This is an optimization exercise on Yosys and OpenROAD, whose aim is small area, not a production implementation.
Function was checked by simulation only, so behaviour that the tests miss may differ from the original.
The series may have gaps, and a smaller design here may also do less where the tests do not look.
No driver is modelled on the clock port, so clocking that relies on it looks cheaper here than on a real chip.
Power and IR drop assume default switching activity.

**Run 1: sequential cells colored by netlist name**

The bar under the picture is 100 microns long. Other sequential cells in the stronger gray, the rest of the logic in the fainter gray.
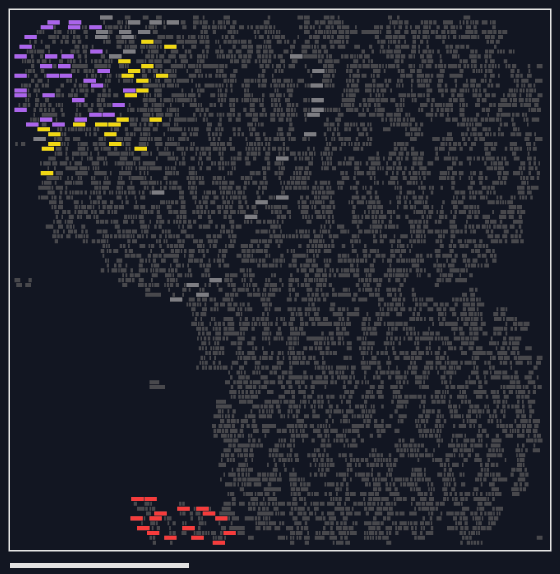
**Run 1: the routed nets**

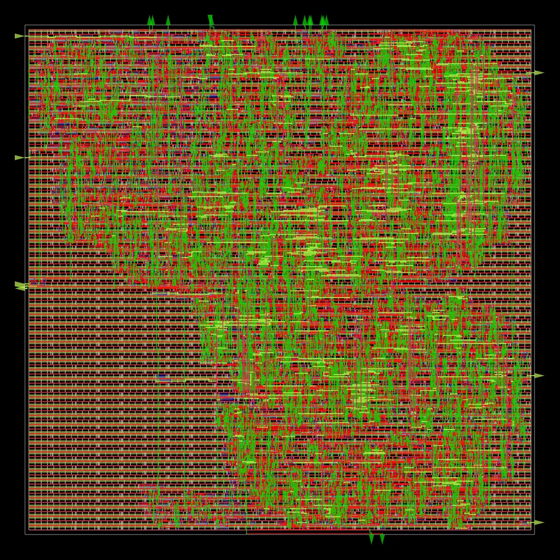
**Run 1: static IR drop**

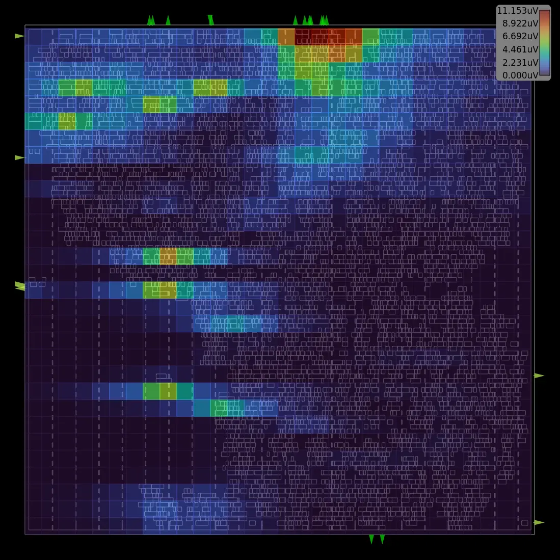
==> flow/design.v <==
`timescale 1ns / 1ps
module D0_display(  
    input [3:0] D0_bits,
    input [3:0] D0_NUM,
    output reg [6:0] D0_a_to_g,
    output D0_dot,
    output [3:0] D0_led_bits
);
    assign D0_dot = D0_led_bits[1];
    assign D0_led_bits = D0_bits;
    always @(*) begin
        case(D0_NUM)
            0:D0_a_to_g=7'b1111110;
            1:D0_a_to_g=7'b0110000;
            2:D0_a_to_g=7'b1101101;
            3:D0_a_to_g=7'b1111001;
            4:D0_a_to_g=7'b0110011;
            5:D0_a_to_g=7'b1011011;
            6:D0_a_to_g=7'b1011111;
            7:D0_a_to_g=7'b1110000;
            8:D0_a_to_g=7'b1111111;
            9:D0_a_to_g=7'b1111011;
            default: D0_a_to_g=7'b1111110;
        endcase
    end
endmodule
module UltrasoundDME(
    input   clk,
    input   rst,                         
    input   start,
    input   receive,
    output  reg signal_1,
    output  reg signal_2,
    output  [6:0] a_to_g,
    output  dot,
    output  [3:0] led_bits ,
    output  reg receive_detect,          
    output  reg start_detect,            
    output  reg flag_square_detect,      
    output  reg flag_button_detect       
    );
    localparam [31:0] ultrasound_speed = 280;
    localparam [31:0] delay            = 1000;  
    localparam [6:0]  waves            = 40;    
    localparam [22:0] T_MAX            = 23'h7fffff;
    reg [3:0]   t_led_bits      ;
    reg [31:0]  clk_cnt         ;
    reg         flag_button     ;  
    reg         flag_square     ;  
    reg [6:0]   waves_cnt       ;
    reg         flag_receive    ;             
    reg [22:0]  t               ;  
    reg         t_rst           ;
    reg [31:0]  distance        ;
    reg [3:0]   num             ;
    reg [31:0]  d               ;  
    always@(posedge clk) begin  
        if (rst) begin
            clk_cnt             <=      0   ;
            flag_button         <=      0   ;
            flag_square         <=      0   ;
            d                   <=      0   ;
            waves_cnt           <=      0   ;
            flag_receive        <=      0   ;
            distance            <=      0   ;
            t                   <=      0   ;  
            t_rst               <=      0   ;
            signal_1            <=      0   ;
            signal_2            <=      0   ;
        end else begin
            clk_cnt <= clk_cnt + 1;   
            if (t_rst) begin
                t <= 0;
                t_rst <= 0;
            end else if (t != T_MAX)
                t <= t + 1;
            if (start && (~flag_button)) begin   
                flag_button <= 1;
                flag_square <= 1;
                flag_receive <= 0;
                t_rst <= 1;
                d <= 0;
            end
            if (flag_square)  
                if (d == 1250) begin  
                    d <= 0;
                    signal_1 <= signal_2;
                    signal_2 <= ~signal_2;
                    waves_cnt <= waves_cnt + 1;
                end else begin
                    d <= d+1;
                    signal_1 <= signal_1;
                    signal_2 <= signal_2;
                end
            if (waves_cnt >= waves) begin
                flag_square <= 0;
                waves_cnt <= 0;
            end
            if (flag_button && t >= delay * 1000) begin  
                flag_button <= 0;
            end
            if (receive) begin  
                if (~flag_receive) begin
                    flag_receive <= 1;
                    distance <= ultrasound_speed * {9'd0, t} / 200000;
                end
            end
        end
    end
    always@(*) begin  
        case (clk_cnt[15:14])
            0: begin
                num = distance % 10;
                t_led_bits = 4'b0001;
            end
            1: begin
                num = distance / 10 % 10;
                t_led_bits = 4'b0010;
            end
            2: begin
                num = distance / 100 % 10;
                t_led_bits = 4'b0100;
            end
            default: begin
                num = distance / 1000 % 10;
                t_led_bits = 4'b1000;
            end
        endcase
    end
    always@(*)  begin    
        receive_detect = flag_receive;
        start_detect = start;
        flag_square_detect = flag_square;
        flag_button_detect = flag_button;
    end
    D0_display myD0_display(.D0_bits(t_led_bits),.D0_NUM(num),.D0_a_to_g(a_to_g),.D0_dot(dot),.D0_led_bits(led_bits)) ;
endmodule
==> flow/run.sh <==
#!/bin/bash
# synth_recipe.tcl (not shown) runs the flow's synth.tcl, then flattens the netlist and writes it again
# the make line also repeats each setting of config.mk as NAME=value (left out here)
make -C /OpenROAD-flow-scripts/flow DESIGN_CONFIG=/design/flow/config.mk WORK_HOME=/design/flow/orfs CLKGATE_MAP_FILE= SYNTH_SCRIPT=/design/flow/synth_recipe.tcl finish
==> flow/config.mk <==
export PLATFORM = sky130hd
export DESIGN_NAME = UltrasoundDME
export DESIGN_NICKNAME = UltrasoundDME
export VERILOG_FILES = /design/flow/design.v
export SDC_FILE = /design/flow/constraint.sdc
export NUM_CORES = 4
export LEC_CHECK = 0
export CAP_MARGIN = 20
export CORE_MARGIN = 2
export CORE_UTILIZATION = 40
export SLEW_MARGIN = 20
==> flow/constraint.sdc <==
create_clock -name core_clock -period 100.0 [get_ports {clk}]
set_input_delay 20.0000 -clock core_clock [delete_from_list [all_inputs] [get_ports {clk}]]
set_output_delay 20.0000 -clock core_clock [all_outputs]
set_load 0.01 [all_outputs]
==> out/results.ini, run 1 <==
[status]
status = timing/DRC/antenna clean

[sta]
fin_hold_ws_ps = 456
slew_headroom_pct = 28.9
fin_crit_ps = 93970
tightest_slew_ps = 1060
fin_setup_tns_ps = 0
drv_slew = 0

[hold_path]
min_path_type = reg2reg
min_from = clk_cnt[0]$_SDFF_PP0_

[power_and_ir_drop]
p_clk_share_pct = 20.1
p_sw_share_pct = 45.0
p_clk_mw = 0.0393
seqPwrFrac_pct = 21.0

[synthesis]
synth_edf_count = 0
yosysUniqueCellTypes = 169
yosys.area.top_type = ha_1
synthTopCellsByArea = ha_1, xnor2_1, nor2_1, dfxtp_1, a21oi_1
synth_cells = 5182

[clocking]
root_buffer = clkbuf_16
path_clk_slew_ps = 90
htree_levels = 3
numCtsBuffers = 9
cts_tree = yes

[routing]
routed_via_density = 6.06
drc = 0
drtIter0Drc = 2921
route.met3.wl_mm = 4.77
firstDrtPassIters = 8

[placement]
dpl.hpwl_mm = 85.5
place_area_sq_um = 36600

[finish]
drive_above_1_share_pct = 6.84
nMultiInputCombCells = 4632
nNonClkBuffers = 61
largest-register = d
nNonClkInverters = 295
fillers = 9282
fin_area_sq_um = 37100
dominant_cells = multi-input combinational cells
final_util_pct = 42.0

[die]
core_area_sq_um = 88200
num_rows = 109
die_w_microns = 302
start_util_pct = 40.3
tap_cells = 1165
die-area_sq_um = 91200

[setup_path]
cp-start-kind = flop
critical_path_class = reg2out
crit_fanout = 31
crit_top_cell = ha_1
crit_start = clk_cnt[14]$_SDFF_PP0_
path_depth = 294
crit-reg2reg-capture = distance[1]$_SDFFE_PP0P_

[global_route]
grt_overflow = 0
grt_pass1_wl_mm = 177
grt_pass1_vias = 34500
grtUsageMet3_pct = 1.34

## Picture notes: 'sequential cells colored by netlist name'
| name in the netlist | color | placed flops |
|---|---|---|
| d | purple | 32 |
| t | yellow | 23 |
| clk_cnt | red | 16 |
not colored: 28

## Picture notes: 'the routed nets'
Post-Route WL: 108 mm
WL/cell: 17.3 microns
gr usage total: 22.8%
M1 WL: 52.8 mm

## Picture notes: 'static IR drop'
switching pwr: 0.0879 mW
PwrDens: 5.27 nW/um^2
Power Internal: 0.107 mW
Pwr Total: 0.195 mW

-- run 1: repair_timing --
| item | in CTS | in global routing |
|---|---|---|
| resized for setup | 0 | 20 |
| endpoints found under the setup margin | 0 | 7 |
| buffers inserted | 0 | 9 |
-- run 1: kinds of logic (layout without fill, tap and decap cells) --
kind of cell	Yosys count	count (layout)	synth area share (%)
compound gates	1623	1623	31.5
xor+xnor	374	374	9.26
fa+ha+maj	350	350	12.7
buf+inv	468	372	5.74
flops	99	99	5.58
mux	146	146	4.48
other cells	1	18	0.0106
simple gates	2121	2121	30.8
-- run 1: cells in the final DEF (no fill, tap or decap), drive strengths merged, types with 59 or more instances in the layout --
cell    Yosys  routed
or2        59      59
nand2     471     471
ha        321     321
a31oi      77      77
nor3      166     166
o211ai     63      63
nand3     171     171
mux2i      94      94
a21o       91      91
xor2      111     111
and2       80      80
a21oi     385     385
o21a       70      70
or3        74      74
and3       79      79
inv       293     294
dfxtp      99      99
nand4      87      87
nor2      592     592
xnor2     263     263
o21ai     364     364
nand2b     85      85
==> inputs of run 2 (changes only) <==
==> flow/design.v (replaced) <==
module UltrasoundDME(
    input   clk,
    input   rst,                         
    input   start,
    input   receive,
    output  reg signal_1,
    output  reg signal_2,
    output  reg [6:0] a_to_g,
    output  dot,
    output  reg [3:0] led_bits,
    output  receive_detect,
    output  start_detect,
    output  flag_square_detect,
    output  flag_button_detect
    );
    reg [15:0]  clk_cnt;
    reg         flag_button;
    reg         flag_square;
    reg         flag_receive;
    reg         t_rst;
    reg [9:0]   c;               
    reg [2:0]   p;               
    reg [3:0]   q0, q1, q2, q3;  
    reg         q4;              
    reg [3:0]   r0, r1, r2, r3;  
    reg [10:0]  d;               
    reg [4:0]   w;               
    wire press   = start & ~flag_button;
    wire d_end   = d[10] & d[7] & d[6] & d[5] & d[1];       
    wire w_end   = w[4] & w[2];                             
    wire c_end   = (c == 10'd0);
    wire q_sat   = q4 & q3[0] & q2[2] & q2[1] & q2[0] & q1[2] & q0[2];  
    wire q_1400  = q4 | q3[3] | q3[2] | q3[1] | (q3[0] & (q2[3] | q2[2]));
    wire capture = receive & ~flag_receive;
    wire q_inc   = c_end & ~q_sat;
    wire c0 = q_inc & (q0 == 4'd9);
    wire c1 = c0 & (q1 == 4'd9);
    wire c2 = c1 & (q2 == 4'd9);
    wire c3 = c2 & (q3 == 4'd9);
    always @(posedge clk) begin
        if (rst) begin
            clk_cnt      <= 0;
            flag_button  <= 0;
            flag_square  <= 0;
            flag_receive <= 0;
            t_rst        <= 0;
            w            <= 0;
            signal_1     <= 0;
            signal_2     <= 0;
            r0 <= 0; r1 <= 0; r2 <= 0; r3 <= 0;
        end else begin
            clk_cnt <= clk_cnt + 1'b1;
            t_rst   <= press;
            if (press) begin
                flag_button  <= 1;
                flag_receive <= 0;
            end
            if (flag_button & q_1400)
                flag_button <= 0;
            if (w_end) begin
                flag_square <= 0;
                w <= 0;
            end else begin
                if (press)
                    flag_square <= 1;
                if (flag_square & d_end) begin
                    signal_1 <= signal_2;
                    signal_2 <= ~signal_2;
                    if (signal_2)
                        w <= w + 1'b1;
                end
            end
            if (capture) begin
                flag_receive <= 1;
                r0 <= q0; r1 <= q1; r2 <= q2; r3 <= q3;
            end
        end
    end
    always @(posedge clk)
        if (~flag_square | d_end) d <= 0;
        else                      d <= d + 1'b1;
    always @(posedge clk) begin
        if (rst | t_rst) begin
            c <= 10'd714;
            p <= 0;
            q0 <= 0; q1 <= 0; q2 <= 0; q3 <= 0; q4 <= 0;
        end else begin
            if (c_end) begin
                c <= (p == 3'd2 || p == 3'd6) ? 10'd714 : 10'd713;
                p <= (p == 3'd6) ? 3'd0 : p + 1'b1;
            end else
                c <= c - 1'b1;
            if (q_inc) q0 <= (q0 == 4'd9) ? 4'd0 : q0 + 1'b1;
            if (c0)    q1 <= (q1 == 4'd9) ? 4'd0 : q1 + 1'b1;
            if (c1)    q2 <= (q2 == 4'd9) ? 4'd0 : q2 + 1'b1;
            if (c2)    q3 <= (q3 == 4'd9) ? 4'd0 : q3 + 1'b1;
            if (c3)    q4 <= 1'b1;
        end
    end
    reg [3:0] num;
    always @(*) begin
        case (clk_cnt[15:14])
            2'd0: begin num = r0; led_bits = 4'b0001; end
            2'd1: begin num = r1; led_bits = 4'b0010; end
            2'd2: begin num = r2; led_bits = 4'b0100; end
            default: begin num = r3; led_bits = 4'b1000; end
        endcase
        case (num)
            4'd0: a_to_g = 7'b1111110;
            4'd1: a_to_g = 7'b0110000;
            4'd2: a_to_g = 7'b1101101;
            4'd3: a_to_g = 7'b1111001;
            4'd4: a_to_g = 7'b0110011;
            4'd5: a_to_g = 7'b1011011;
            4'd6: a_to_g = 7'b1011111;
            4'd7: a_to_g = 7'b1110000;
            4'd8: a_to_g = 7'b1111111;
            4'd9: a_to_g = 7'b1111011;
            default: a_to_g = 7'b1111110;
        endcase
    end
    assign dot                = led_bits[1];
    assign receive_detect     = flag_receive;
    assign start_detect       = start;
    assign flag_square_detect = flag_square;
    assign flag_button_detect = flag_button;
endmodule
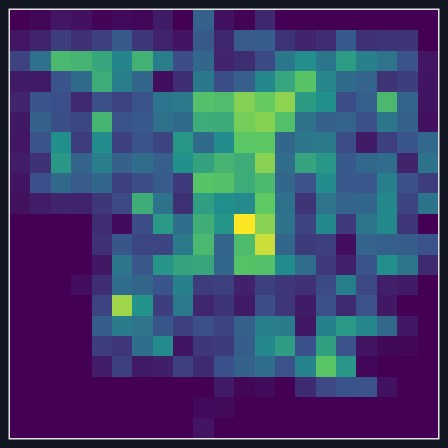
**Above:** run 2 (signal metal coverage by tile).
21 x 21 tiles, from dark purple (low) to yellow (high), scaled to the fullest tile. Values are wire area over tile area, all layers added.
fullest tile: 0.45
densest ninth of the die: middle
mean over tiles: 0.11
nearly empty tiles: 25%
tiles over half the peak: 13%
emptiest ninth of the die: bottom left

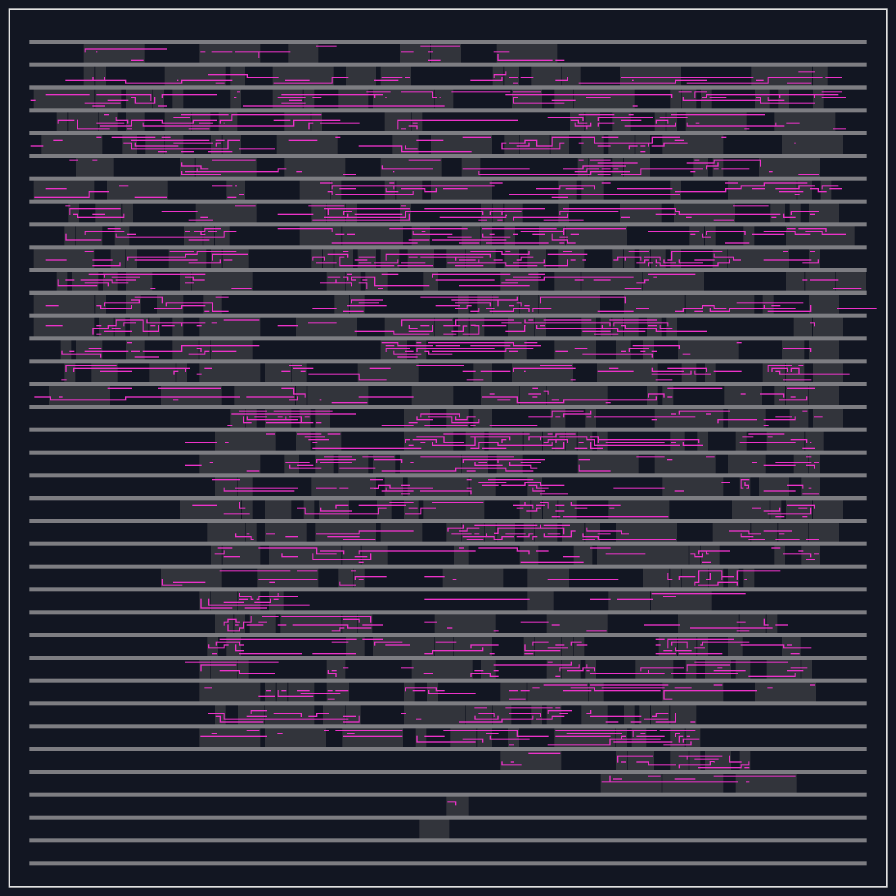
**Above:** run 2 (metal 1).
Supply wires on this layer in gray. Cells faint in the background.
longest straight run: 23.9 microns
main direction: horizontal
nets with wire on the layer: 458
wire length on this layer: 3700 microns

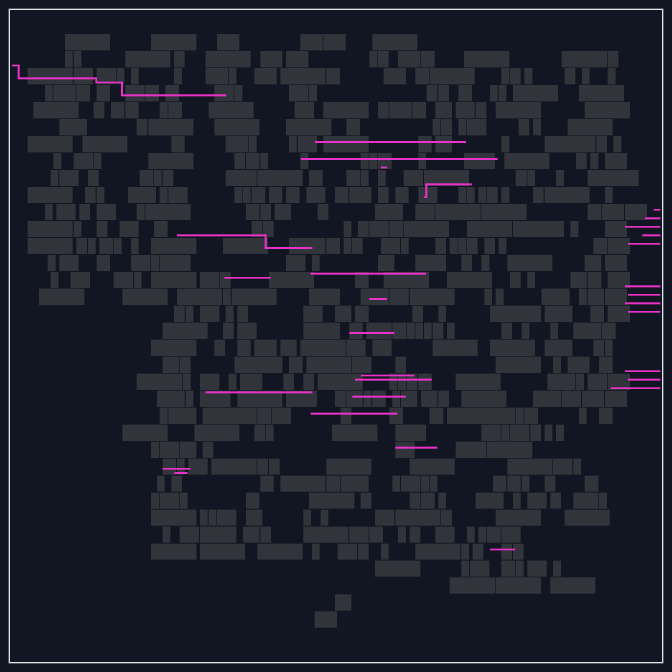
**Above:** run 2 (signal wires on met3).
Cells faint in the background.
share of all routed wire: 3.9%
nets with wire on the layer: 24
longest straight run: 31.3 microns
wire length on this layer: 292 microns

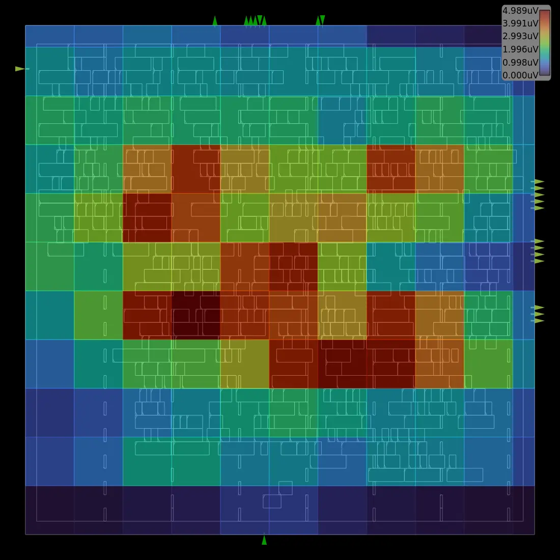
**Above:** run 2 (static IR drop).
PwrDens: 13.7 nW/um^2
Power Internal: 0.0468 mW
Pwr Total: 0.0617 mW
switching pwr: 0.0149 mW

==> run 2 against run 1 <==
Effect of this change:
- non-clock buffer count shrank 39
- first-iteration DRC count shrank 96%
- sequential cell count shrank 15
- maximum frequency grew 130%
- synthesized cell count shrank 91%
- critical path depth shrank 292
- still clean
- clock skew shrank 17 ps
- core utilization grew 4.0 points
- area after synthesis shrank 89%
- combinational power shrank 97%
==> out/results.ini, run 2 <==
[die]
num_rows = 36
boundaryPins = 22
die_w_microns = 104
start_util_pct = 41.3
core_area_sq_um = 9770
die-area_sq_um = 10900

[job]
drv_cap = 0

[finish]
fin_area_sq_um = 4490
final_cell_mix = dfxtp_1, nand2_1, nor2_1, a21oi_1, clkdlybuf4s50_1
final_common_cell = dfxtp_1
largest-register = clk_cnt
final_util_pct = 46.0
drive_above_1_share_pct = 8.18

[placement]
dpl.hpwl_mm = 5.20
place_area_sq_um = 4300

[status]
status = timing/DRC/antenna clean

[routing]
drc = 0
drtIter0Drc = 116
totalWireLength_mm = 7.54
firstDrtPassIters = 4
routed_via_density = 5.15

[setup_path]
crit_top_cell = clkdlybuf4s50_1
cp-start-kind = primary input
path_depth = 2
crit_start = start
crit-reg2reg-capture = q2[3]$_SDFFE_PP0N_

[sta]
tightest_slew_ps = 1070
fin_crit_ps = 41010
fin_setup_tns_ps = 0
fin_skew_ps = 7.65
drv_slew = 0
fin_hold_ws_ps = 458

[clocking]
postCtsSetupBuffers = 0
cts_tree = yes
ctsResizeCount = 0
numCtsBuffers = 9
root_buffer = clkbuf_8
htree_levels = 3

[hold_path]
min_from = r0[0]$_SDFFE_PP0P_
min_path_type = reg2reg

[global_route]
grt_pass1_wl_mm = 13.5
grt_use_total_pct = 14.8
grt_overflow = 0

[synthesis]
synthTopCellsByArea = dfxtp_1, nand2_1, nor2_1, a21oi_1, xnor2_1
synth_cells = 463
synth_edf_count = 0
yosys.area.top_type = dfxtp_1

[power_and_ir_drop]
p_clk_mw = 0.0242
seqPwrFrac_pct = 55.9
p_sw_share_pct = 24.2

## run 2: changes by cell type after synthesis, moves of 86 or more
cell,change
nor2_1,-535
nand2_1,-408
a21oi_1,-347
ha_1,-310
o21ai_0,-307
inv_1,-282
xnor2_1,-245
nand3_1,-150
nor3_1,-150
xor2_1,-97
a21o_1,-86
## run 2: kinds of logic (layout without fill, tap and decap cells)
logic type      Yosys count  count (layout)  synth area share (%)
compound gates           78              78                  12.4
xor+xnor                 30              30                  6.51
fa+ha+maj                11              11                  3.41
buf+inv                  35              49                  4.06
flops                    84              84                  41.7
mux                       8               8                  3.26
simple gates            217             217                  28.7
## run 2: cell type report
type | instances | area, sq um
Fill cell | 998 | 5280
Multi-Input combinational cell | 344 | 2190
Sequential cell | 84 | 1680
Timing Repair Buffer | 22 | 218
Tap cell | 133 | 166
Clock buffer | 9 | 124
Clock inverter | 7 | 73.8
Inverter | 11 | 41.3
## run 2: routing by layer
layer	track usage, %	wire length (microns)	vias up
met3	4.57	291	8
met2	24.2	3470	46
li1	-	-	1652
met1	18.8	3700	1436
met4	4.15	76	0
met5	0	0	-
==> run 3: a larger rewrite; changed files in full <==
removed: flow/run.sh
==> flow/design.v <==
module UltrasoundDME(
    input   clk,
    input   rst,                         
    input   start,
    input   receive,
    output  reg signal_1,
    output  reg signal_2,
    output  reg [6:0] a_to_g,
    output  dot,
    output  reg [3:0] led_bits,
    output  receive_detect,
    output  start_detect,
    output  flag_square_detect,
    output  flag_button_detect
    );
    localparam [13:0] PRE_INV = 14'b10101010101010;
    localparam [9:0]  C_INV   = 10'b1010101010;
    localparam [10:0] D_INV   = 11'b01010101010;
    reg  [13:0] pre_r;
    reg  [1:0]  sel;             
    wire [13:0] pre = pre_r ^ PRE_INV;
    wire pre_z   = ~|pre[12:0];
    wire pre_end = pre[13] & pre_z;
    always @(posedge clk) begin
        if (rst) begin
            pre_r <= PRE_INV;
            sel   <= 2'b00;
        end else begin
            pre_r <= {pre[12:0], pre[13] ^ pre[12] ^ pre[11] ^ pre[1] ^ pre_z} ^ PRE_INV;
            if (pre_end) sel <= {sel[0], ~sel[1]};
        end
    end
    reg flag_button, flag_square, flag_receive, t_rst;
    wire press   = start & ~flag_button;
    wire capture = receive & ~flag_receive;
    wire q_1400;
    wire w_end;
    always @(posedge clk) begin
        if (rst) begin
            flag_button  <= 0;
            flag_square  <= 0;
            flag_receive <= 0;
            t_rst        <= 0;
        end else begin
            t_rst        <= press;
            flag_button  <= flag_button ? ~q_1400 : start;
            flag_receive <= flag_receive ? ~press : receive;
            flag_square  <= (flag_square | press) & ~w_end;
        end
    end
    reg  [10:0] d_r;
    reg  [4:0]  w;
    wire [10:0] d = d_r ^ D_INV;
    wire d_end = d[0] & d[1] & ~d[2] & d[3] & d[4] & ~d[5] & ~d[8] & ~d[10];
    assign w_end = w[4] & ~w[2] & ~w[1] & ~w[0];
    wire toggle = flag_square & d_end;
    always @(posedge clk)
        if (~flag_square | d_end) d_r <= D_INV;
        else                      d_r <= {d[9:0], ~(d[10] ^ d[1])} ^ D_INV;
    always @(posedge clk) begin
        if (rst | w_end)
            w <= 0;
        else if (toggle & signal_2)
            w <= {w[3:0], ~(w[4] ^ w[3])};
        if (rst) begin
            signal_1 <= 0;
            signal_2 <= 0;
        end else if (toggle) begin
            signal_1 <= signal_2;
            signal_2 <= ~signal_2;
        end
    end
    reg  [9:0]  c_r;             
    reg  [2:0]  p;               
    reg  [3:0]  q0, q1, q2, q3;  
    reg         q4;              
    wire [9:0]  c = c_r ^ C_INV;
    wire c_end  = ~c[0] & c[1] & ~c[2] & c[3] & c[4] & ~c[5] & ~c[7] & ~c[9];  
    wire next_long = (p[2] ^ p[1]) & ~(p[1] ^ p[0]);    
    wire q_sat  = q4 & q3[0] & q2[2] & q2[1] & q2[0] & q1[2] & q0[2];  
    assign q_1400 = q4 | q3[3] | q3[2] | q3[1] | (q3[0] & (q2[3] | q2[2]));
    wire i0 = c_end & ~q_sat;
    wire i1 = i0 & q0[3] & q0[0];
    wire i2 = i1 & q1[3] & q1[0];
    wire i3 = i2 & q2[3] & q2[0];
    wire i4 = i3 & q3[3] & q3[0];
    function [3:0] bcd_inc(input [3:0] v);
        bcd_inc = (v[3] & v[0]) ? 4'd0 : v + 1'b1;
    endfunction
    always @(posedge clk) begin
        if (rst | t_rst) begin
            c_r <= C_INV;
            p   <= 0;
            q0 <= 0; q1 <= 0; q2 <= 0; q3 <= 0; q4 <= 0;
        end else begin
            if (c_end) begin
                c_r <= {9'd0, ~next_long} ^ C_INV;
                p   <= {p[1:0], ~(p[2] ^ p[1])};
            end else
                c_r <= {c[8:0], ~(c[9] ^ c[6])} ^ C_INV;
            if (i0) q0 <= bcd_inc(q0);
            if (i1) q1 <= bcd_inc(q1);
            if (i2) q2 <= bcd_inc(q2);
            if (i3) q3 <= bcd_inc(q3);
            if (i4) q4 <= 1'b1;
        end
    end
    reg [3:0] r0, r1, r2, r3;
    always @(posedge clk) begin
        if (rst) begin
            r0 <= 0; r1 <= 0; r2 <= 0; r3 <= 0;
        end else if (capture) begin
            r0 <= q0; r1 <= q1; r2 <= q2; r3 <= q3;
        end
    end
    reg [3:0] num;
    always @(*) begin
        case (sel)
            2'b00: begin num = r0; led_bits = 4'b0001; end
            2'b01: begin num = r1; led_bits = 4'b0010; end
            2'b11: begin num = r2; led_bits = 4'b0100; end
            default: begin num = r3; led_bits = 4'b1000; end
        endcase
        case (num)
            4'd0: a_to_g = 7'b1111110;
            4'd1: a_to_g = 7'b0110000;
            4'd2: a_to_g = 7'b1101101;
            4'd3: a_to_g = 7'b1111001;
            4'd4: a_to_g = 7'b0110011;
            4'd5: a_to_g = 7'b1011011;
            4'd6: a_to_g = 7'b1011111;
            4'd7: a_to_g = 7'b1110000;
            4'd8: a_to_g = 7'b1111111;
            4'd9: a_to_g = 7'b1111011;
            default: a_to_g = 7'b1111110;
        endcase
    end
    assign dot                = led_bits[1];
    assign receive_detect     = flag_receive;
    assign start_detect       = start;
    assign flag_square_detect = flag_square;
    assign flag_button_detect = flag_button;
endmodule
==> flow/flow/run.sh <==
#!/bin/bash
# Layout flow: the standard flow (standard.sh) with two changes.
#  1. Synthesis is the standard flow's synthesis script, except that Yosys's abc call maps the
#     logic with flow/area.abc (an area-oriented ABC script) instead of ORFS's
#     delay-oriented script. Every other synthesis step is unchanged, so the
#     registers, their names and their cells are those of the standard synthesis.
#  2. Port buffers are sky130_fd_sc_hd__buf_1 cells.
# Each tool's output goes to a log file in this folder (and ORFS's own logs under orfs/logs).
set -euo pipefail
W=$(pwd)
F=$W/flow
SD=$FLOW_HOME/scripts

# synthesis script: ORFS synth.tcl with only the abc call changed
sed 's#log_cmd abc {\*}\$abc_args#log_cmd abc -script '"$F"'/area.abc {*}$lib_args {*}$lib_dont_use_args#' \
    "$SD/synth.tcl" > "$W/synth_area.tcl"
grep -q 'area.abc' "$W/synth_area.tcl"
sed 's#source \$::env(SCRIPTS_DIR)/synth.tcl#source '"$W"'/synth_area.tcl#' "$W/synth_recipe.tcl" > "$W/flow_synth.tcl"
grep -q 'synth_area.tcl' "$W/flow_synth.tcl"

# standard.sh, with the synthesis script above
sed 's#SYNTH_SCRIPT=[^ ]*synth_recipe.tcl#SYNTH_SCRIPT='"$W"'/flow_synth.tcl#' "$W/standard.sh" > "$W/flow_standard.sh"
grep -q 'flow_synth.tcl' "$W/flow_standard.sh"

export BUFFER_PORTS_ARGS="-buffer_cell sky130_fd_sc_hd__buf_1"
bash "$W/flow_standard.sh" synth > "$W/synth.log" 2>&1
bash "$W/flow_standard.sh" > "$W/layout.log" 2>&1
test -s "$W/out/final.def"
==> flow/flow/area.abc <==
strash
dch -f
amap
==> flow/standard.sh <==
#!/bin/bash
# synth_recipe.tcl (not shown) runs the flow's synth.tcl, then flattens the netlist and writes it again
# the make line also repeats each setting of config.mk as NAME=value (left out here)
make -C /OpenROAD-flow-scripts/flow DESIGN_CONFIG=/design/flow/config.mk WORK_HOME=/design/flow/orfs CLKGATE_MAP_FILE= SYNTH_SCRIPT=/design/flow/synth_recipe.tcl "${@:-finish}"
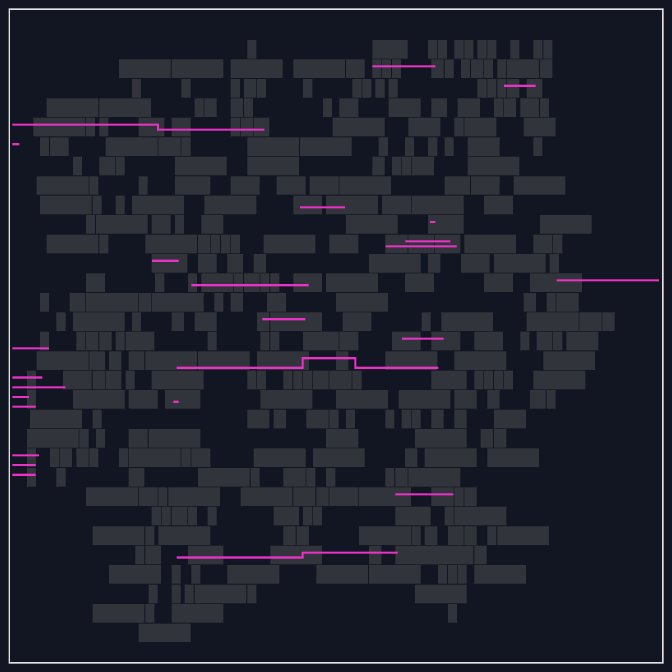
**Above:** run 3 (signal wires on met3).
Cells faint in the background.
longest straight run: 20.2 microns
main direction: horizontal

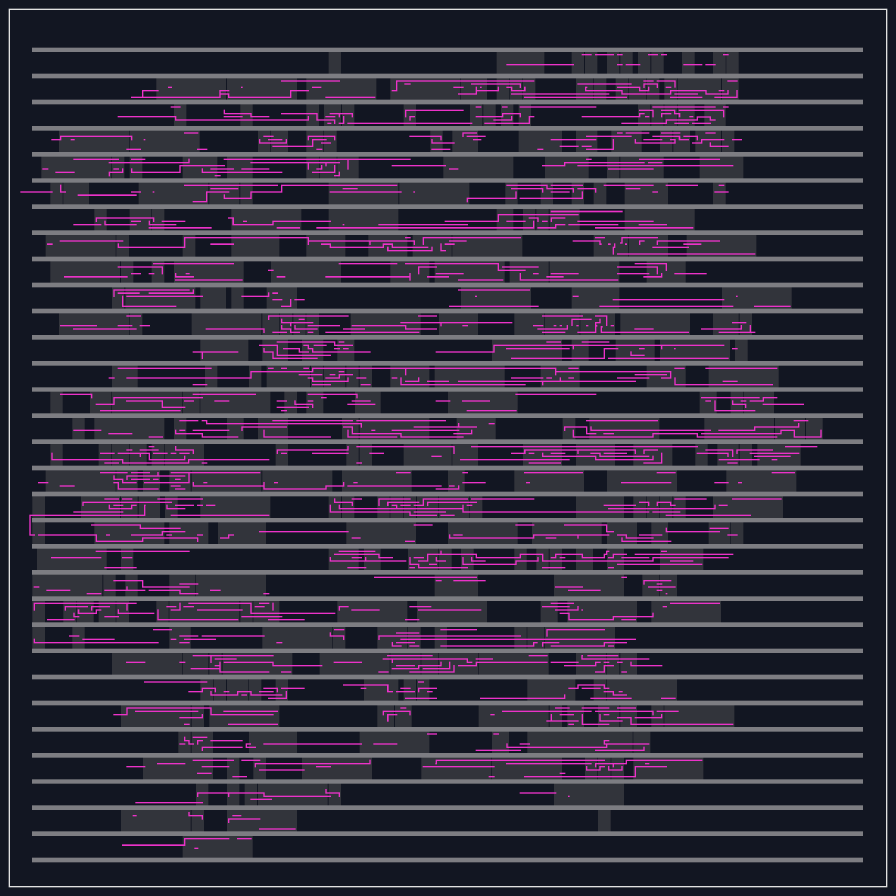
**Above:** run 3 (metal 1).
Supply wires on this layer in gray. Cells faint in the background.
nets with wire on the layer: 340
share of all routed wire: 53%
main direction: horizontal
wire length on this layer: 3100 microns
longest straight run: 25.3 microns

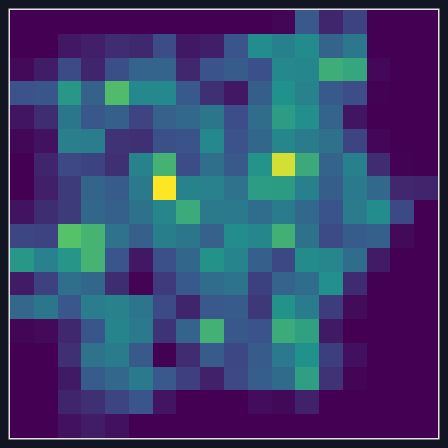
**Above:** run 3 (signal metal coverage by tile).
18 x 18 tiles, from dark purple (low) to yellow (high), scaled to the fullest tile. Values are wire area over tile area, all layers added.
densest ninth of the die: middle
emptiest ninth of the die: bottom right
nearly empty tiles: 28%
fullest tile: 0.50

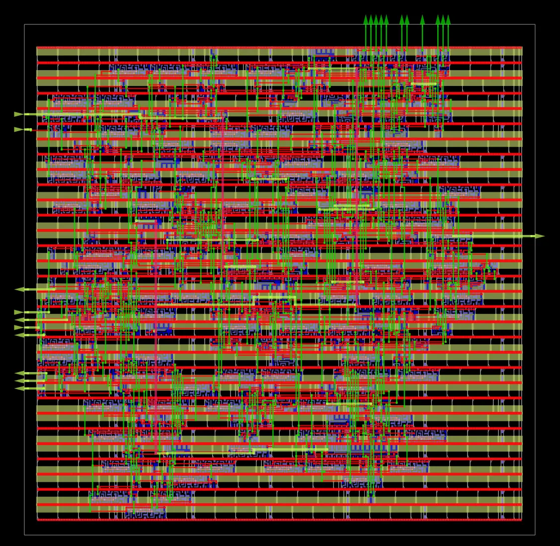
**Above:** run 3 (the routed nets).
met2 wire length: 2.47 mm
Post-Route WL: 5.90 mm
WL/cell: 13.0 microns
gr usage total: 15.6%
via count: 2317

==> run 3 against run 2 <==
Effect of this change:
- still clean
- maximum frequency rose by 1.9%
- sequential share of layout area rose by 12 points
- sequential cell count did not move
- critical endpoint unchanged
- highest routed layer unchanged
==> out/results.ini, run 3 <==
[status]
status = timing/DRC/antenna clean

[routing]
firstDrtPassIters = 5
drtIter0Drc = 78
drc = 0

[setup_path]
critical_path_class = in2out

[die]
core_area_sq_um = 7290
die-area_sq_um = 8310
num_rows = 31

[sta]
fin_skew_ps = 5.57
fin_crit_ps = 40260

[finish]
multi_input_area_sq_um = 1230
nMultiInputCombCells = 202
final-clk-cell-share_pct = 5.37
seqCellArea_sq_um = 1680
area_share_nonclk_buffers_pct = 2.74
drive_above_1_share_pct = 4.52

[placement]
dpl.hpwl_mm = 3.92

[synthesis]
synthTopCellsByArea = dfxtp_1, o221a_1, nor2_1, nand2_1, ha_1
synth_edf_count = 0
synth_cells = 317

[power_and_ir_drop]
power_mw = 0.0620
intPower_mw = 0.0473
seqPwrFrac_pct = 56.4
p_clk_share_pct = 37.1
cellPowerDensity_nw_per_um2 = 18.1

[hold_path]
min_path_type = reg2reg

[clocking]
path_clk_slew_ps = 80

run 3: through the flow:
| stage | instance area, sq um | utilization [%] |
|---|---|---|
| after CTS | 3430 | 47.0 |
| after global placement | 3240 | 44.5 |
| after detailed placement | 3240 | 44.5 |
| after floorplan | 3040 | - |
| after global routing | 3430 | 47.0 |
| final | 3430 | 47.0 |
run 3: metal layers:
layer | vias to the layer above | track usage (%) | share of wire [%]
li1 | 1221 | - | -
met1 | 1053 | 20.9 | 53
met2 | 34 | 23.3 | 42
met3 | 9 | 4.23 | 3.8
met4 | 0 | 7.45 | 1.9
met5 | - | 0 | 0
run 3: kinds of logic (layout without fill, tap and decap cells):
kind of cell               Yosys count  in the layout  share of synthesized area, %
and+or+nand+nor                    115            115                          16.4
DFF                                 84             84                          55.3
AOI/OAI and AO/OA                   77             77                          20.1
buffers and inverters               31             68                          4.07
adders and majority gates           10             10                          4.12
run 3: worst max-delay path by stage:
stage,cells after the start,startpoint,end
after global routing,2,start,start_detect
after global placement,2,start,start_detect
final,2,start,start_detect
after floorplan,1,start,start_detect
after detailed placement,2,start,start_detect
after CTS,2,start,start_detect
==> inputs of run 4 (changes only) <==
--- a/flow/flow/run.sh
+++ b/flow/flow/run.sh
@@ -5,6 +5,7 @@
 #     delay-oriented script. Every other synthesis step is unchanged, so the
 #     registers, their names and their cells are those of the standard synthesis.
 #  2. Port buffers are sky130_fd_sc_hd__buf_1 cells.
+#  3. Clock tree synthesis runs with the arguments in flow/cts_args.
 # Each tool's output goes to a log file in this folder (and ORFS's own logs under orfs/logs).
 set -euo pipefail
 W=$(pwd)
@@ -23,6 +24,8 @@
 grep -q 'flow_synth.tcl' "$W/flow_standard.sh"
 
 export BUFFER_PORTS_ARGS="-buffer_cell sky130_fd_sc_hd__buf_1"
+# clock tree: small buffers, no dummy loads
+export CTS_ARGS="$(cat "$F/cts_args")"
 bash "$W/flow_standard.sh" synth > "$W/synth.log" 2>&1
 bash "$W/flow_standard.sh" > "$W/layout.log" 2>&1
 test -s "$W/out/final.def"
==> flow/flow/cts_args (new file) <==
-sink_clustering_enable -repair_clock_nets -dont_use_dummy_load -buf_list sky130_fd_sc_hd__clkbuf_4 -root_buf sky130_fd_sc_hd__clkbuf_4 -sink_clustering_size 30
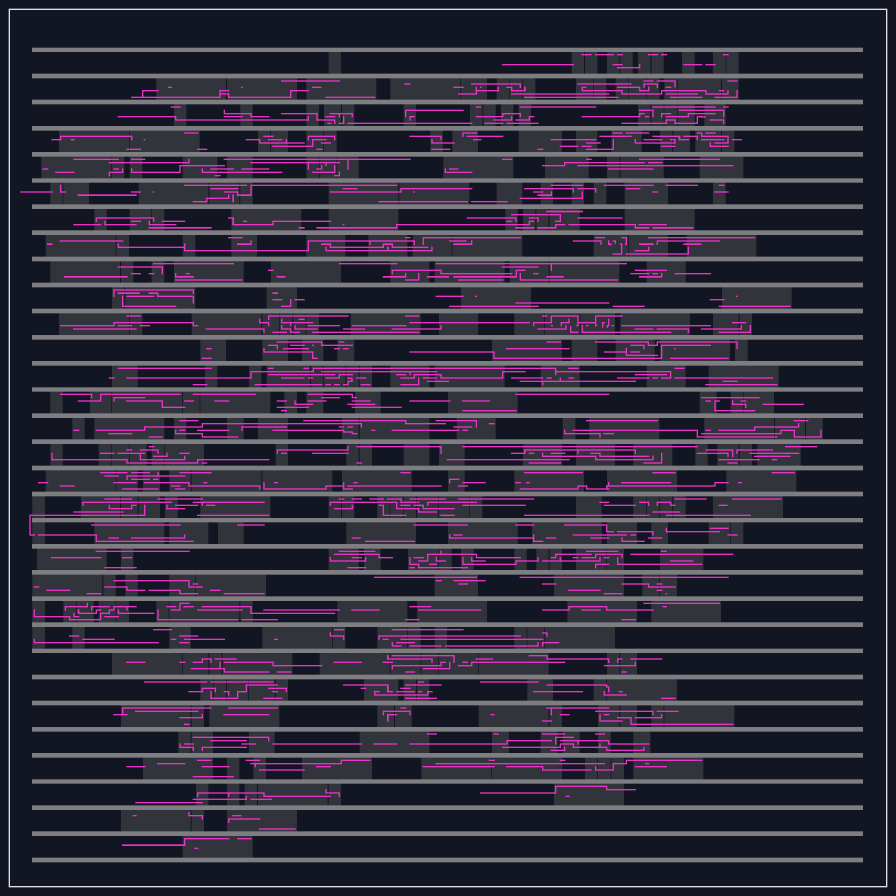
**Above:** run 4 (metal 1).
Supply wires on this layer in gray. Cells faint in the background.
share of all routed wire: 53%
nets with wire on the layer: 337

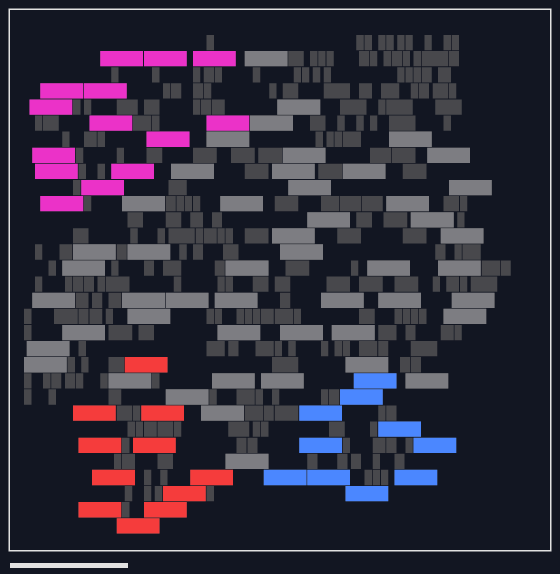
**Above:** run 4 (sequential cells colored by netlist name).
The bar under the picture is 20 microns long. Other sequential cells in the stronger gray, the rest of the logic in the fainter gray.
| name in the netlist | color | placed flops |
|---|---|---|
| d_r | red | 11 |
| pre_r | magenta | 14 |
| c_r | blue | 10 |

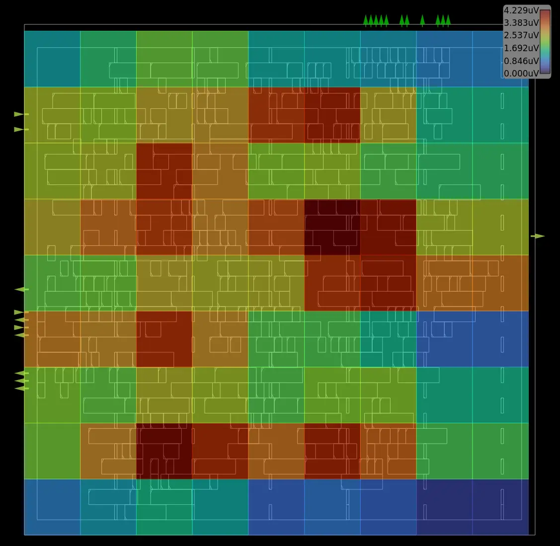
**Above:** run 4 (static IR drop).
Power Internal: 0.0401 mW
PwrDens: 15.9 nW/um^2
switching pwr: 0.0126 mW
Pwr Total: 0.0527 mW

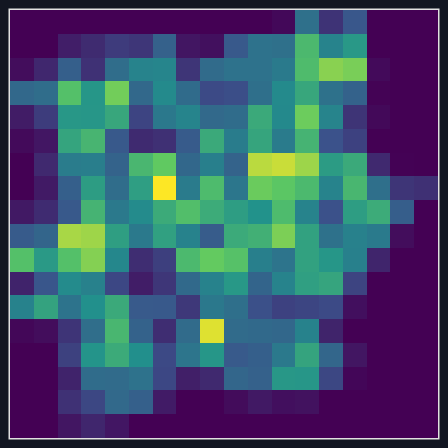
**Above:** run 4 (signal metal coverage by tile).
18 x 18 tiles, from dark purple (low) to yellow (high), scaled to the fullest tile. Values are wire area over tile area, all layers added.
nearly empty tiles: 26%
tiles over half the peak: 23%
densest ninth of the die: middle
fullest tile: 0.37
mean over tiles: 0.11
emptiest ninth of the die: bottom right

==> run 4 against run 3 <==
Effect of this change:
- sequential share of layout area is 1.7 points higher
- global-route usage is 0.53 points lower
- register-to-register slack better by 30 ps
- via count is 0.99% lower
- cell area is 3.4% lower
- combinational power hardly changed
- maximum frequency hardly changed
- first-iteration DRC count is 37% higher
- highest routed layer unchanged
- core utilization is 1.6 points lower
- clock skew is 21 ps higher
- still clean
==> out/results.ini, run 4 <==
[die]
die-area_sq_um = 8310
core_area_sq_um = 7290
num_rows = 31
start_util_pct = 41.7
boundaryPins = 22

[sta]
fin_setup_tns_ps = 0
slew_headroom_pct = 47.0
drv_slew = 0
fin_skew_ps = 26.2
fin_crit_ps = 40260

[finish]
fin_area_sq_um = 3310
final_util_pct = 45.4
fillers = 747
largest-register = pre_r
drive_above_1_share_pct = 3.17

[routing]
vias = 2294
drc = 0
route.met3.wl_microns = 200
wl_met2_mm = 2.37

[synthesis]
synth_edf_count = 0
synthXorXnorAreaFrac_pct = 0
yosysUniqueCellTypes = 36
synthAdderAreaFrac_pct = 4.12
synthTopCellsByArea = dfxtp_1, o221a_1, nor2_1, nand2_1, ha_1
synth-compound-area-share_pct = 20.1
yosys.area.top_type = dfxtp_1
synth_top_family_by_area = compound AO/OA/AOI/OAI gates
yosys.area_share.simple_pct = 16.4

[global_route]
met1_usage_pct = 20.4
gr-max-usage-layer = met2
grt_pass1_wl_mm = 10.2
grt_use_total_pct = 15.1
grt_overflow = 0
grt_pass1_vias = 2228

[placement]
place_area_sq_um = 3240
dpl.hpwl_mm = 3.92

[power_and_ir_drop]
seqPwrFrac_pct = 66.3
p_clk_mw = 0.0137
p_clk_share_pct = 26.1
p_sw_share_pct = 24.0

[status]
status = timing/DRC/antenna clean

[clocking]
htree_levels = 3
root_buffer = clkbuf_4
ctsResizeCount = 0
path_clk_slew_ps = 120

[job]
drv_cap = 0

[hold_path]
min_path_type = reg2reg
min_from = d_r[6]$_SDFF_PP0_

[setup_path]
crit_start = start

[run 4: cell types whose count changed in the layout (fill, tap and decap cells not counted)]
cell and delta:
clkinvlp_4 -1, clkbuf_1 -2, clkbuf_8 -9, clkbuf_4 +9
clkinv_2 -3, bufinv_16 -1
[run 4: worst reg2reg max path, cell delays in order (launching register included)]
cell and delay [ps]:
dfxtp_1 340, nand2_1 60, nor3_1 120, nand4_1 360, clkinv_1 240, o31ai_1 140
clkinv_1 150, nand3_1 140, nor2_1 380, nand2_1 220, clkinv_1 120, nand2_1 70
a2111oi_0 350
[run 4: cell type report]
class / instances / area (sq um) / area share (%)
flip-flops and latches: 84 / 1680 / 50.8
well taps: 99 / 124 / 3.74
inverters: 29 / 109 / 3.29
multi-input cells: 202 / 1230 / 37.3
repair buffers: 23 / 93.8 / 2.83
clock buffers: 9 / 67.6 / 2.04
[run 4: final timing paths]
path / endpoint / slack, ps / cells past startpoint
worst max register to register: q3[2]$_SDFFE_PP0P_ / 97200 / 12
worst min-delay path: d_r[7]$_SDFF_PP1_ / 370 / 1
worst min register to register: d_r[7]$_SDFF_PP1_ / 370 / 1
worst max-delay path: start_detect / 59740 / 2
==> inputs of run 5 (changes only) <==
==> flow/flow/cts_args (replaced) <==
-sink_clustering_enable -repair_clock_nets -dont_use_dummy_load -buf_list sky130_fd_sc_hd__clkbuf_2 -root_buf sky130_fd_sc_hd__clkbuf_4 -sink_clustering_size 20
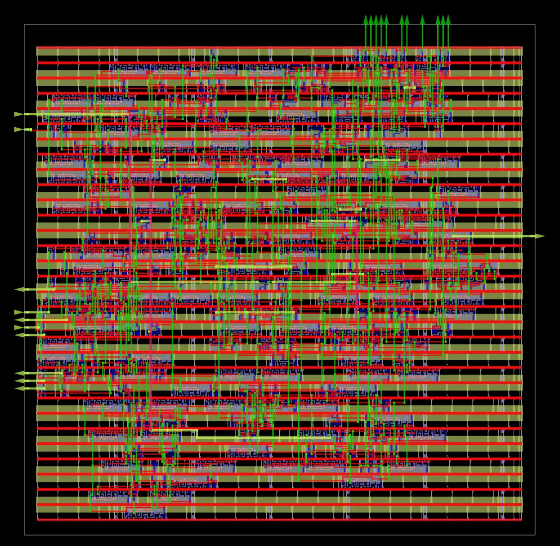
**Above:** run 5 (the routed nets).
metal3 WL: 200 microns
M1 WL: 3.04 mm
DR top layer: met4

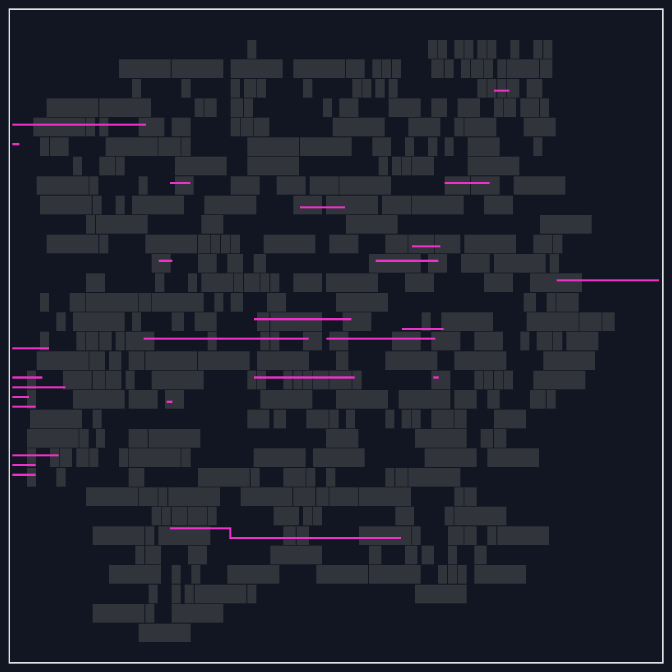
**Above:** run 5 (signal wires on met3).
Cells faint in the background.
wire length on this layer: 200 microns
share of all routed wire: 3.5%

==> run 5 against run 4 <==
Effect of this change:
- combinational power barely moved
- largest cell class unchanged
- routed wire length did not move
- worst hold slack did not move
- global-route usage did not move
- clock power barely moved
- non-clock buffer count did not move
- highest routed layer unchanged
- via count did not move
- maximum frequency did not move
- register-to-register slack barely moved
==> out/results.ini, run 5 <==
[setup_path]
critical_path_class = in2out
crit_fanout = 2
crit_family = buffers and inverters
cp-start-kind = primary input

[clocking]
ctsHoldBuffers = 0
numCtsBuffers = 9
path_clk_slew_ps = 120
cts.path.max_buffers = 2
postCtsSetupBuffers = 0
htree_levels = 3
cts_tree = yes
root_buffer = clkbuf_4

[die]
die-area_sq_um = 8310
start_util_pct = 41.7
boundaryPins = 22
core_area_sq_um = 7290
die_w_microns = 91.2
num_rows = 31

[finish]
seqCellArea_sq_um = 1680
final_util_pct = 45.4
final_common_cell = dfxtp_1
drive_above_1_share_pct = 3.17
final_cell_mix = dfxtp_1, nor2_1, nand2_1, clkinv_1, buf_1
fin_area_sq_um = 3310
fillers = 747
largest-register = pre_r

[synthesis]
synth_edf_count = 0
synthTopCellsByArea = dfxtp_1, o221a_1, nor2_1, nand2_1, ha_1
synth_cells = 317
yosys.area.top_type = dfxtp_1

[sta]
fin_skew_ps = 26.2
slew_headroom_pct = 47.0
fin_setup_tns_ps = 0
fin_crit_ps = 40260
fin_hold_ws_ps = 374
drv_slew = 0
tightest_slew_ps = 788

[global_route]
gr-max-usage-layer = met2
met1_usage_pct = 20.4
grt_pass1_vias = 2228
use_met2_pct = 22.2
grt_pass1_wl_mm = 10.2
grtUsageMet3_pct = 4.48
grt_overflow = 0

[placement]
place_area_sq_um = 3240
dpl.hpwl_mm = 3.92

[power_and_ir_drop]
cellPowerDensity_nw_per_um2 = 15.9
power_mw = 0.0527

[status]
status = timing/DRC/antenna clean

[routing]
wl_met2_mm = 2.37
firstDrtPassIters = 4
vias = 2294
drc = 0
totalWireLength_mm = 5.70
routed_via_density = 5.14

[hold_path]
min_path_type = reg2reg

[run 5: cells by family (layout without fill, tap and decap cells)]
group | count (synthesis) | after routing | synth area share (%)
compound gates | 77 | 77 | 20.1
buf+inv | 31 | 61 | 4.07
fa+ha+maj | 10 | 10 | 4.12
flops | 84 | 84 | 55.3
simple gates | 115 | 115 | 16.4
[run 5: power breakdown]
group / total [mW] / switching [mW] / internal [mW]
sequential: 0.0350 / 0.000599 / 0.0344
combinational: 0.00401 / 0.00250 / 0.00151
clock: 0.0137 / 0.00954 / 0.00420
total: 0.0527 / 0.0126 / 0.0401
[run 5: layout make-up]
cell class | instances | share of cell area (%)
Sequential cell | 84 | 50.8
Multi-Input combinational cell | 202 | 37.3
Tap cell | 99 | 3.74
Inverter | 29 | 3.29
Timing Repair Buffer | 23 | 2.83
Clock buffer | 9 | 2.04
[run 5: path summary, 6_finish.rpt]
check	cells past startpoint	slack [ps]	from	endpoint
max reg2reg	12	97200	c_r[5]$_SDFF_PP1_	q3[2]$_SDFFE_PP0P_
min reg2reg	1	370	d_r[6]$_SDFF_PP0_	d_r[7]$_SDFF_PP1_
min	1	370	d_r[6]$_SDFF_PP0_	d_r[7]$_SDFF_PP1_
max	2	59740	start	start_detect
==> inputs of run 6 (changes only) <==
==> flow/run.sh (new file) <==
#!/bin/bash
# synth_recipe.tcl (not shown) runs the flow's synth.tcl, then flattens the netlist and writes it again
# the make line also repeats each setting of config.mk as NAME=value (left out here)
make -C /OpenROAD-flow-scripts/flow DESIGN_CONFIG=/design/flow/config.mk WORK_HOME=/design/flow/orfs CLKGATE_MAP_FILE= SYNTH_SCRIPT=/design/flow/synth_recipe.tcl finish
--- a/flow/config.mk
+++ b/flow/config.mk
@@ -5,6 +5,7 @@
 export SDC_FILE = /design/flow/constraint.sdc
 export NUM_CORES = 4
 export LEC_CHECK = 0
+export ABC_AREA = 1
 export CAP_MARGIN = 20
 export CORE_MARGIN = 2
 export CORE_UTILIZATION = 40
removed: flow/flow/run.sh
removed: flow/flow/area.abc
removed: flow/flow/cts_args
removed: flow/standard.sh
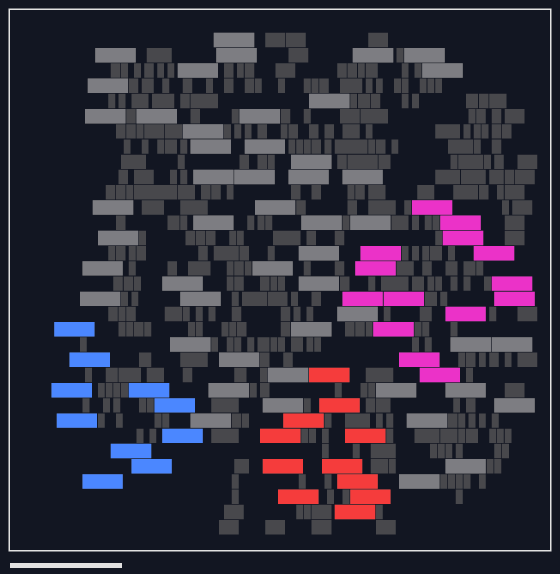
**Above:** run 6 (sequential cells colored by netlist name).
The bar under the picture is 20 microns long. Other sequential cells in the stronger gray, the rest of the logic in the fainter gray.
| name in the netlist | color | placed flops | where |
|---|---|---|---|
| d_r | red | 11 | bottom middle |
| c_r | blue | 10 | bottom left |
| pre_r | magenta | 14 | right middle |
not colored: 49

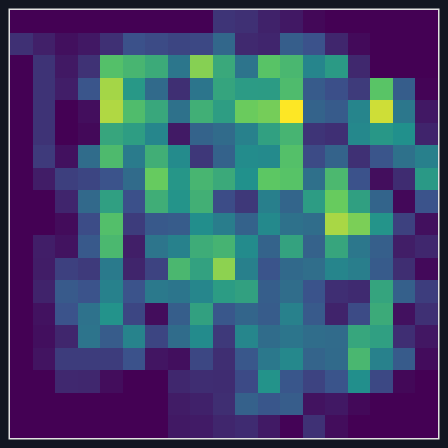
**Above:** run 6 (signal metal coverage by tile).
19 x 19 tiles, from dark purple (low) to yellow (high), scaled to the fullest tile. Values are wire area over tile area, all layers added.
mean over tiles: 0.11
densest ninth of the die: middle
nearly empty tiles: 18%
tiles over half the peak: 19%
fullest tile: 0.38
emptiest ninth of the die: bottom left

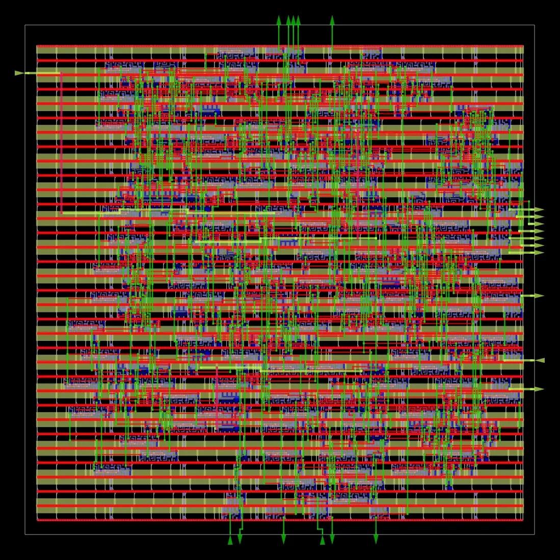
**Above:** run 6 (the routed nets).
met2 wire length: 3.05 mm
gr usage total: 15.3%
via count: 2700
metal3 WL: 147 microns

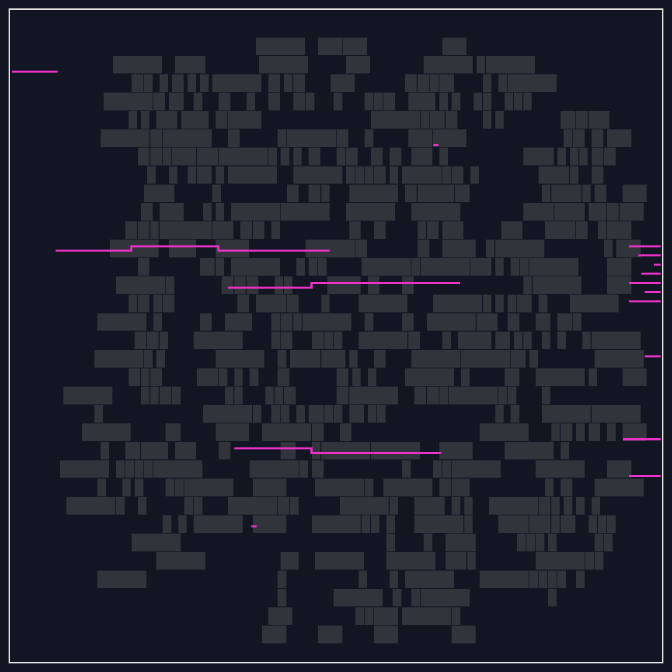
**Above:** run 6 (signal wires on met3).
Cells faint in the background.
wire length on this layer: 147 microns
share of all routed wire: 2.3%
main direction: horizontal
longest straight run: 21.9 microns

==> run 6 against run 5 <==
Effect of this change:
- register-to-register slack gained 1100 ps
- maximum frequency shrank 1.8%
- non-clock buffer count shrank 1
- area after synthesis grew 13%
- clock skew shrank 18 ps
- critical path type unchanged
==> out/results.ini, run 6 <==
[routing]
wl_per_cell_microns = 11.2
topRoutingLayerUsed = met4

[die]
boundaryPins = 22
die-area_sq_um = 9310
start_util_pct = 41.4
core_area_sq_um = 8260

[finish]
final_common_cell = dfxtp_1
seq_cells = 84
seqCellArea_sq_um = 1680
nNonClkBuffers = 22
area_share_nonclk_buffers_pct = 5.58

[global_route]
grt_pass1_wl_mm = 11.1
grt_pass1_vias = 2567
grt_overflow = 0

[power_and_ir_drop]
p_sw_share_pct = 25.3
seqPwrFrac_pct = 56.2
intPower_mw = 0.0463
cellPowerDensity_nw_per_um2 = 15.9
p_comb_share_pct = 8.0
p_clk_mw = 0.0222
p_clk_share_pct = 35.8
maxPowerGroup = sequential cells
p_seq_mw = 0.0349

[sta]
drv_slew = 0
slew_headroom_pct = 51.6
fin_crit_ps = 41010

[hold_path]
min_path_type = reg2reg
min_from = d_r[6]$_SDFF_PP0_

[setup_path]
critical_path_class = in2out
cp-start-kind = primary input
crit_start = start
crit_family = buffers and inverters

[clocking]
numCtsBuffers = 9
cts.path.max_buffers = 2
htree_levels = 3

[synthesis]
synthTopCellsByArea = dfxtp_1, nand2_1, nor2_1, o21ai_0, inv_1

[status]
status = timing/DRC/antenna clean

==> run 6: worst paths after layout <==
check,slack (ps),to,depth (start not counted)
hold reg to reg,380,d_r[7]$_SDFF_PP1_,1
hold / removal,380,d_r[7]$_SDFF_PP1_,1
setup / recovery,58990,start_detect,2
setup reg to reg,98350,q3[1]$_SDFFE_PP0P_,9
==> run 6: cell families (layout without fill, tap and decap cells) <==
kind of cell | Yosys count | count (layout) | synth area share, %
AO/OA/AOI/OAI | 69 | 69 | 11.1
XOR/XNOR | 7 | 7 | 1.79
adder cells (fa/ha/maj) | 10 | 10 | 3.66
buffers and inverters | 57 | 86 | 6.87
flip-flops | 84 | 84 | 49.1
AND/OR/NAND/NOR | 204 | 204 | 27.4
==> run 6: routing by layer <==
metal / vias up / global-route usage [%]
met5: - / 0
met4: 0 / 5.63
met3: 6 / 3.96
met2: 18 / 25.9
met1: 1247 / 18.8
li1: 1429 / -
==> run 6: through the flow <==
step                      hold slack, ps  area (sq um)  util [%]  power [mW]
after floorplan                      351          3420         -      0.0388
after global placement               356          3720      45.1      0.0406
after detailed placement             359          3720      45.1      0.0407
after CTS                            388          3900      47.3      0.0630
after global routing                 402          3900      47.3      0.0651
final                                382          3900      47.3      0.0620
==> run 7: a larger rewrite; changed files in full <==
removed: flow/run.sh
==> flow/design.v <==
module UltrasoundDME(
    input   clk,
    input   rst,                         
    input   start,
    input   receive,
    output  reg signal_1,
    output  reg signal_2,
    output  reg [6:0] a_to_g,
    output  dot,
    output  [3:0] led_bits,
    output  receive_detect,
    output  start_detect,
    output  flag_square_detect,
    output  flag_button_detect
    );
    reg  [14:0] pre;
    reg  [1:0]  sel;             
    wire pre_end = ~pre[0] & pre[3] & ~pre[4] & pre[5] & ~pre[6] & pre[7] & pre[11] & ~pre[12] & pre[13] & ~pre[14];
    always @(posedge clk) begin
        if (rst | pre_end) pre <= 15'd0;
        else               pre <= {~pre[13:0], pre[14] ^ pre[6]};
        if (rst)           sel <= 2'b00;
        else if (pre_end)  sel <= {sel[0], ~sel[1]};
    end
    reg  flag_button, flag_square, flag_receive, t_rst;
    wire press   = start & ~flag_button;
    wire capture = receive & ~flag_receive;
    wire q_1400;                 
    wire w_end;                  
    always @(posedge clk) begin
        if (rst) begin
            flag_button  <= 1'b0;
            flag_square  <= 1'b0;
            flag_receive <= 1'b0;
            t_rst        <= 1'b0;
        end else begin
            t_rst        <= press;
            flag_button  <= flag_button ? ~q_1400 : start;
            flag_receive <= flag_receive ? ~press : receive;
            flag_square  <= (flag_square | press) & ~w_end;
        end
    end
    reg  [10:0] d;
    reg  [4:0]  w;
    wire d_end  = ~d[0] & ~d[1] & ~d[2] & d[4] & d[6] & ~d[7] & ~d[8] & d[10];
    assign w_end = w[0] & w[1] & w[2];
    wire toggle = flag_square & d_end;
    always @(posedge clk) begin
        if (~flag_square | d_end) d <= 11'd0;
        else                      d <= {~d[9:0], d[10] ^ d[7]};
        if (rst | w_end)              w <= 5'd0;
        else if (toggle & signal_2)   w <= {~w[3:0], w[4] ^ w[1]};
        if (rst) begin
            signal_1 <= 1'b0;
            signal_2 <= 1'b0;
        end else if (toggle) begin
            signal_1 <= signal_2;
            signal_2 <= ~signal_2;
        end
    end
    reg  [9:0]  c;
    reg  [2:0]  p;
    wire p_long = (~p[1] & ~p[2]);
    wire c_end  = c[0] & ~c[1] & c[2] & ~c[3] & c[4] & ~c[9] & (p_long ? ~c[5] : c[8]);
    wire t_clr  = rst | t_rst;
    always @(posedge clk) begin
        if (t_clr | c_end) c <= 10'd0;
        else               c <= {~c[8:0], c[9] ^ c[2]};
        if (t_clr)         p <= 3'd0;
        else if (c_end)    p <= {~p[1:0], p[2] ^ p[0]};
    end
    reg  [3:0]  q0, q1, q2, q3;
    reg         q4;
    wire q_sat  = q4 & ((q3[0])) & ((q2[0] & q2[1] & q2[2])) & ((q1[2])) & ((q0[2]));    
    assign q_1400 = q4 | ((q3[3]) | (q3[2]) | (q3[1])) | (((q3[0] & ~q3[1] & ~q3[2] & ~q3[3])) & ((q2[3]) | (q2[2])));
    wire i0 = c_end & ~q_sat;
    wire i1 = i0 & ((q0[0] & q0[3]));
    wire i2 = i1 & ((q1[0] & q1[3]));
    wire i3 = i2 & ((q2[0] & q2[3]));
    wire i4 = i3 & ((q3[0] & q3[3]));
    wire [3:0] q0_inc = {((q0[0] & q0[1] & q0[2]) | (~q0[0] & q0[3])), ((~q0[0] & q0[2]) | (q0[0] & q0[1] & ~q0[2]) | (~q0[1] & q0[2])), ((~q0[0] & q0[1]) | (q0[0] & ~q0[1] & ~q0[3])), ((~q0[0]))};
    wire [3:0] q1_inc = {((q1[0] & q1[1] & q1[2]) | (~q1[0] & q1[3])), ((~q1[0] & q1[2]) | (q1[0] & q1[1] & ~q1[2]) | (~q1[1] & q1[2])), ((~q1[0] & q1[1]) | (q1[0] & ~q1[1] & ~q1[3])), ((~q1[0]))};
    wire [3:0] q2_inc = {((q2[0] & q2[1] & q2[2]) | (~q2[0] & q2[3])), ((~q2[0] & q2[2]) | (q2[0] & q2[1] & ~q2[2]) | (~q2[1] & q2[2])), ((~q2[0] & q2[1]) | (q2[0] & ~q2[1] & ~q2[3])), ((~q2[0]))};
    wire [3:0] q3_inc = {((q3[0] & q3[1] & q3[2]) | (~q3[0] & q3[3])), ((~q3[0] & q3[2]) | (q3[0] & q3[1] & ~q3[2]) | (~q3[1] & q3[2])), ((~q3[0] & q3[1]) | (q3[0] & ~q3[1] & ~q3[3])), ((~q3[0]))};
    always @(posedge clk) begin
        if (t_clr) begin
            q0 <= 4'd0; q1 <= 4'd0; q2 <= 4'd0; q3 <= 4'd0; q4 <= 1'b0;
        end else begin
            if (i0) q0 <= q0_inc;
            if (i1) q1 <= q1_inc;
            if (i2) q2 <= q2_inc;
            if (i3) q3 <= q3_inc;
            if (i4) q4 <= 1'b1;
        end
    end
    reg  [3:0] r0, r1, r2, r3;
    always @(posedge clk) begin
        if (rst) begin
            r0 <= 4'd0; r1 <= 4'd0; r2 <= 4'd0; r3 <= 4'd0;
        end else if (capture) begin
            r0 <= q0; r1 <= q1; r2 <= q2; r3 <= q3;
        end
    end
    assign led_bits = {sel == 2'b10, sel == 2'b11, sel == 2'b01, sel == 2'b00};
    reg [3:0] num;
    always @(*) begin
        case (sel)
            2'b00:   num = r0;
            2'b01:   num = r1;
            2'b11:   num = r2;
            default: num = r3;
        endcase
        a_to_g = {((num[3]) | (num[0] & num[2]) | (~num[0] & ~num[2]) | (num[1])),
                  ((~num[0] & ~num[1]) | (~num[2]) | (num[0] & num[1])),
                  ((~num[1]) | (num[2]) | (num[0])),
                  ((num[1] & ~num[2]) | (~num[0] & ~num[2]) | (~num[0] & num[1]) | (num[0] & ~num[1] & num[2]) | (num[3])),
                  ((~num[0] & ~num[2]) | (~num[0] & num[1])),
                  ((~num[1] & num[2]) | (~num[0] & num[2]) | (~num[0] & ~num[1]) | (num[3])),
                  ((~num[0] & num[2]) | (num[1] & ~num[2]) | (~num[1] & num[2]) | (num[3]))};
    end
    assign dot                = led_bits[1];
    assign receive_detect     = flag_receive;
    assign start_detect       = start;
    assign flag_square_detect = flag_square;
    assign flag_button_detect = flag_button;
endmodule
==> flow/flow/run.sh <==
#!/bin/bash
# Layout flow: the standard flow (standard.sh) with two changes.
#  1. Synthesis is the standard flow's synthesis script, except that Yosys's abc call maps the
#     logic with flow/area.abc (an area-oriented ABC script) instead of ORFS's
#     delay-oriented script. Every other synthesis step is unchanged, so the
#     registers, their names and their cells are those of the standard synthesis.
#  2. Port buffers are sky130_fd_sc_hd__buf_1 cells.
#  3. Clock tree synthesis runs with the arguments in flow/cts_args.
# Each tool's output goes to a log file in this folder (and ORFS's own logs under orfs/logs).
set -euo pipefail
W=$(pwd)
F=$W/flow
SD=$FLOW_HOME/scripts

# synthesis script: ORFS synth.tcl with only the abc call changed
sed 's#log_cmd abc {\*}\$abc_args#log_cmd abc -script '"$F"'/area.abc {*}$lib_args {*}$lib_dont_use_args#' \
    "$SD/synth.tcl" > "$W/synth_area.tcl"
grep -q 'area.abc' "$W/synth_area.tcl"
sed 's#source \$::env(SCRIPTS_DIR)/synth.tcl#source '"$W"'/synth_area.tcl#' "$W/synth_recipe.tcl" > "$W/flow_synth.tcl"
grep -q 'synth_area.tcl' "$W/flow_synth.tcl"

# standard.sh, with the synthesis script above
sed 's#SYNTH_SCRIPT=[^ ]*synth_recipe.tcl#SYNTH_SCRIPT='"$W"'/flow_synth.tcl#' "$W/standard.sh" > "$W/flow_standard.sh"
grep -q 'flow_synth.tcl' "$W/flow_standard.sh"

export BUFFER_PORTS_ARGS="-buffer_cell sky130_fd_sc_hd__buf_1"
# clock tree: small buffers, no dummy loads
export CTS_ARGS="$(cat "$F/cts_args")"
bash "$W/flow_standard.sh" synth > "$W/synth.log" 2>&1
bash "$W/flow_standard.sh" > "$W/layout.log" 2>&1
test -s "$W/out/final.def"
==> flow/flow/area.abc <==
strash
dch -f
amap
==> flow/flow/cts_args <==
-sink_clustering_enable -repair_clock_nets -dont_use_dummy_load -buf_list sky130_fd_sc_hd__clkbuf_4 -root_buf sky130_fd_sc_hd__clkbuf_4
==> flow/standard.sh <==
#!/bin/bash
# synth_recipe.tcl (not shown) runs the flow's synth.tcl, then flattens the netlist and writes it again
# the make line also repeats each setting of config.mk as NAME=value (left out here)
make -C /OpenROAD-flow-scripts/flow DESIGN_CONFIG=/design/flow/config.mk WORK_HOME=/design/flow/orfs CLKGATE_MAP_FILE= SYNTH_SCRIPT=/design/flow/synth_recipe.tcl "${@:-finish}"
==> flow/config.mk <==
export PLATFORM = sky130hd
export DESIGN_NAME = UltrasoundDME
export DESIGN_NICKNAME = UltrasoundDME
export VERILOG_FILES = /design/flow/design.v
export SDC_FILE = /design/flow/constraint.sdc
export NUM_CORES = 4
export LEC_CHECK = 0
export CAP_MARGIN = 20
export CORE_MARGIN = 2
export CORE_UTILIZATION = 65
export PLACE_DENSITY = 0.8
export SLEW_MARGIN = 20
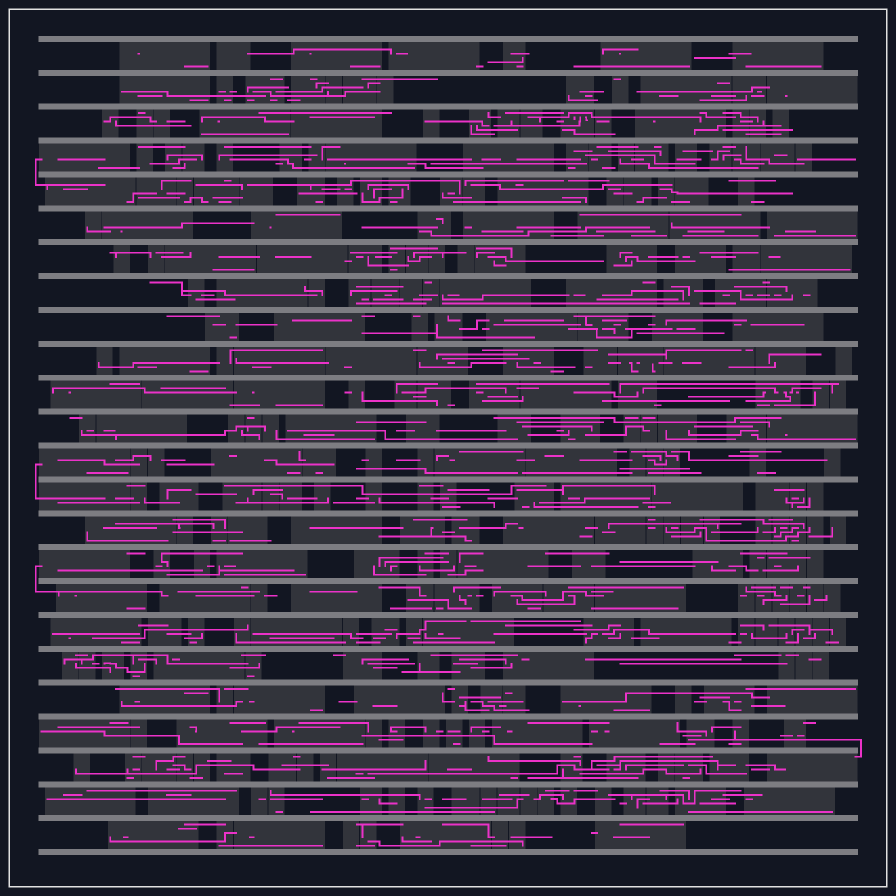
**Above:** run 7 (metal 1).
Supply wires on this layer in gray. Cells faint in the background.
share of all routed wire: 49%
main direction: horizontal
nets with wire on the layer: 312

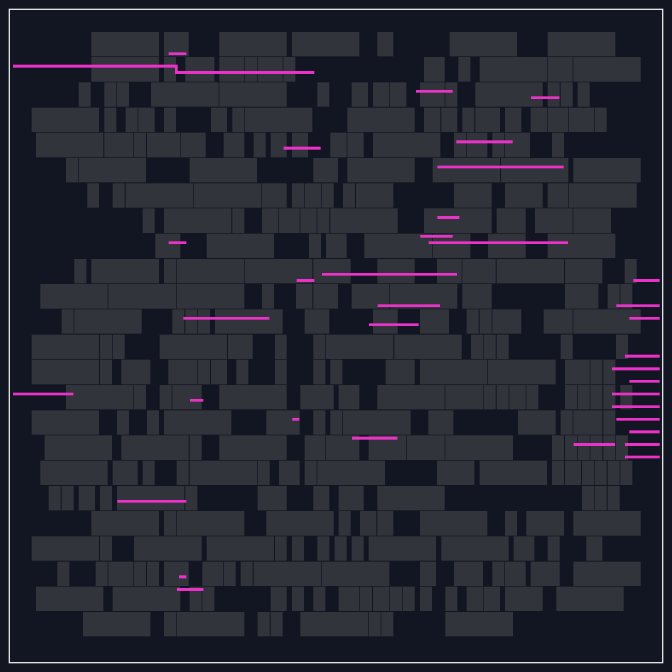
**Above:** run 7 (signal wires on met3).
Cells faint in the background.
nets with wire on the layer: 26
longest straight run: 17.5 microns
wire length on this layer: 193 microns
share of all routed wire: 3.6%

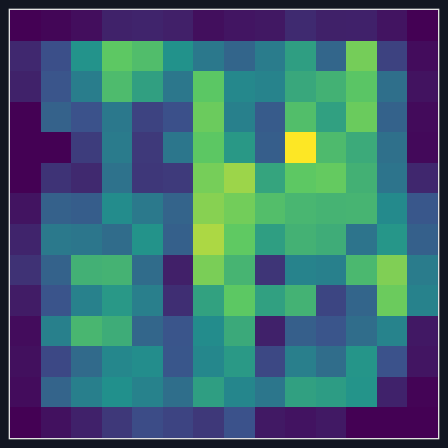
**Above:** run 7 (signal metal coverage by tile).
14 x 14 tiles, from dark purple (low) to yellow (high), scaled to the fullest tile. Values are wire area over tile area, all layers added.
mean over tiles: 0.17
fullest tile: 0.46
nearly empty tiles: 6.1%
tiles over half the peak: 31%

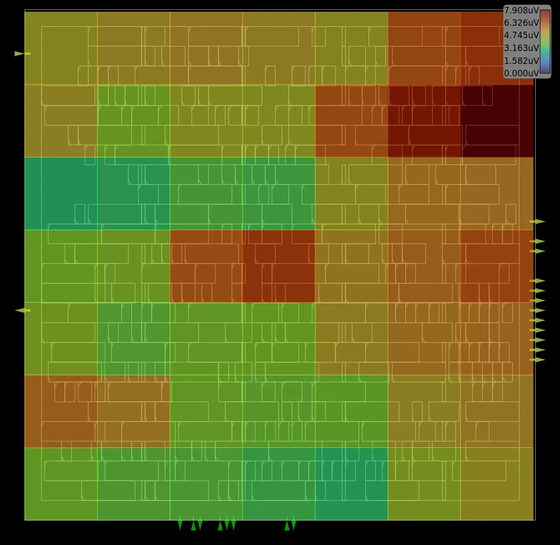
**Above:** run 7 (static IR drop).
PwrDens: 17.7 nW/um^2
Pwr Total: 0.0543 mW
Power Internal: 0.0414 mW

==> run 7 against run 6 <==
Effect of this change:
- sequential power increased by 5%
- non-clock buffer count increased by 1
- core utilization increased by 24 points
- cell area decreased by 21%
- critical path depth unchanged
- total power decreased by 13%
- global-route usage increased by 8.5 points
==> out/results.ini, run 7 <==
[power_and_ir_drop]
p_clk_share_pct = 25.1
p_comb_share_pct = 7.3
maxPowerGroup = sequential cells
pg_comb_mw = 0.00395

[clocking]
ctsResizeCount = 0
root_buffer = clkbuf_4
path_clk_slew_ps = 120
cts.path.max_buffers = 2
cts_tree = yes
postCtsSetupBuffers = 0

[finish]
fillers = 339
drive_above_1_share_pct = 3.40
nNonClkBuffers = 23
multi_input_area_sq_um = 1030
area_share_nonclk_buffers_pct = 3.05
seq_area_share_pct = 55.4
dominant_cells = registers
largest-register = pre
fin_area_sq_um = 3070

[setup_path]
rr_worst_depth = 13
critical_path_class = in2out
cp-endpoint = start_detect

[synthesis]
synth-compound-area-share_pct = 20.1
synth_top_family_by_area = compound AO/OA/AOI/OAI gates
yosysUniqueCellTypes = 33
synth_edf_count = 0
synth_cells = 294

[global_route]
grt_pass1_wl_mm = 9.26

[die]
die-area_sq_um = 4940
die_w_microns = 70.3
num_rows = 24
tap_cells = 52
start_util_pct = 66.6

[hold_path]
min_path_cells = 1
min_from = pre[10]$_SDFF_PP0_

[routing]
firstDrtPassIters = 4

[sta]
fin_crit_ps = 40240
drv_slew = 0
fin_skew_ps = 34.4

[placement]
place_area_sq_um = 3000
dpl.hpwl_mm = 3.71

[status]
status = timing/DRC/antenna clean

run 7: cell types whose count changed after synthesis, moves of 6 or more:
cell / before / now
nand2_1: 80 / 15
nor2_1: 75 / 67
a221oi_1: 0 / 6
a211oi_1: 1 / 7
a21oi_1: 26 / 13
inv_1: 42 / 0
nand3_1: 17 / 1
clkinv_1: 1 / 29
ha_1: 10 / 0
o221a_1: 0 / 18
o21ai_0: 33 / 10
run 7: layer usage:
metal	share of wire [%]	track usage, %	vias to the layer above
li1	-	-	1114
met1	49	31.8	989
met2	45	36.8	49
met3	3.6	4.33	13
met4	2.6	12.6	0
met5	0	0	-
run 7: worst register-to-register path, cell delays in order (launching register included):
cell and delay (ps):
dfxtp_1 350, clkinv_1 90, nor4b_1 250, nand2_1 80, a2111oi_1 260, buf_4 220
o21ai_0 170, or3_1 390, or3_1 380, nor3_1 330, clkinv_1 160, nor2_1 210
nor2_1 90, a32o_1 220
run 7: metrics by stage:
step	power [mW]	instances	hold WS (ps)
floorplan	0.0400	294	368
global placement	0.0412	367	370
detailed placement	0.0414	367	374
CTS	0.0547	376	357
global route	0.0567	376	365
finish	0.0543	376	348
==> inputs of run 8 (changes only) <==
==> flow/flow/run.sh (replaced) <==
#!/bin/bash
# Layout flow: the standard flow (standard.sh) with these changes.
#  1. Synthesis is the standard flow's synthesis script, except that Yosys's abc call maps the
#     logic with an area-oriented ABC script instead of ORFS's delay-oriented one.
#     Synthesis is tried once with each flow/abc*.abc script (in synth_*/), and the
#     script giving the least cell area is used for the layout. Every other synthesis step is unchanged, so the registers,
#     their names and their cells are those of the standard synthesis.
#  2. Port buffers are sky130_fd_sc_hd__buf_1 cells.
#  3. Clock tree synthesis runs with the arguments in flow/cts_args (clkbuf_4 cells,
#     no dummy loads); flow/post_cts.tcl then makes any clock buffer with a slow
#     output slew a clkbuf_8.
# Each tool's output goes to a log file in this folder (and ORFS's own logs under
# orfs/logs and synth_*/logs).
set -euo pipefail
W=$(pwd)
F=$W/flow
SD=$FLOW_HOME/scripts
RES=orfs/results/$FLOW_PLATFORM/UltrasoundDME/base
grep -q 'WORK_HOME=[^ ]*/orfs ' "$W/standard.sh"
grep -q 'SYNTH_SCRIPT=[^ ]*synth_recipe.tcl' "$W/standard.sh"

best=""; best_area=""
for abc in "$F"/abc*.abc; do
    n=$(basename "$abc" .abc)
    sed 's#log_cmd abc {\*}\$abc_args#log_cmd abc -script '"$abc"' {*}$lib_args {*}$lib_dont_use_args#' \
        "$SD/synth.tcl" > "$W/synth_$n.tcl"
    grep -q "$abc" "$W/synth_$n.tcl"
    sed 's#source \$::env(SCRIPTS_DIR)/synth.tcl#source '"$W/synth_$n.tcl"'#' \
        "$W/synth_recipe.tcl" > "$W/flow_synth_$n.tcl"
    grep -q "synth_$n.tcl" "$W/flow_synth_$n.tcl"
    sed -e 's#SYNTH_SCRIPT=[^ ]*synth_recipe.tcl#SYNTH_SCRIPT='"$W/flow_synth_$n.tcl"'#' \
        -e 's#WORK_HOME=[^ ]*/orfs #WORK_HOME='"$W/synth_$n"' #' "$W/standard.sh" > "$W/standard_$n.sh"
    if bash "$W/standard_$n.sh" synth > "$W/synth_$n.log" 2>&1; then
        a=$(grep 'Chip area for module' "$W/synth_$n/reports/$FLOW_PLATFORM/UltrasoundDME/base/synth_stat.txt" \
            | tail -n 1 | awk '{print $NF}')
        echo "synthesis with $n: area $a" | tee -a "$W/synth_choice.log"
        if [[ -z "$best" ]] || awk -v a="$a" -v b="$best_area" 'BEGIN{exit !(a < b)}'; then
            best=$n; best_area=$a
        fi
    else
        echo "synthesis with $n failed" | tee -a "$W/synth_choice.log"
    fi
done
test -n "$best"
echo "kept: $best" | tee -a "$W/synth_choice.log"

# the layout: standard.sh with the kept synthesis script
sed 's#SYNTH_SCRIPT=[^ ]*synth_recipe.tcl#SYNTH_SCRIPT='"$W/flow_synth_$best.tcl"'#' "$W/standard.sh" > "$W/flow_standard.sh"
grep -q "flow_synth_$best.tcl" "$W/flow_standard.sh"
export BUFFER_PORTS_ARGS="-buffer_cell sky130_fd_sc_hd__buf_1"
export CTS_ARGS="$(cat "$F/cts_args")"
export POST_CTS_TCL="$F/post_cts.tcl"
bash "$W/flow_standard.sh" > "$W/layout.log" 2>&1
test -s "$W/out/final.def"
==> flow/flow/abc1.abc (new file) <==
strash
dch -f
amap
==> flow/flow/abc2.abc (new file) <==
strash
&get -n
&dch -f
&nf -R 1000 -E 1
&put
==> flow/flow/abc3.abc (new file) <==
strash
dch -f
map -a
amap
==> flow/flow/post_cts.tcl (new file) <==
proc post_cts_upsize {} {
  estimate_parasitics -placement
  foreach inst [get_cells clkbuf_*] {
    set s [get_property [get_pins [get_name $inst]/X] slew_max]
    if {$s > 0.100 && [get_property $inst ref_name] eq "sky130_fd_sc_hd__clkbuf_4"} {
      puts "post cts: [get_name $inst] output slew $s, now clkbuf_8"
      replace_cell $inst sky130_fd_sc_hd__clkbuf_8
    }
  }
  detailed_placement
  estimate_parasitics -placement
}
post_cts_upsize
removed: flow/flow/area.abc
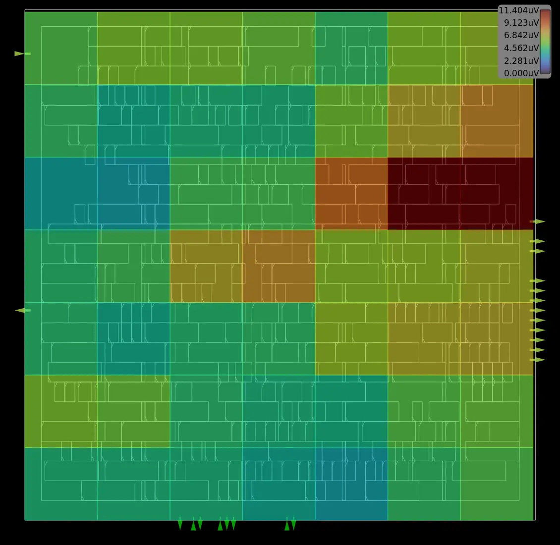
**Above:** run 8 (static IR drop).
Pwr Total: 0.0574 mW
switching pwr: 0.0134 mW
Power Internal: 0.0440 mW

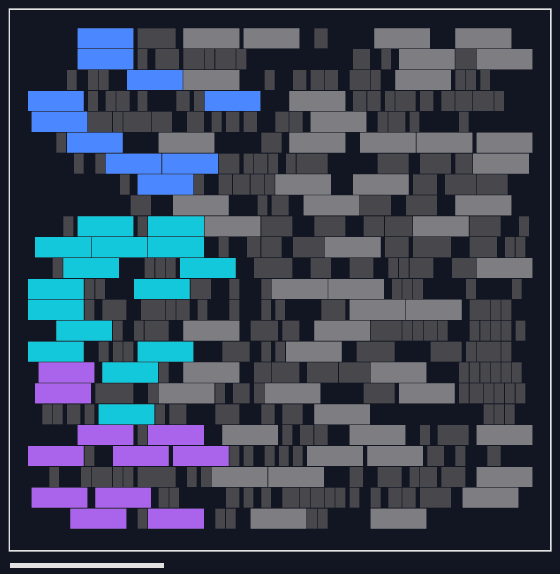
**Above:** run 8 (sequential cells colored by netlist name).
The bar under the picture is 20 microns long. Other sequential cells in the stronger gray, the rest of the logic in the fainter gray.
| name in the netlist | color | placed flops | where |
|---|---|---|---|
| d | purple | 11 | bottom left |
| c | blue | 10 | top left |
| pre | cyan | 15 | left middle |

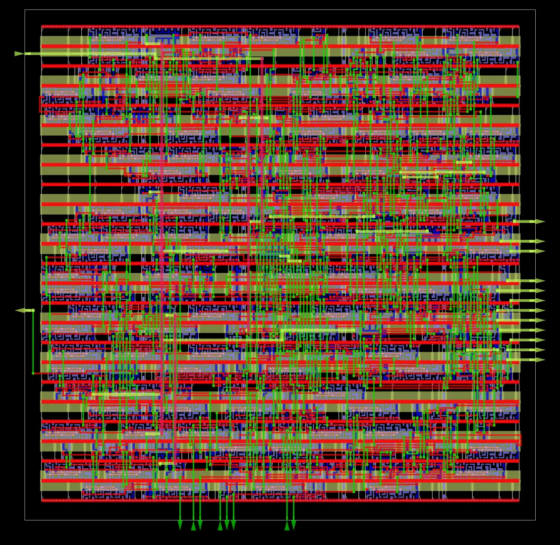
**Above:** run 8 (the routed nets).
M1 WL: 2.68 mm
met2 wire length: 2.40 mm

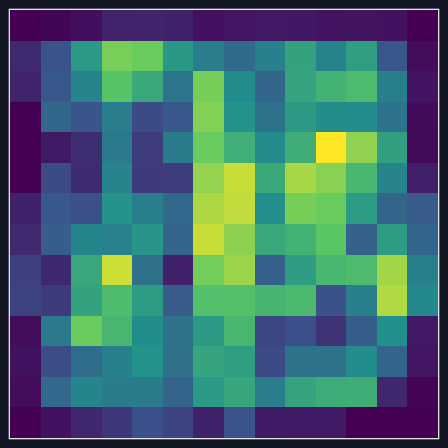
**Above:** run 8 (signal metal coverage by tile).
14 x 14 tiles, from dark purple (low) to yellow (high), scaled to the fullest tile. Values are wire area over tile area, all layers added.
fullest tile: 0.44
nearly empty tiles: 5.6%
tiles over half the peak: 35%
mean over tiles: 0.17

==> run 8 against run 7 <==
Effect of this change:
- still clean
- cell area is 1.2% higher
- highest routed layer unchanged
- maximum frequency hardly changed
- area after synthesis stayed put
- total power is 5.8% higher
- non-clock buffer count stayed put
- synthesized cell count stayed put
- combinational power hardly changed
- critical endpoint unchanged
- sequential power hardly changed
- register-to-register slack better by 30 ps
==> out/results.ini, run 8 <==
[status]
status = timing/DRC/antenna clean

[finish]
final_util_pct = 72.4
largest-register = pre
drive_above_1_share_pct = 3.40
final_common_cell = dfxtp_1

[routing]
drtIter0Drc = 123
totalWireLength_mm = 5.39
wl_per_cell_microns = 14.3
vias = 2141

[power_and_ir_drop]
p_clk_mw = 0.0168
p_seq_mw = 0.0367
p_clk_share_pct = 29.2
p_sw_share_pct = 23.4
p_comb_share_pct = 6.9

[sta]
fin_hold_ws_ps = 376
fin_crit_ps = 40240
slew_headroom_pct = 52.2
fin_setup_tns_ps = 0

[hold_path]
min_from = c[7]$_SDFF_PP0_

[global_route]
grt_use_total_pct = 23.9
grt_pass1_vias = 2089

[placement]
dp_cells = 367
dpl.hpwl_mm = 3.71

[setup_path]
crit_top_cell = buf_1
crit_family = buffers and inverters
crit_fanout = 2
cp-start-kind = primary input

[die]
die-area_sq_um = 4940

[synthesis]
synth_edf_count = 0

[clocking]
path_clk_slew_ps = 80
cts_tree = yes

## run 8: cell types whose count changed in the layout (fill, tap and decap cells not counted)
cell / previous run / this run
clkbuf_4: 9 / 3
clkbuf_8: 0 / 6
## run 8: cells by family (layout without fill, tap and decap cells)
kind of cell,count (synthesis),after routing,share of synthesized area (%)
and+or+nand+nor,106,106,16.0
DFF,85,85,59.5
buffers and inverters,31,61,4.33
AOI/OAI and AO/OA,72,72,20.1
## run 8: final timing paths
check,slack (ps),depth (start not counted),end
setup / recovery,59760,2,start_detect
hold / removal,380,1,c[8]$_SDFF_PP0_
setup reg to reg,96710,13,q3[1]$_SDFFE_PP0P_
hold reg to reg,380,1,c[8]$_SDFF_PP0_
## run 8: routing by layer
metal	up-vias	GRT usage (%)	share of wire [%]	wire, microns
met3	12	4.33	3.5	188
met1	982	32.1	50	2680
met5	-	0	0	0
met2	41	37.4	44	2400
met4	0	11.3	2.3	125
li1	1106	-	-	-
## run 8: layout make-up
cell class	instances	area (sq um)	share of cell area [%]
Clock buffer	9	105	3.38
Multi-Input combinational cell	178	1030	33.3
Tap cell	52	65.1	2.09
Inverter	29	109	3.50
Timing Repair Buffer	23	93.8	3.02
Sequential cell	85	1700	54.7
==> inputs of run 9 (changes only) <==
==> flow/design.v (replaced) <==
module UltrasoundDME(
    input   clk,
    input   rst,                         
    input   start,
    input   receive,
    output  reg signal_1,
    output  reg signal_2,
    output  reg [6:0] a_to_g,
    output  dot,
    output  [3:0] led_bits,
    output  receive_detect,
    output  start_detect,
    output  flag_square_detect,
    output  flag_button_detect
    );
    reg  [14:0] pre_q;
    reg  [1:0]  sel_q;
    wire [14:0] pre = pre_q ^ 15'd0;
    wire [1:0]  sel = sel_q ^ 2'd2;   
    wire pre_end = ~pre[0] & pre[3] & ~pre[4] & pre[5] & ~pre[6] & pre[7] & pre[11] & ~pre[12] & pre[13] & ~pre[14];
    always @(posedge clk) begin
        if (rst | pre_end) pre_q <= 15'd0;
        else               pre_q <= {~pre[13:0], pre[14] ^ pre[6]} ^ 15'd0;
        if (rst)           sel_q <= 2'd2;
        else if (pre_end)  sel_q <= {sel[0], ~sel[1]} ^ 2'd2;
    end
    reg  flag_button, flag_square, flag_receive, t_rst_q;
    wire t_rst   = t_rst_q ^ 1'b0;
    wire press   = start & ~flag_button;
    wire capture = receive & ~flag_receive;
    wire q_1400;                 
    wire w_end;                  
    always @(posedge clk) begin
        if (rst) begin
            flag_button  <= 1'b0;
            flag_square  <= 1'b0;
            flag_receive <= 1'b0;
            t_rst_q      <= 1'b0;
        end else begin
            t_rst_q      <= press ^ 1'b0;
            flag_button  <= flag_button ? ~q_1400 : start;
            flag_receive <= flag_receive ? ~press : receive;
            flag_square  <= (flag_square | press) & ~w_end;
        end
    end
    reg  [10:0] d_q;
    reg  [4:0]  w_q;
    wire [10:0] d = d_q ^ 11'd1;
    wire [4:0]  w = w_q ^ 5'd16;
    wire d_end  = ~d[0] & ~d[1] & ~d[2] & d[4] & d[6] & ~d[7] & ~d[8] & d[10];
    assign w_end = w[0] & w[1] & w[2];
    wire toggle = flag_square & d_end;
    always @(posedge clk) begin
        if (~flag_square | d_end) d_q <= 11'd1;
        else                      d_q <= {~d[9:0], d[10] ^ d[7]} ^ 11'd1;
        if (rst | w_end)              w_q <= 5'd16;
        else if (toggle & signal_2)   w_q <= {~w[3:0], w[4] ^ w[1]} ^ 5'd16;
        if (rst) begin
            signal_1 <= 1'b0;
            signal_2 <= 1'b0;
        end else if (toggle) begin
            signal_1 <= signal_2;
            signal_2 <= ~signal_2;
        end
    end
    reg  [9:0]  c_q;
    reg  [2:0]  p_q;
    wire [9:0]  c = c_q ^ 10'd3;
    wire [2:0]  p = p_q ^ 3'd0;
    wire p_long = (~p[1] & ~p[2]);
    wire c_end  = c[0] & ~c[1] & c[2] & ~c[3] & c[4] & ~c[9] & (p_long ? ~c[5] : c[8]);
    wire t_clr  = rst | t_rst;
    always @(posedge clk) begin
        if (t_clr | c_end) c_q <= 10'd3;
        else               c_q <= {~c[8:0], c[9] ^ c[2]} ^ 10'd3;
        if (t_clr)         p_q <= 3'd0;
        else if (c_end)    p_q <= {~p[1:0], p[2] ^ p[0]} ^ 3'd0;
    end
    reg  [3:0]  q0, q1, q2, q3;
    reg         q4_q;
    wire        q4 = q4_q ^ 1'b0;
    wire q_sat  = q4 & ((~q3[1])) & ((q2[0] & q2[2])) & ((q1[0])) & ((q0[0]));    
    assign q_1400 = q4 | ((~q3[3]) | (q3[0]) | (~q3[2])) | (((~q3[0] & ~q3[1] & q3[2])) & ((q2[1] & ~q2[3]) | (q2[0])));
    wire i0 = c_end & ~q_sat;
    wire i1 = i0 & ((q0[0] & q0[2] & ~q0[3]));
    wire i2 = i1 & ((q1[0] & q1[2] & ~q1[3]));
    wire i3 = i2 & ((q2[0] & q2[2] & ~q2[3]));
    wire i4 = i3 & ((q3[0] & q3[2] & ~q3[3]));
    wire [3:0] q0_inc = {((q0[2])), ((q0[1])), ((q0[0])), ((q0[0] & ~q0[1]) | (~q0[0] & ~q0[3]) | (q0[0] & q0[3]))};
    wire [3:0] q1_inc = {((q1[2])), ((q1[1])), ((q1[0])), ((q1[0] & ~q1[1]) | (~q1[0] & ~q1[3]) | (q1[0] & q1[3]))};
    wire [3:0] q2_inc = {((q2[2])), ((q2[1])), ((q2[0])), ((q2[0] & ~q2[1]) | (~q2[0] & ~q2[3]) | (q2[0] & q2[3]))};
    wire [3:0] q3_inc = {((q3[2])), ((q3[1])), ((q3[0])), ((q3[0] & ~q3[1]) | (~q3[0] & ~q3[3]) | (q3[0] & q3[3]))};
    always @(posedge clk) begin
        if (t_clr) begin
            q0 <= 4'd14; q1 <= 4'd14; q2 <= 4'd14; q3 <= 4'd14; q4_q <= 1'b0;
        end else begin
            if (i0) q0 <= q0_inc;
            if (i1) q1 <= q1_inc;
            if (i2) q2 <= q2_inc;
            if (i3) q3 <= q3_inc;
            if (i4) q4_q <= 1'b1;
        end
    end
    reg  [3:0] r0, r1, r2, r3;
    always @(posedge clk) begin
        if (rst) begin
            r0 <= 4'd14; r1 <= 4'd14; r2 <= 4'd14; r3 <= 4'd14;
        end else if (capture) begin
            r0 <= q0; r1 <= q1; r2 <= q2; r3 <= q3;
        end
    end
    assign led_bits = {sel == 2'b10, sel == 2'b11, sel == 2'b01, sel == 2'b00};
    reg [3:0] num;
    always @(*) begin
        case (sel)
            2'b00:   num = r0;
            2'b01:   num = r1;
            2'b11:   num = r2;
            default: num = r3;
        endcase
        a_to_g = {((num[0] & num[2]) | (~num[0] & ~num[2]) | (num[1])),
                  ((num[3]) | (~num[1]) | (num[0] & num[2])),
                  ((~num[3]) | (num[2]) | (num[0])),
                  ((~num[0] & ~num[2]) | (num[1])),
                  ((~num[2] & num[3]) | (~num[0] & num[1])),
                  ((num[0] & ~num[3]) | (num[1])),
                  ((~num[3]) | (~num[2]))};
    end
    assign dot                = led_bits[1];
    assign receive_detect     = flag_receive;
    assign start_detect       = start;
    assign flag_square_detect = flag_square;
    assign flag_button_detect = flag_button;
endmodule
--- a/flow/config.mk
+++ b/flow/config.mk
@@ -7,6 +7,6 @@
 export LEC_CHECK = 0
 export CAP_MARGIN = 20
 export CORE_MARGIN = 2
-export CORE_UTILIZATION = 65
-export PLACE_DENSITY = 0.8
+export CORE_UTILIZATION = 75
+export PLACE_DENSITY = 0.92
 export SLEW_MARGIN = 20
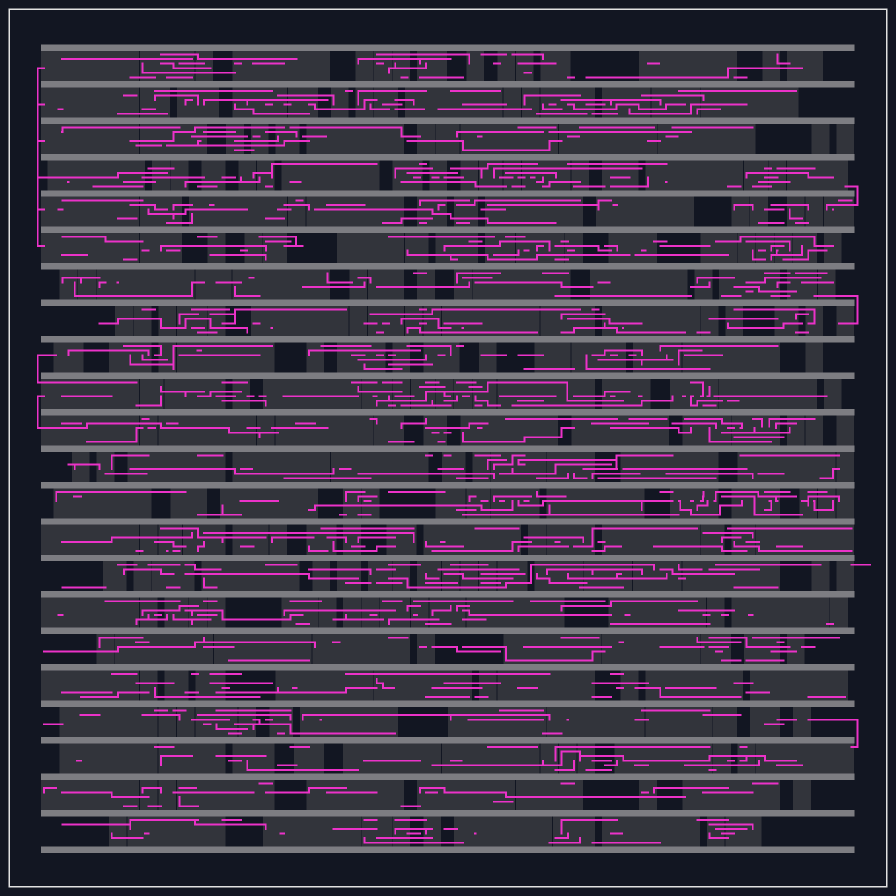
**Above:** run 9 (metal 1).
Supply wires on this layer in gray. Cells faint in the background.
share of all routed wire: 47%
main direction: horizontal
nets with wire on the layer: 302

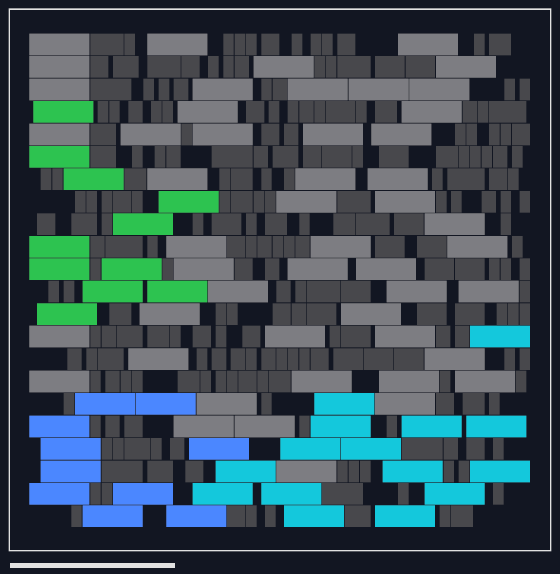
**Above:** run 9 (sequential cells colored by netlist name).
The bar under the picture is 20 microns long. Other sequential cells in the stronger gray, the rest of the logic in the fainter gray.
| name in the netlist | color | placed flops |
|---|---|---|
| pre_q | cyan | 15 |
| c_q | blue | 10 |
| d_q | green | 11 |

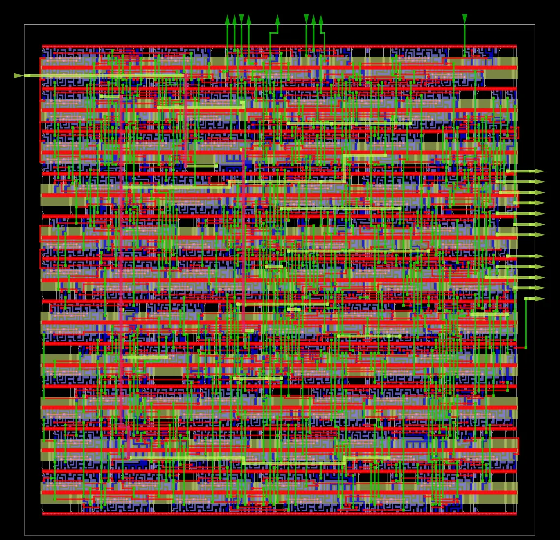
**Above:** run 9 (the routed nets).
M1 WL: 2.37 mm
met2 wire length: 2.37 mm
via count: 2148
WL/cell: 13.9 microns

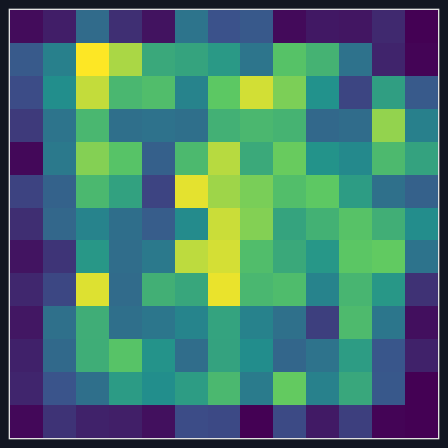
**Above:** run 9 (signal metal coverage by tile).
13 x 13 tiles, from dark purple (low) to yellow (high), scaled to the fullest tile. Values are wire area over tile area, all layers added.
fullest tile: 0.43
mean over tiles: 0.19
densest ninth of the die: middle

==> run 9 against run 8 <==
Effect of this change:
- clock skew shrank 5.9 ps
- synthesized cell count shrank 2.4%
- sequential cell count did not move
- routed wire length fell by 6.0%
- critical path depth unchanged
- area after synthesis is 1.2% lower
- largest cell class unchanged
- global-route usage increased by 2.4 points
- final cell count shrank 2.9%
- cell area fell by 1.3%
==> out/results.ini, run 9 <==
[die]
boundaryPins = 22
die-area_sq_um = 4270
start_util_pct = 77.8
core_area_sq_um = 3630

[finish]
final_cell_mix = dfxtp_1, nor2_1, clkinv_1, nand2_1, buf_1
instances_no_fill = 365
final_util_pct = 84.4
drive_above_1_share_pct = 3.79
fin_area_sq_um = 3070
final_common_cell = dfxtp_1
largest-register = pre_q

[placement]
dp_cells = 356

[setup_path]
cp-start-kind = primary input
r2r_slack_ps = 94910
path_depth = 2
crit_start = start
rr_worst_depth = 14
cp-endpoint = start_detect
crit_family = buffers and inverters

[routing]
firstDrtPassIters = 5
routed_via_density = 5.88

[sta]
slew_headroom_pct = 29.8
drv_slew = 0
fin_hold_ws_ps = 373
fin_setup_tns_ps = 0
fin_skew_ps = 28.2
tightest_slew_ps = 1050
fin_crit_ps = 40240

[hold_path]
min_path_cells = 1
min_from = pre_q[2]$_SDFF_PP0_

[synthesis]
yosys.area.top_type = dfxtp_1
synthTopCellsByArea = dfxtp_1, nor2_1, a221o_1, clkinv_1, nand2_1
yosysUniqueCellTypes = 35
synth_edf_count = 0

[clocking]
cts_tree = yes
path_clk_slew_ps = 90

[job]
drv_cap = 0

[status]
status = timing/DRC/antenna clean

[power_and_ir_drop]
cellPowerDensity_nw_per_um2 = 18.3

-- run 9: area by class of cell --
type | instances | area (sq um)
multi-input cells | 173 | 1010
fillers | 219 | 566
well taps | 48 | 60.1
inverters | 27 | 101
repair buffers | 23 | 93.8
clock buffers | 9 | 98.8
flip-flops and latches | 85 | 1700
-- run 9: per-layer routing --
| layer | vias to the layer above | global-route usage, % | wire (microns) |
|---|---|---|---|
| li1 | 1099 | - | - |
| met1 | 993 | 33.2 | 2370 |
| met2 | 47 | 42.6 | 2370 |
| met3 | 9 | 7.53 | 240 |
| met4 | 0 | 11.2 | 81 |
| met5 | - | 0 | 0 |
-- run 9: report_power, final --
part           internal (mW)  leakage [nW]  switching, mW
combinational        0.00140         0.368        0.00218
sequential            0.0357         0.700        0.00104
clock                0.00637        0.0544        0.00941
total                 0.0435          1.12         0.0126
-- run 9: kinds of logic (layout without fill, tap and decap cells) --
logic type / Yosys count / count (layout) / synth area share [%]
flops: 85 / 85 / 60.2
buf+inv: 29 / 59 / 4.12
compound gates: 67 / 67 / 18.8
simple gates: 104 / 104 / 16.0
fa+ha+maj: 2 / 2 / 0.886
==> inputs of run 10 (changes only) <==
--- a/flow/config.mk
+++ b/flow/config.mk
@@ -7,6 +7,6 @@
 export LEC_CHECK = 0
 export CAP_MARGIN = 20
 export CORE_MARGIN = 2
-export CORE_UTILIZATION = 75
-export PLACE_DENSITY = 0.92
+export CORE_UTILIZATION = 85
+export PLACE_DENSITY = 0.95
 export SLEW_MARGIN = 20
==> run 10 against run 9 <==
Effect of this change:
- the run now fails in global placement without I/O (3_1_place_gp_skip_io)
- area after synthesis unchanged
- synthesized cell count did not move
==> out/results.ini, run 10 <==
[synthesis]
yosysUniqueCellTypes = 35
synth_edf_count = 0
yosysMostFrequentCell = dfxtp_1
yosys.area.top_type = dfxtp_1
ys_ff_latch = 85
async_flop_share_pct = 0
synth_flop_cell = dfxtp_1
post_synth.cell_area_avg_sq_um = 9.84
synth.cell_area_sq_um = 2830
ys_seq_area_share_pct = 60.2
yosys_warnings = 1
synth_common_cells = dfxtp_1, nor2_1, clkinv_1
synthTopCellsByArea = dfxtp_1, nor2_1, a221o_1, clkinv_1, nand2_1
yosys.area.top_type_share_pct = 60.2
synth_cells = 287

[status]
haltStage = global placement without I/O (3_1_place_gp_skip_io)
status = did not finish
stop_error = [ERROR GPL-0301] Utilization 101.237 % exceeds 100%.

[die]
die_w_microns = 61.7
die-height_microns = 61.7
num_rows = 20
start_util_pct = 91.0

## run 10: logic make-up after synthesis
| family | count (synthesis) | share of synthesized area, % |
|---|---|---|
| AND/OR/NAND/NOR | 104 | 16.0 |
| flip-flops | 85 | 60.2 |
| AO/OA/AOI/OAI | 67 | 18.8 |
| buffers and inverters | 29 | 4.12 |
| adder cells (fa/ha/maj) | 2 | 0.886 |
==> inputs of run 11 (changes only) <==
--- a/flow/config.mk
+++ b/flow/config.mk
@@ -7,6 +7,6 @@
 export LEC_CHECK = 0
 export CAP_MARGIN = 20
 export CORE_MARGIN = 2
-export CORE_UTILIZATION = 85
-export PLACE_DENSITY = 0.95
+export CORE_UTILIZATION = 65
+export PLACE_DENSITY = 0.8
 export SLEW_MARGIN = 20
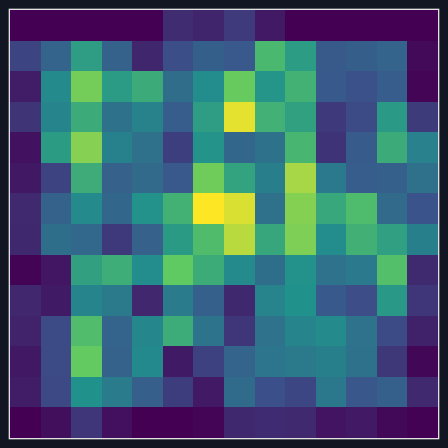
**Above:** run 11 (signal metal coverage by tile).
14 x 14 tiles, from dark purple (low) to yellow (high), scaled to the fullest tile. Values are wire area over tile area, all layers added.
fullest tile: 0.49
nearly empty tiles: 9.2%
mean over tiles: 0.17
densest ninth of the die: middle

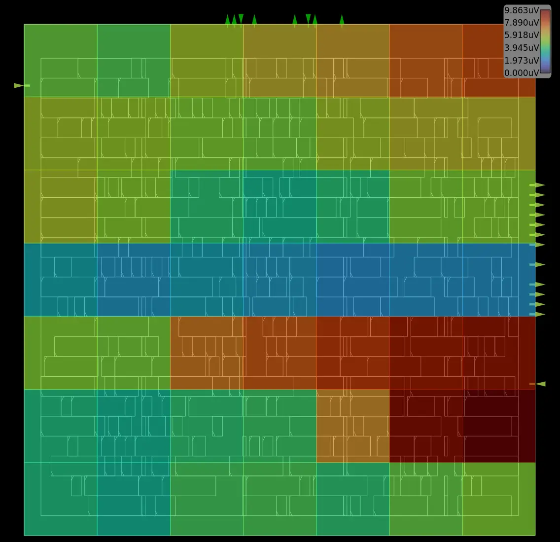
**Above:** run 11 (static IR drop).
PwrDens: 18.4 nW/um^2
Power Internal: 0.0439 mW

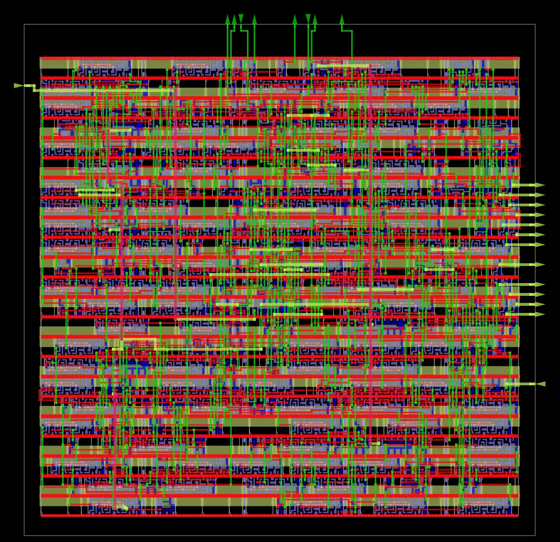
**Above:** run 11 (the routed nets).
metal3 WL: 217 microns
via count: 2179
WL/cell: 13.9 microns
Post-Route WL: 5.10 mm
M1 WL: 2.44 mm

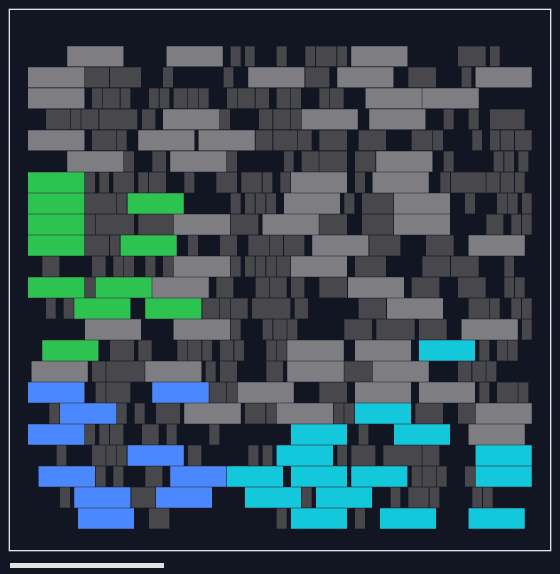
**Above:** run 11 (sequential cells colored by netlist name).
The bar under the picture is 20 microns long. Other sequential cells in the stronger gray, the rest of the logic in the fainter gray.
| name in the netlist | color | placed flops |
|---|---|---|
| pre_q | cyan | 15 |
| d_q | green | 11 |
| c_q | blue | 10 |
not colored: 49

==> run 11 against run 10 <==
Effect of this change:
- now clean on timing, DRC and antenna
- area after synthesis stayed put
- synthesized cell count stayed put
==> out/results.ini, run 11 <==
[status]
status = timing/DRC/antenna clean

[global_route]
grt_use_total_pct = 22.4
grt_overflow = 0
grt_pass1_wl_mm = 8.56

[synthesis]
synth-compound-area-share_pct = 18.8
async_flop_share_pct = 0
synth_top_family_by_area = compound AO/OA/AOI/OAI gates
synth_flop_cell = dfxtp_1
synth_common_cells = dfxtp_1, nor2_1, clkinv_1
synthXorXnorAreaFrac_pct = 0
yosysMostFrequentCell = dfxtp_1
yosys.area.top_type = dfxtp_1
synthAdderAreaFrac_pct = 0.886
synth_edf_count = 0
post_synth.cell_area_avg_sq_um = 9.84
synth.cell_area_sq_um = 2830

[setup_path]
crit_family = buffers and inverters
cp-start-kind = primary input
reg2reg_from = c_q[2]$_SDFF_PP0_
crit_top_cell = buf_1
crit_start = start

[hold_path]
min_path_type = reg2reg

[sta]
fin_skew_ps = 34.0
tightest_slew_ps = 787

[die]
die-height_microns = 69.9
die-area_sq_um = 4890
num_rows = 23
core_area_sq_um = 4090

[finish]
largest-register = pre_q
final_util_pct = 75.4

[job]
drv_cap = 0

[routing]
wl_met2_mm = 2.32

-- run 11: final cells by class --
class / count / area share (%)
tap: 50 / 2.03
inverter: 27 / 3.29
timing repair buffer: 23 / 3.05
clock buffer: 9 / 3.41
sequential: 85 / 55.3
multi-input combinational: 173 / 33.0
-- run 11: how the worst min path moves through the flow --
stage	to	slack, ps
after floorplan	c_q[7]$_SDFF_PP0_	370
after global placement	pre_q[11]$_SDFF_PP0_	370
after detailed placement	d_q[10]$_SDFF_PP0_	380
after global routing	c_q[1]$_SDFF_PP1_	390
final	c_q[1]$_SDFF_PP1_	380
-- run 11: cells by family (layout without fill, tap and decap cells) --
family	after synthesis	count (layout)
DFF	85	85
AOI/OAI and AO/OA	67	67
adders and majority gates	2	2
buffers and inverters	29	59
and+or+nand+nor	104	104
-- run 11: per-layer routing --
metal / global-route usage, % / vias to the layer above
met5: 0 / -
met4: 13.2 / 0
met3: 5.19 / 12
met2: 33.1 / 56
met1: 30.0 / 1018
li1: - / 1093
-- run 11: report_power, final --
part / switching, mW / internal [mW]
Clock: 0.00959 / 0.00678
Combinational: 0.00217 / 0.00141
Sequential: 0.00104 / 0.0357
Total: 0.0128 / 0.0439
==> inputs of run 12 (changes only) <==
--- a/flow/design.v
+++ b/flow/design.v
@@ -16,13 +16,13 @@
     reg  [14:0] pre_q;
     reg  [1:0]  sel_q;
     wire [14:0] pre = pre_q ^ 15'd0;
-    wire [1:0]  sel = sel_q ^ 2'd2;   
+    wire [1:0]  sel = sel_q ^ 2'd0;   
     wire pre_end = ~pre[0] & pre[3] & ~pre[4] & pre[5] & ~pre[6] & pre[7] & pre[11] & ~pre[12] & pre[13] & ~pre[14];
     always @(posedge clk) begin
         if (rst | pre_end) pre_q <= 15'd0;
         else               pre_q <= {~pre[13:0], pre[14] ^ pre[6]} ^ 15'd0;
-        if (rst)           sel_q <= 2'd2;
-        else if (pre_end)  sel_q <= {sel[0], ~sel[1]} ^ 2'd2;
+        if (rst)           sel_q <= 2'd0;
+        else if (pre_end)  sel_q <= {sel[0], ~sel[1]} ^ 2'd0;
     end
     reg  flag_button, flag_square, flag_receive, t_rst_q;
     wire t_rst   = t_rst_q ^ 1'b0;
@@ -46,15 +46,15 @@
     reg  [10:0] d_q;
     reg  [4:0]  w_q;
     wire [10:0] d = d_q ^ 11'd1;
-    wire [4:0]  w = w_q ^ 5'd16;
+    wire [4:0]  w = w_q ^ 5'd18;
     wire d_end  = ~d[0] & ~d[1] & ~d[2] & d[4] & d[6] & ~d[7] & ~d[8] & d[10];
-    assign w_end = w[0] & w[1] & w[2];
+    assign w_end = w[0] & w[1] & w[2] & w[3];
     wire toggle = flag_square & d_end;
     always @(posedge clk) begin
         if (~flag_square | d_end) d_q <= 11'd1;
         else                      d_q <= {~d[9:0], d[10] ^ d[7]} ^ 11'd1;
-        if (rst | w_end)              w_q <= 5'd16;
-        else if (toggle & signal_2)   w_q <= {~w[3:0], w[4] ^ w[1]} ^ 5'd16;
+        if (rst | w_end)              w_q <= 5'd18;
+        else if (toggle & signal_2)   w_q <= {~w[3:0], w[4] ^ w[0]} ^ 5'd18;
         if (rst) begin
             signal_1 <= 1'b0;
             signal_2 <= 1'b0;
@@ -65,14 +65,14 @@
     end
     reg  [9:0]  c_q;
     reg  [2:0]  p_q;
-    wire [9:0]  c = c_q ^ 10'd3;
+    wire [9:0]  c = c_q ^ 10'd1;
     wire [2:0]  p = p_q ^ 3'd0;
     wire p_long = (~p[1] & ~p[2]);
     wire c_end  = c[0] & ~c[1] & c[2] & ~c[3] & c[4] & ~c[9] & (p_long ? ~c[5] : c[8]);
     wire t_clr  = rst | t_rst;
     always @(posedge clk) begin
-        if (t_clr | c_end) c_q <= 10'd3;
-        else               c_q <= {~c[8:0], c[9] ^ c[2]} ^ 10'd3;
+        if (t_clr | c_end) c_q <= 10'd1;
+        else               c_q <= {~c[8:0], c[9] ^ c[2]} ^ 10'd1;
         if (t_clr)         p_q <= 3'd0;
         else if (c_end)    p_q <= {~p[1:0], p[2] ^ p[0]} ^ 3'd0;
     end
--- a/flow/config.mk
+++ b/flow/config.mk
@@ -7,6 +7,7 @@
 export LEC_CHECK = 0
 export CAP_MARGIN = 20
 export CORE_MARGIN = 2
-export CORE_UTILIZATION = 65
-export PLACE_DENSITY = 0.8
+export CORE_UTILIZATION = 75
+export GPL_TIMING_DRIVEN = 0
+export PLACE_DENSITY = 0.92
 export SLEW_MARGIN = 20
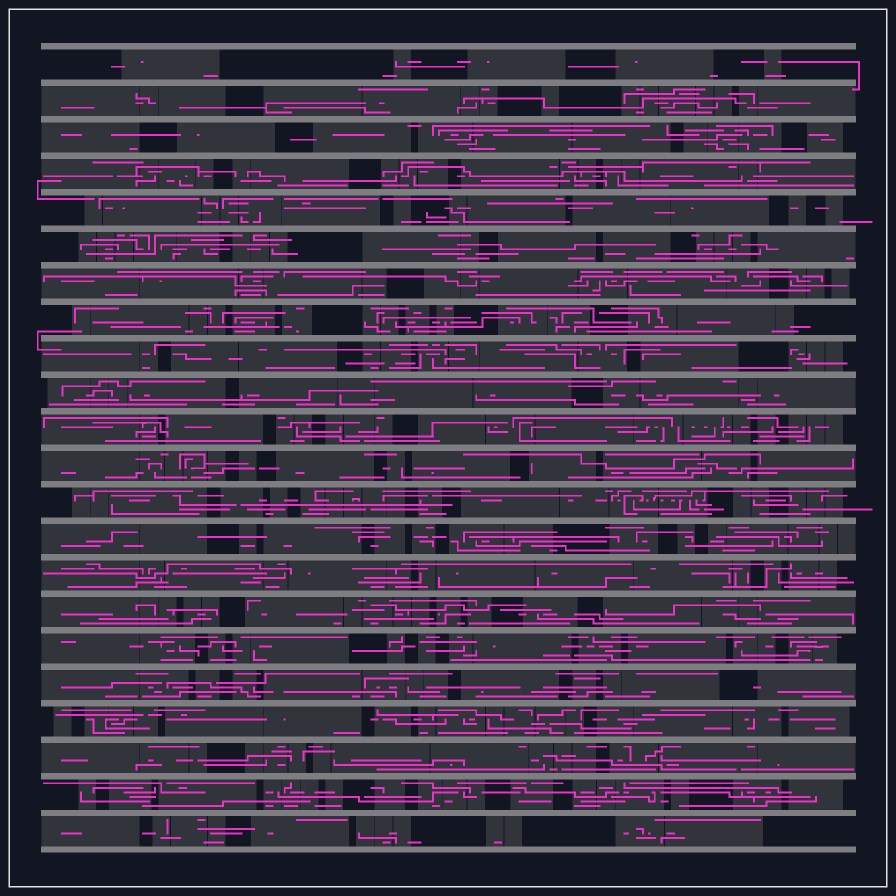
**Above:** run 12 (metal 1).
Supply wires on this layer in gray. Cells faint in the background.
main direction: horizontal
wire length on this layer: 2460 microns
nets with wire on the layer: 309
share of all routed wire: 43%

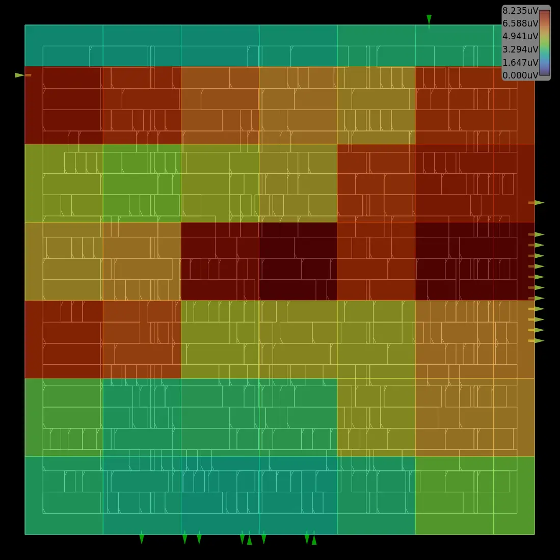
**Above:** run 12 (static IR drop).
Power Internal: 0.0438 mW
Pwr Total: 0.0568 mW
switching pwr: 0.0130 mW

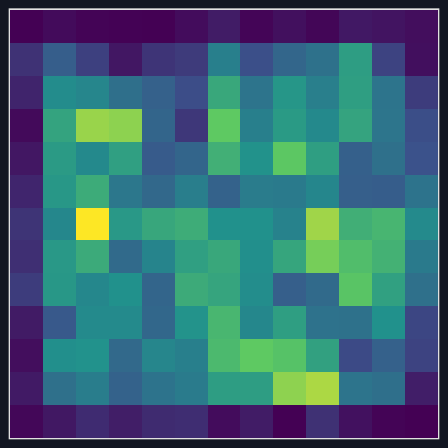
**Above:** run 12 (signal metal coverage by tile).
13 x 13 tiles, from dark purple (low) to yellow (high), scaled to the fullest tile. Values are wire area over tile area, all layers added.
nearly empty tiles: 5.9%
fullest tile: 0.58
tiles over half the peak: 31%
mean over tiles: 0.22

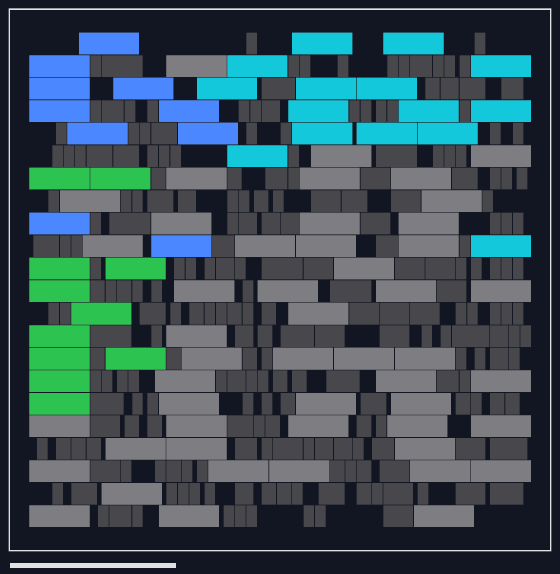
**Above:** run 12 (sequential cells colored by netlist name).
The bar under the picture is 20 microns long. Other sequential cells in the stronger gray, the rest of the logic in the fainter gray.
| name in the netlist | color | placed flops |
|---|---|---|
| pre_q | cyan | 15 |
| d_q | green | 11 |
| c_q | blue | 10 |
not colored: 49

==> run 12 against run 11 <==
Effect of this change:
- combinational power increased by 3%
- via count rose by 2.8%
- still clean on timing, DRC and antenna
- register-to-register slack lost 270 ps
==> out/results.ini, run 12 <==
[die]
boundaryPins = 22
die-area_sq_um = 4260

[status]
status = timing/DRC/antenna clean

[synthesis]
synthTopCellsByArea = dfxtp_1, nor2_1, a221o_1, clkinv_1, nand2_1
yosys.area.top_type_share_pct = 60.5
synth.cell_area_sq_um = 2810
yosys_warnings = 1
yosysUniqueCellTypes = 32
ys_seq_area_share_pct = 60.5
ys_ff_latch = 85
synth_edf_count = 0
yosysMostFrequentCell = dfxtp_1

[setup_path]
crit_fanout = 2
path_depth = 3
rr_worst_depth = 13

[hold_path]
min_path_cells = 1
min_path_type = reg2reg

[routing]
vias = 2239
firstDrtPassIters = 5
drtIter0Drc = 219
drc = 0

[finish]
fin_area_sq_um = 3060
largest-register = pre_q
drive_above_1_share_pct = 3.77

[placement]
dp_cells = 357

[sta]
fin_crit_ps = 40340
fin_skew_ps = 26.9
tightest_slew_ps = 1050

[power_and_ir_drop]
cellPowerDensity_nw_per_um2 = 18.6

[clocking]
cts_tree = yes

[global_route]
grt_overflow = 0

## run 12: where the power goes
part	switching, mW	total (mW)	internal (mW)
Clock	0.00951	0.0163	0.00679
Combinational	0.00238	0.00369	0.00131
Sequential	0.00108	0.0368	0.0357
Total	0.0130	0.0568	0.0438
## run 12: cell type report
class                      count  area [sq um]
sequential                    85          1700
multi-input combinational    175          1000
fill                         201           573
clock buffer                   9           105
inverter                      26          97.6
timing repair buffer          21          78.8
tap                           48          60.1
buffer                         2          15.0
## run 12: kinds of logic after synthesis
group / Yosys count / share of synthesized area [%]
buffers and inverters: 28 / 4.00
AND/OR/NAND/NOR: 108 / 16.2
flip-flops: 85 / 60.5
adder cells (fa/ha/maj): 2 / 0.889
AO/OA/AOI/OAI: 64 / 18.1
XOR/XNOR: 1 / 0.311
## run 12: per-layer routing
layer	routed length, microns	part of all wire (%)	up-vias	track usage [%]
li1	-	-	1099	-
met1	2460	43	1041	37.2
met2	2830	49	86	50.0
met3	321	5.6	13	5.31
met4	109	1.9	0	15.9
met5	0	0	-	0

==> screenshots <==
The routed nets.
picture 1
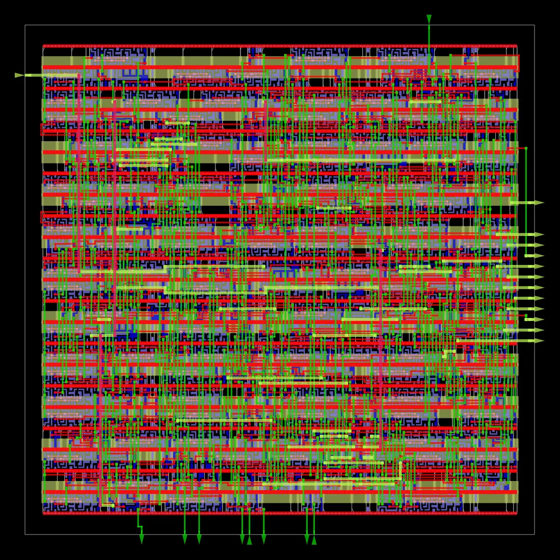
picture 2
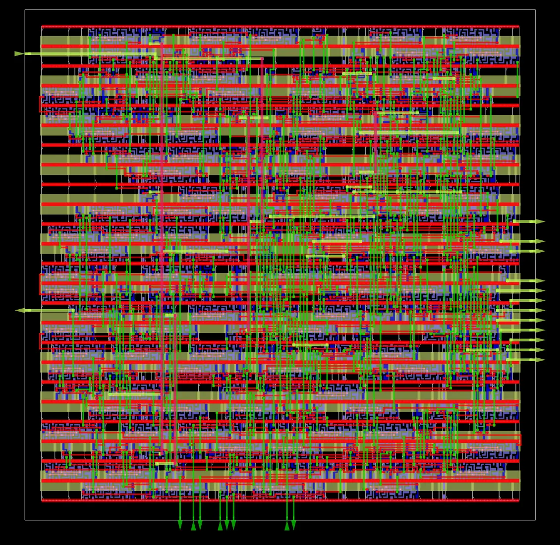
picture 3
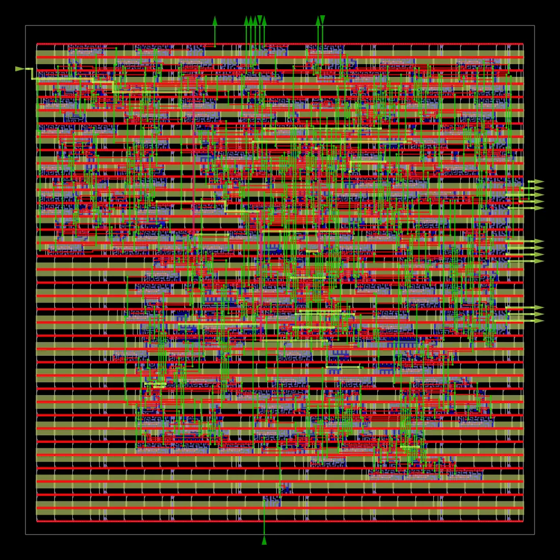
| from | picture |
|---|---|
| run 2 | picture 3 |
| run 12 | picture 1 |
| run 7 | picture 2 |


## Gallery

Sequential cells colored by netlist name.
The bar under the picture is 20 microns long. Other sequential cells in the stronger gray, the rest of the logic in the fainter gray.
panel A
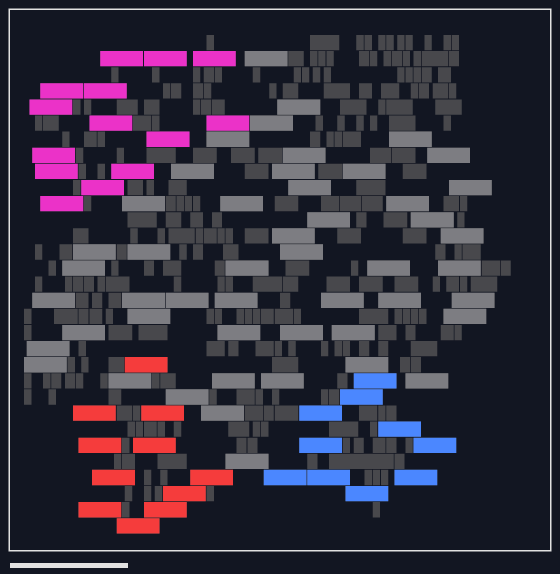
panel B
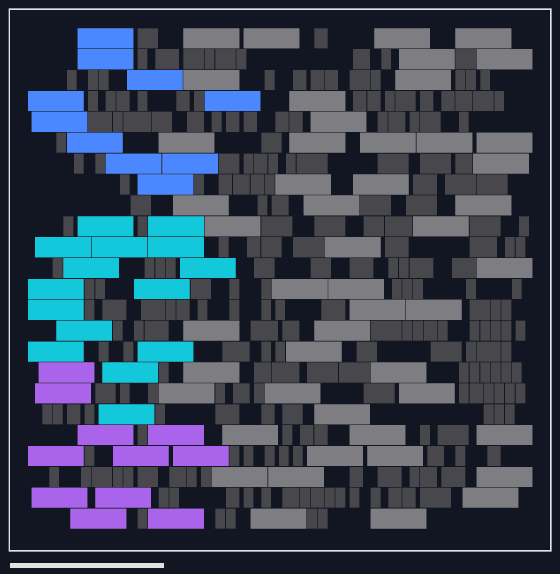
panel C
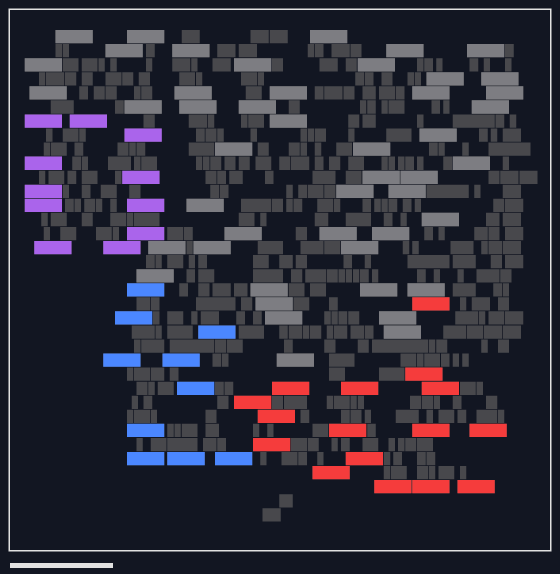
Run 2 is panel C.
Run 7 is panel B.
Run 3 is panel A.
The one with the smallest die is panel B.
The one with the most cells is panel C.

## port drivers added, routing unchanged
The results above use ideal ports. As a check the final layouts listed here were re-extracted and re-timed, cells and wires unchanged.
Step 1 sets driving cells, clkbuf_16 on the clock port and buf_2 on the other inputs (assumed; they add their load-dependent delay and slew).
Step 2 moves the port delays by t, midway between the first and last clock arrival at a register: inputs arrive t later, outputs are due t later. That takes back most of the time a late clock gives input paths.
Slacks: no drivers / after step 1 / after step 2; pairs: no drivers / after step 1.
| run | t, ns | setup slack, ns | pins driven straight from the clock port |
|---|---|---|---|
| run 1 | 0.451 | 6.026 / 5.966 / 6.417 | 1 |
| run 2 | 0.374 | 58.991 / 58.968 / 58.968 | 1 |
| run 3 | 0.378 | 59.741 / 59.718 / 59.718 | 1 |
| run 4 | 0.426 | 59.741 / 59.718 / 59.718 | 1 |
| run 5 | 0.426 | 59.741 / 59.718 / 59.718 | 1 |
| run 6 | 0.372 | 58.993 / 58.969 / 58.969 | 1 |
| run 7 | 0.412 | 59.760 / 59.739 / 59.739 | 1 |
| run 8 | 0.368 | 59.759 / 59.738 / 59.738 | 1 |
| run 9 | 0.357 | 59.764 / 59.741 / 59.741 | 1 |
| run 11 | 0.376 | 59.760 / 59.735 / 59.735 | 1 |
| run 12 | 0.363 | 59.663 / 59.639 / 59.639 | 1 |
After both steps every run listed still meets setup and hold. For run 11, which loses most, drivers alone change the setup slack by -0.025 ns; drivers and shift together by -0.025 ns.
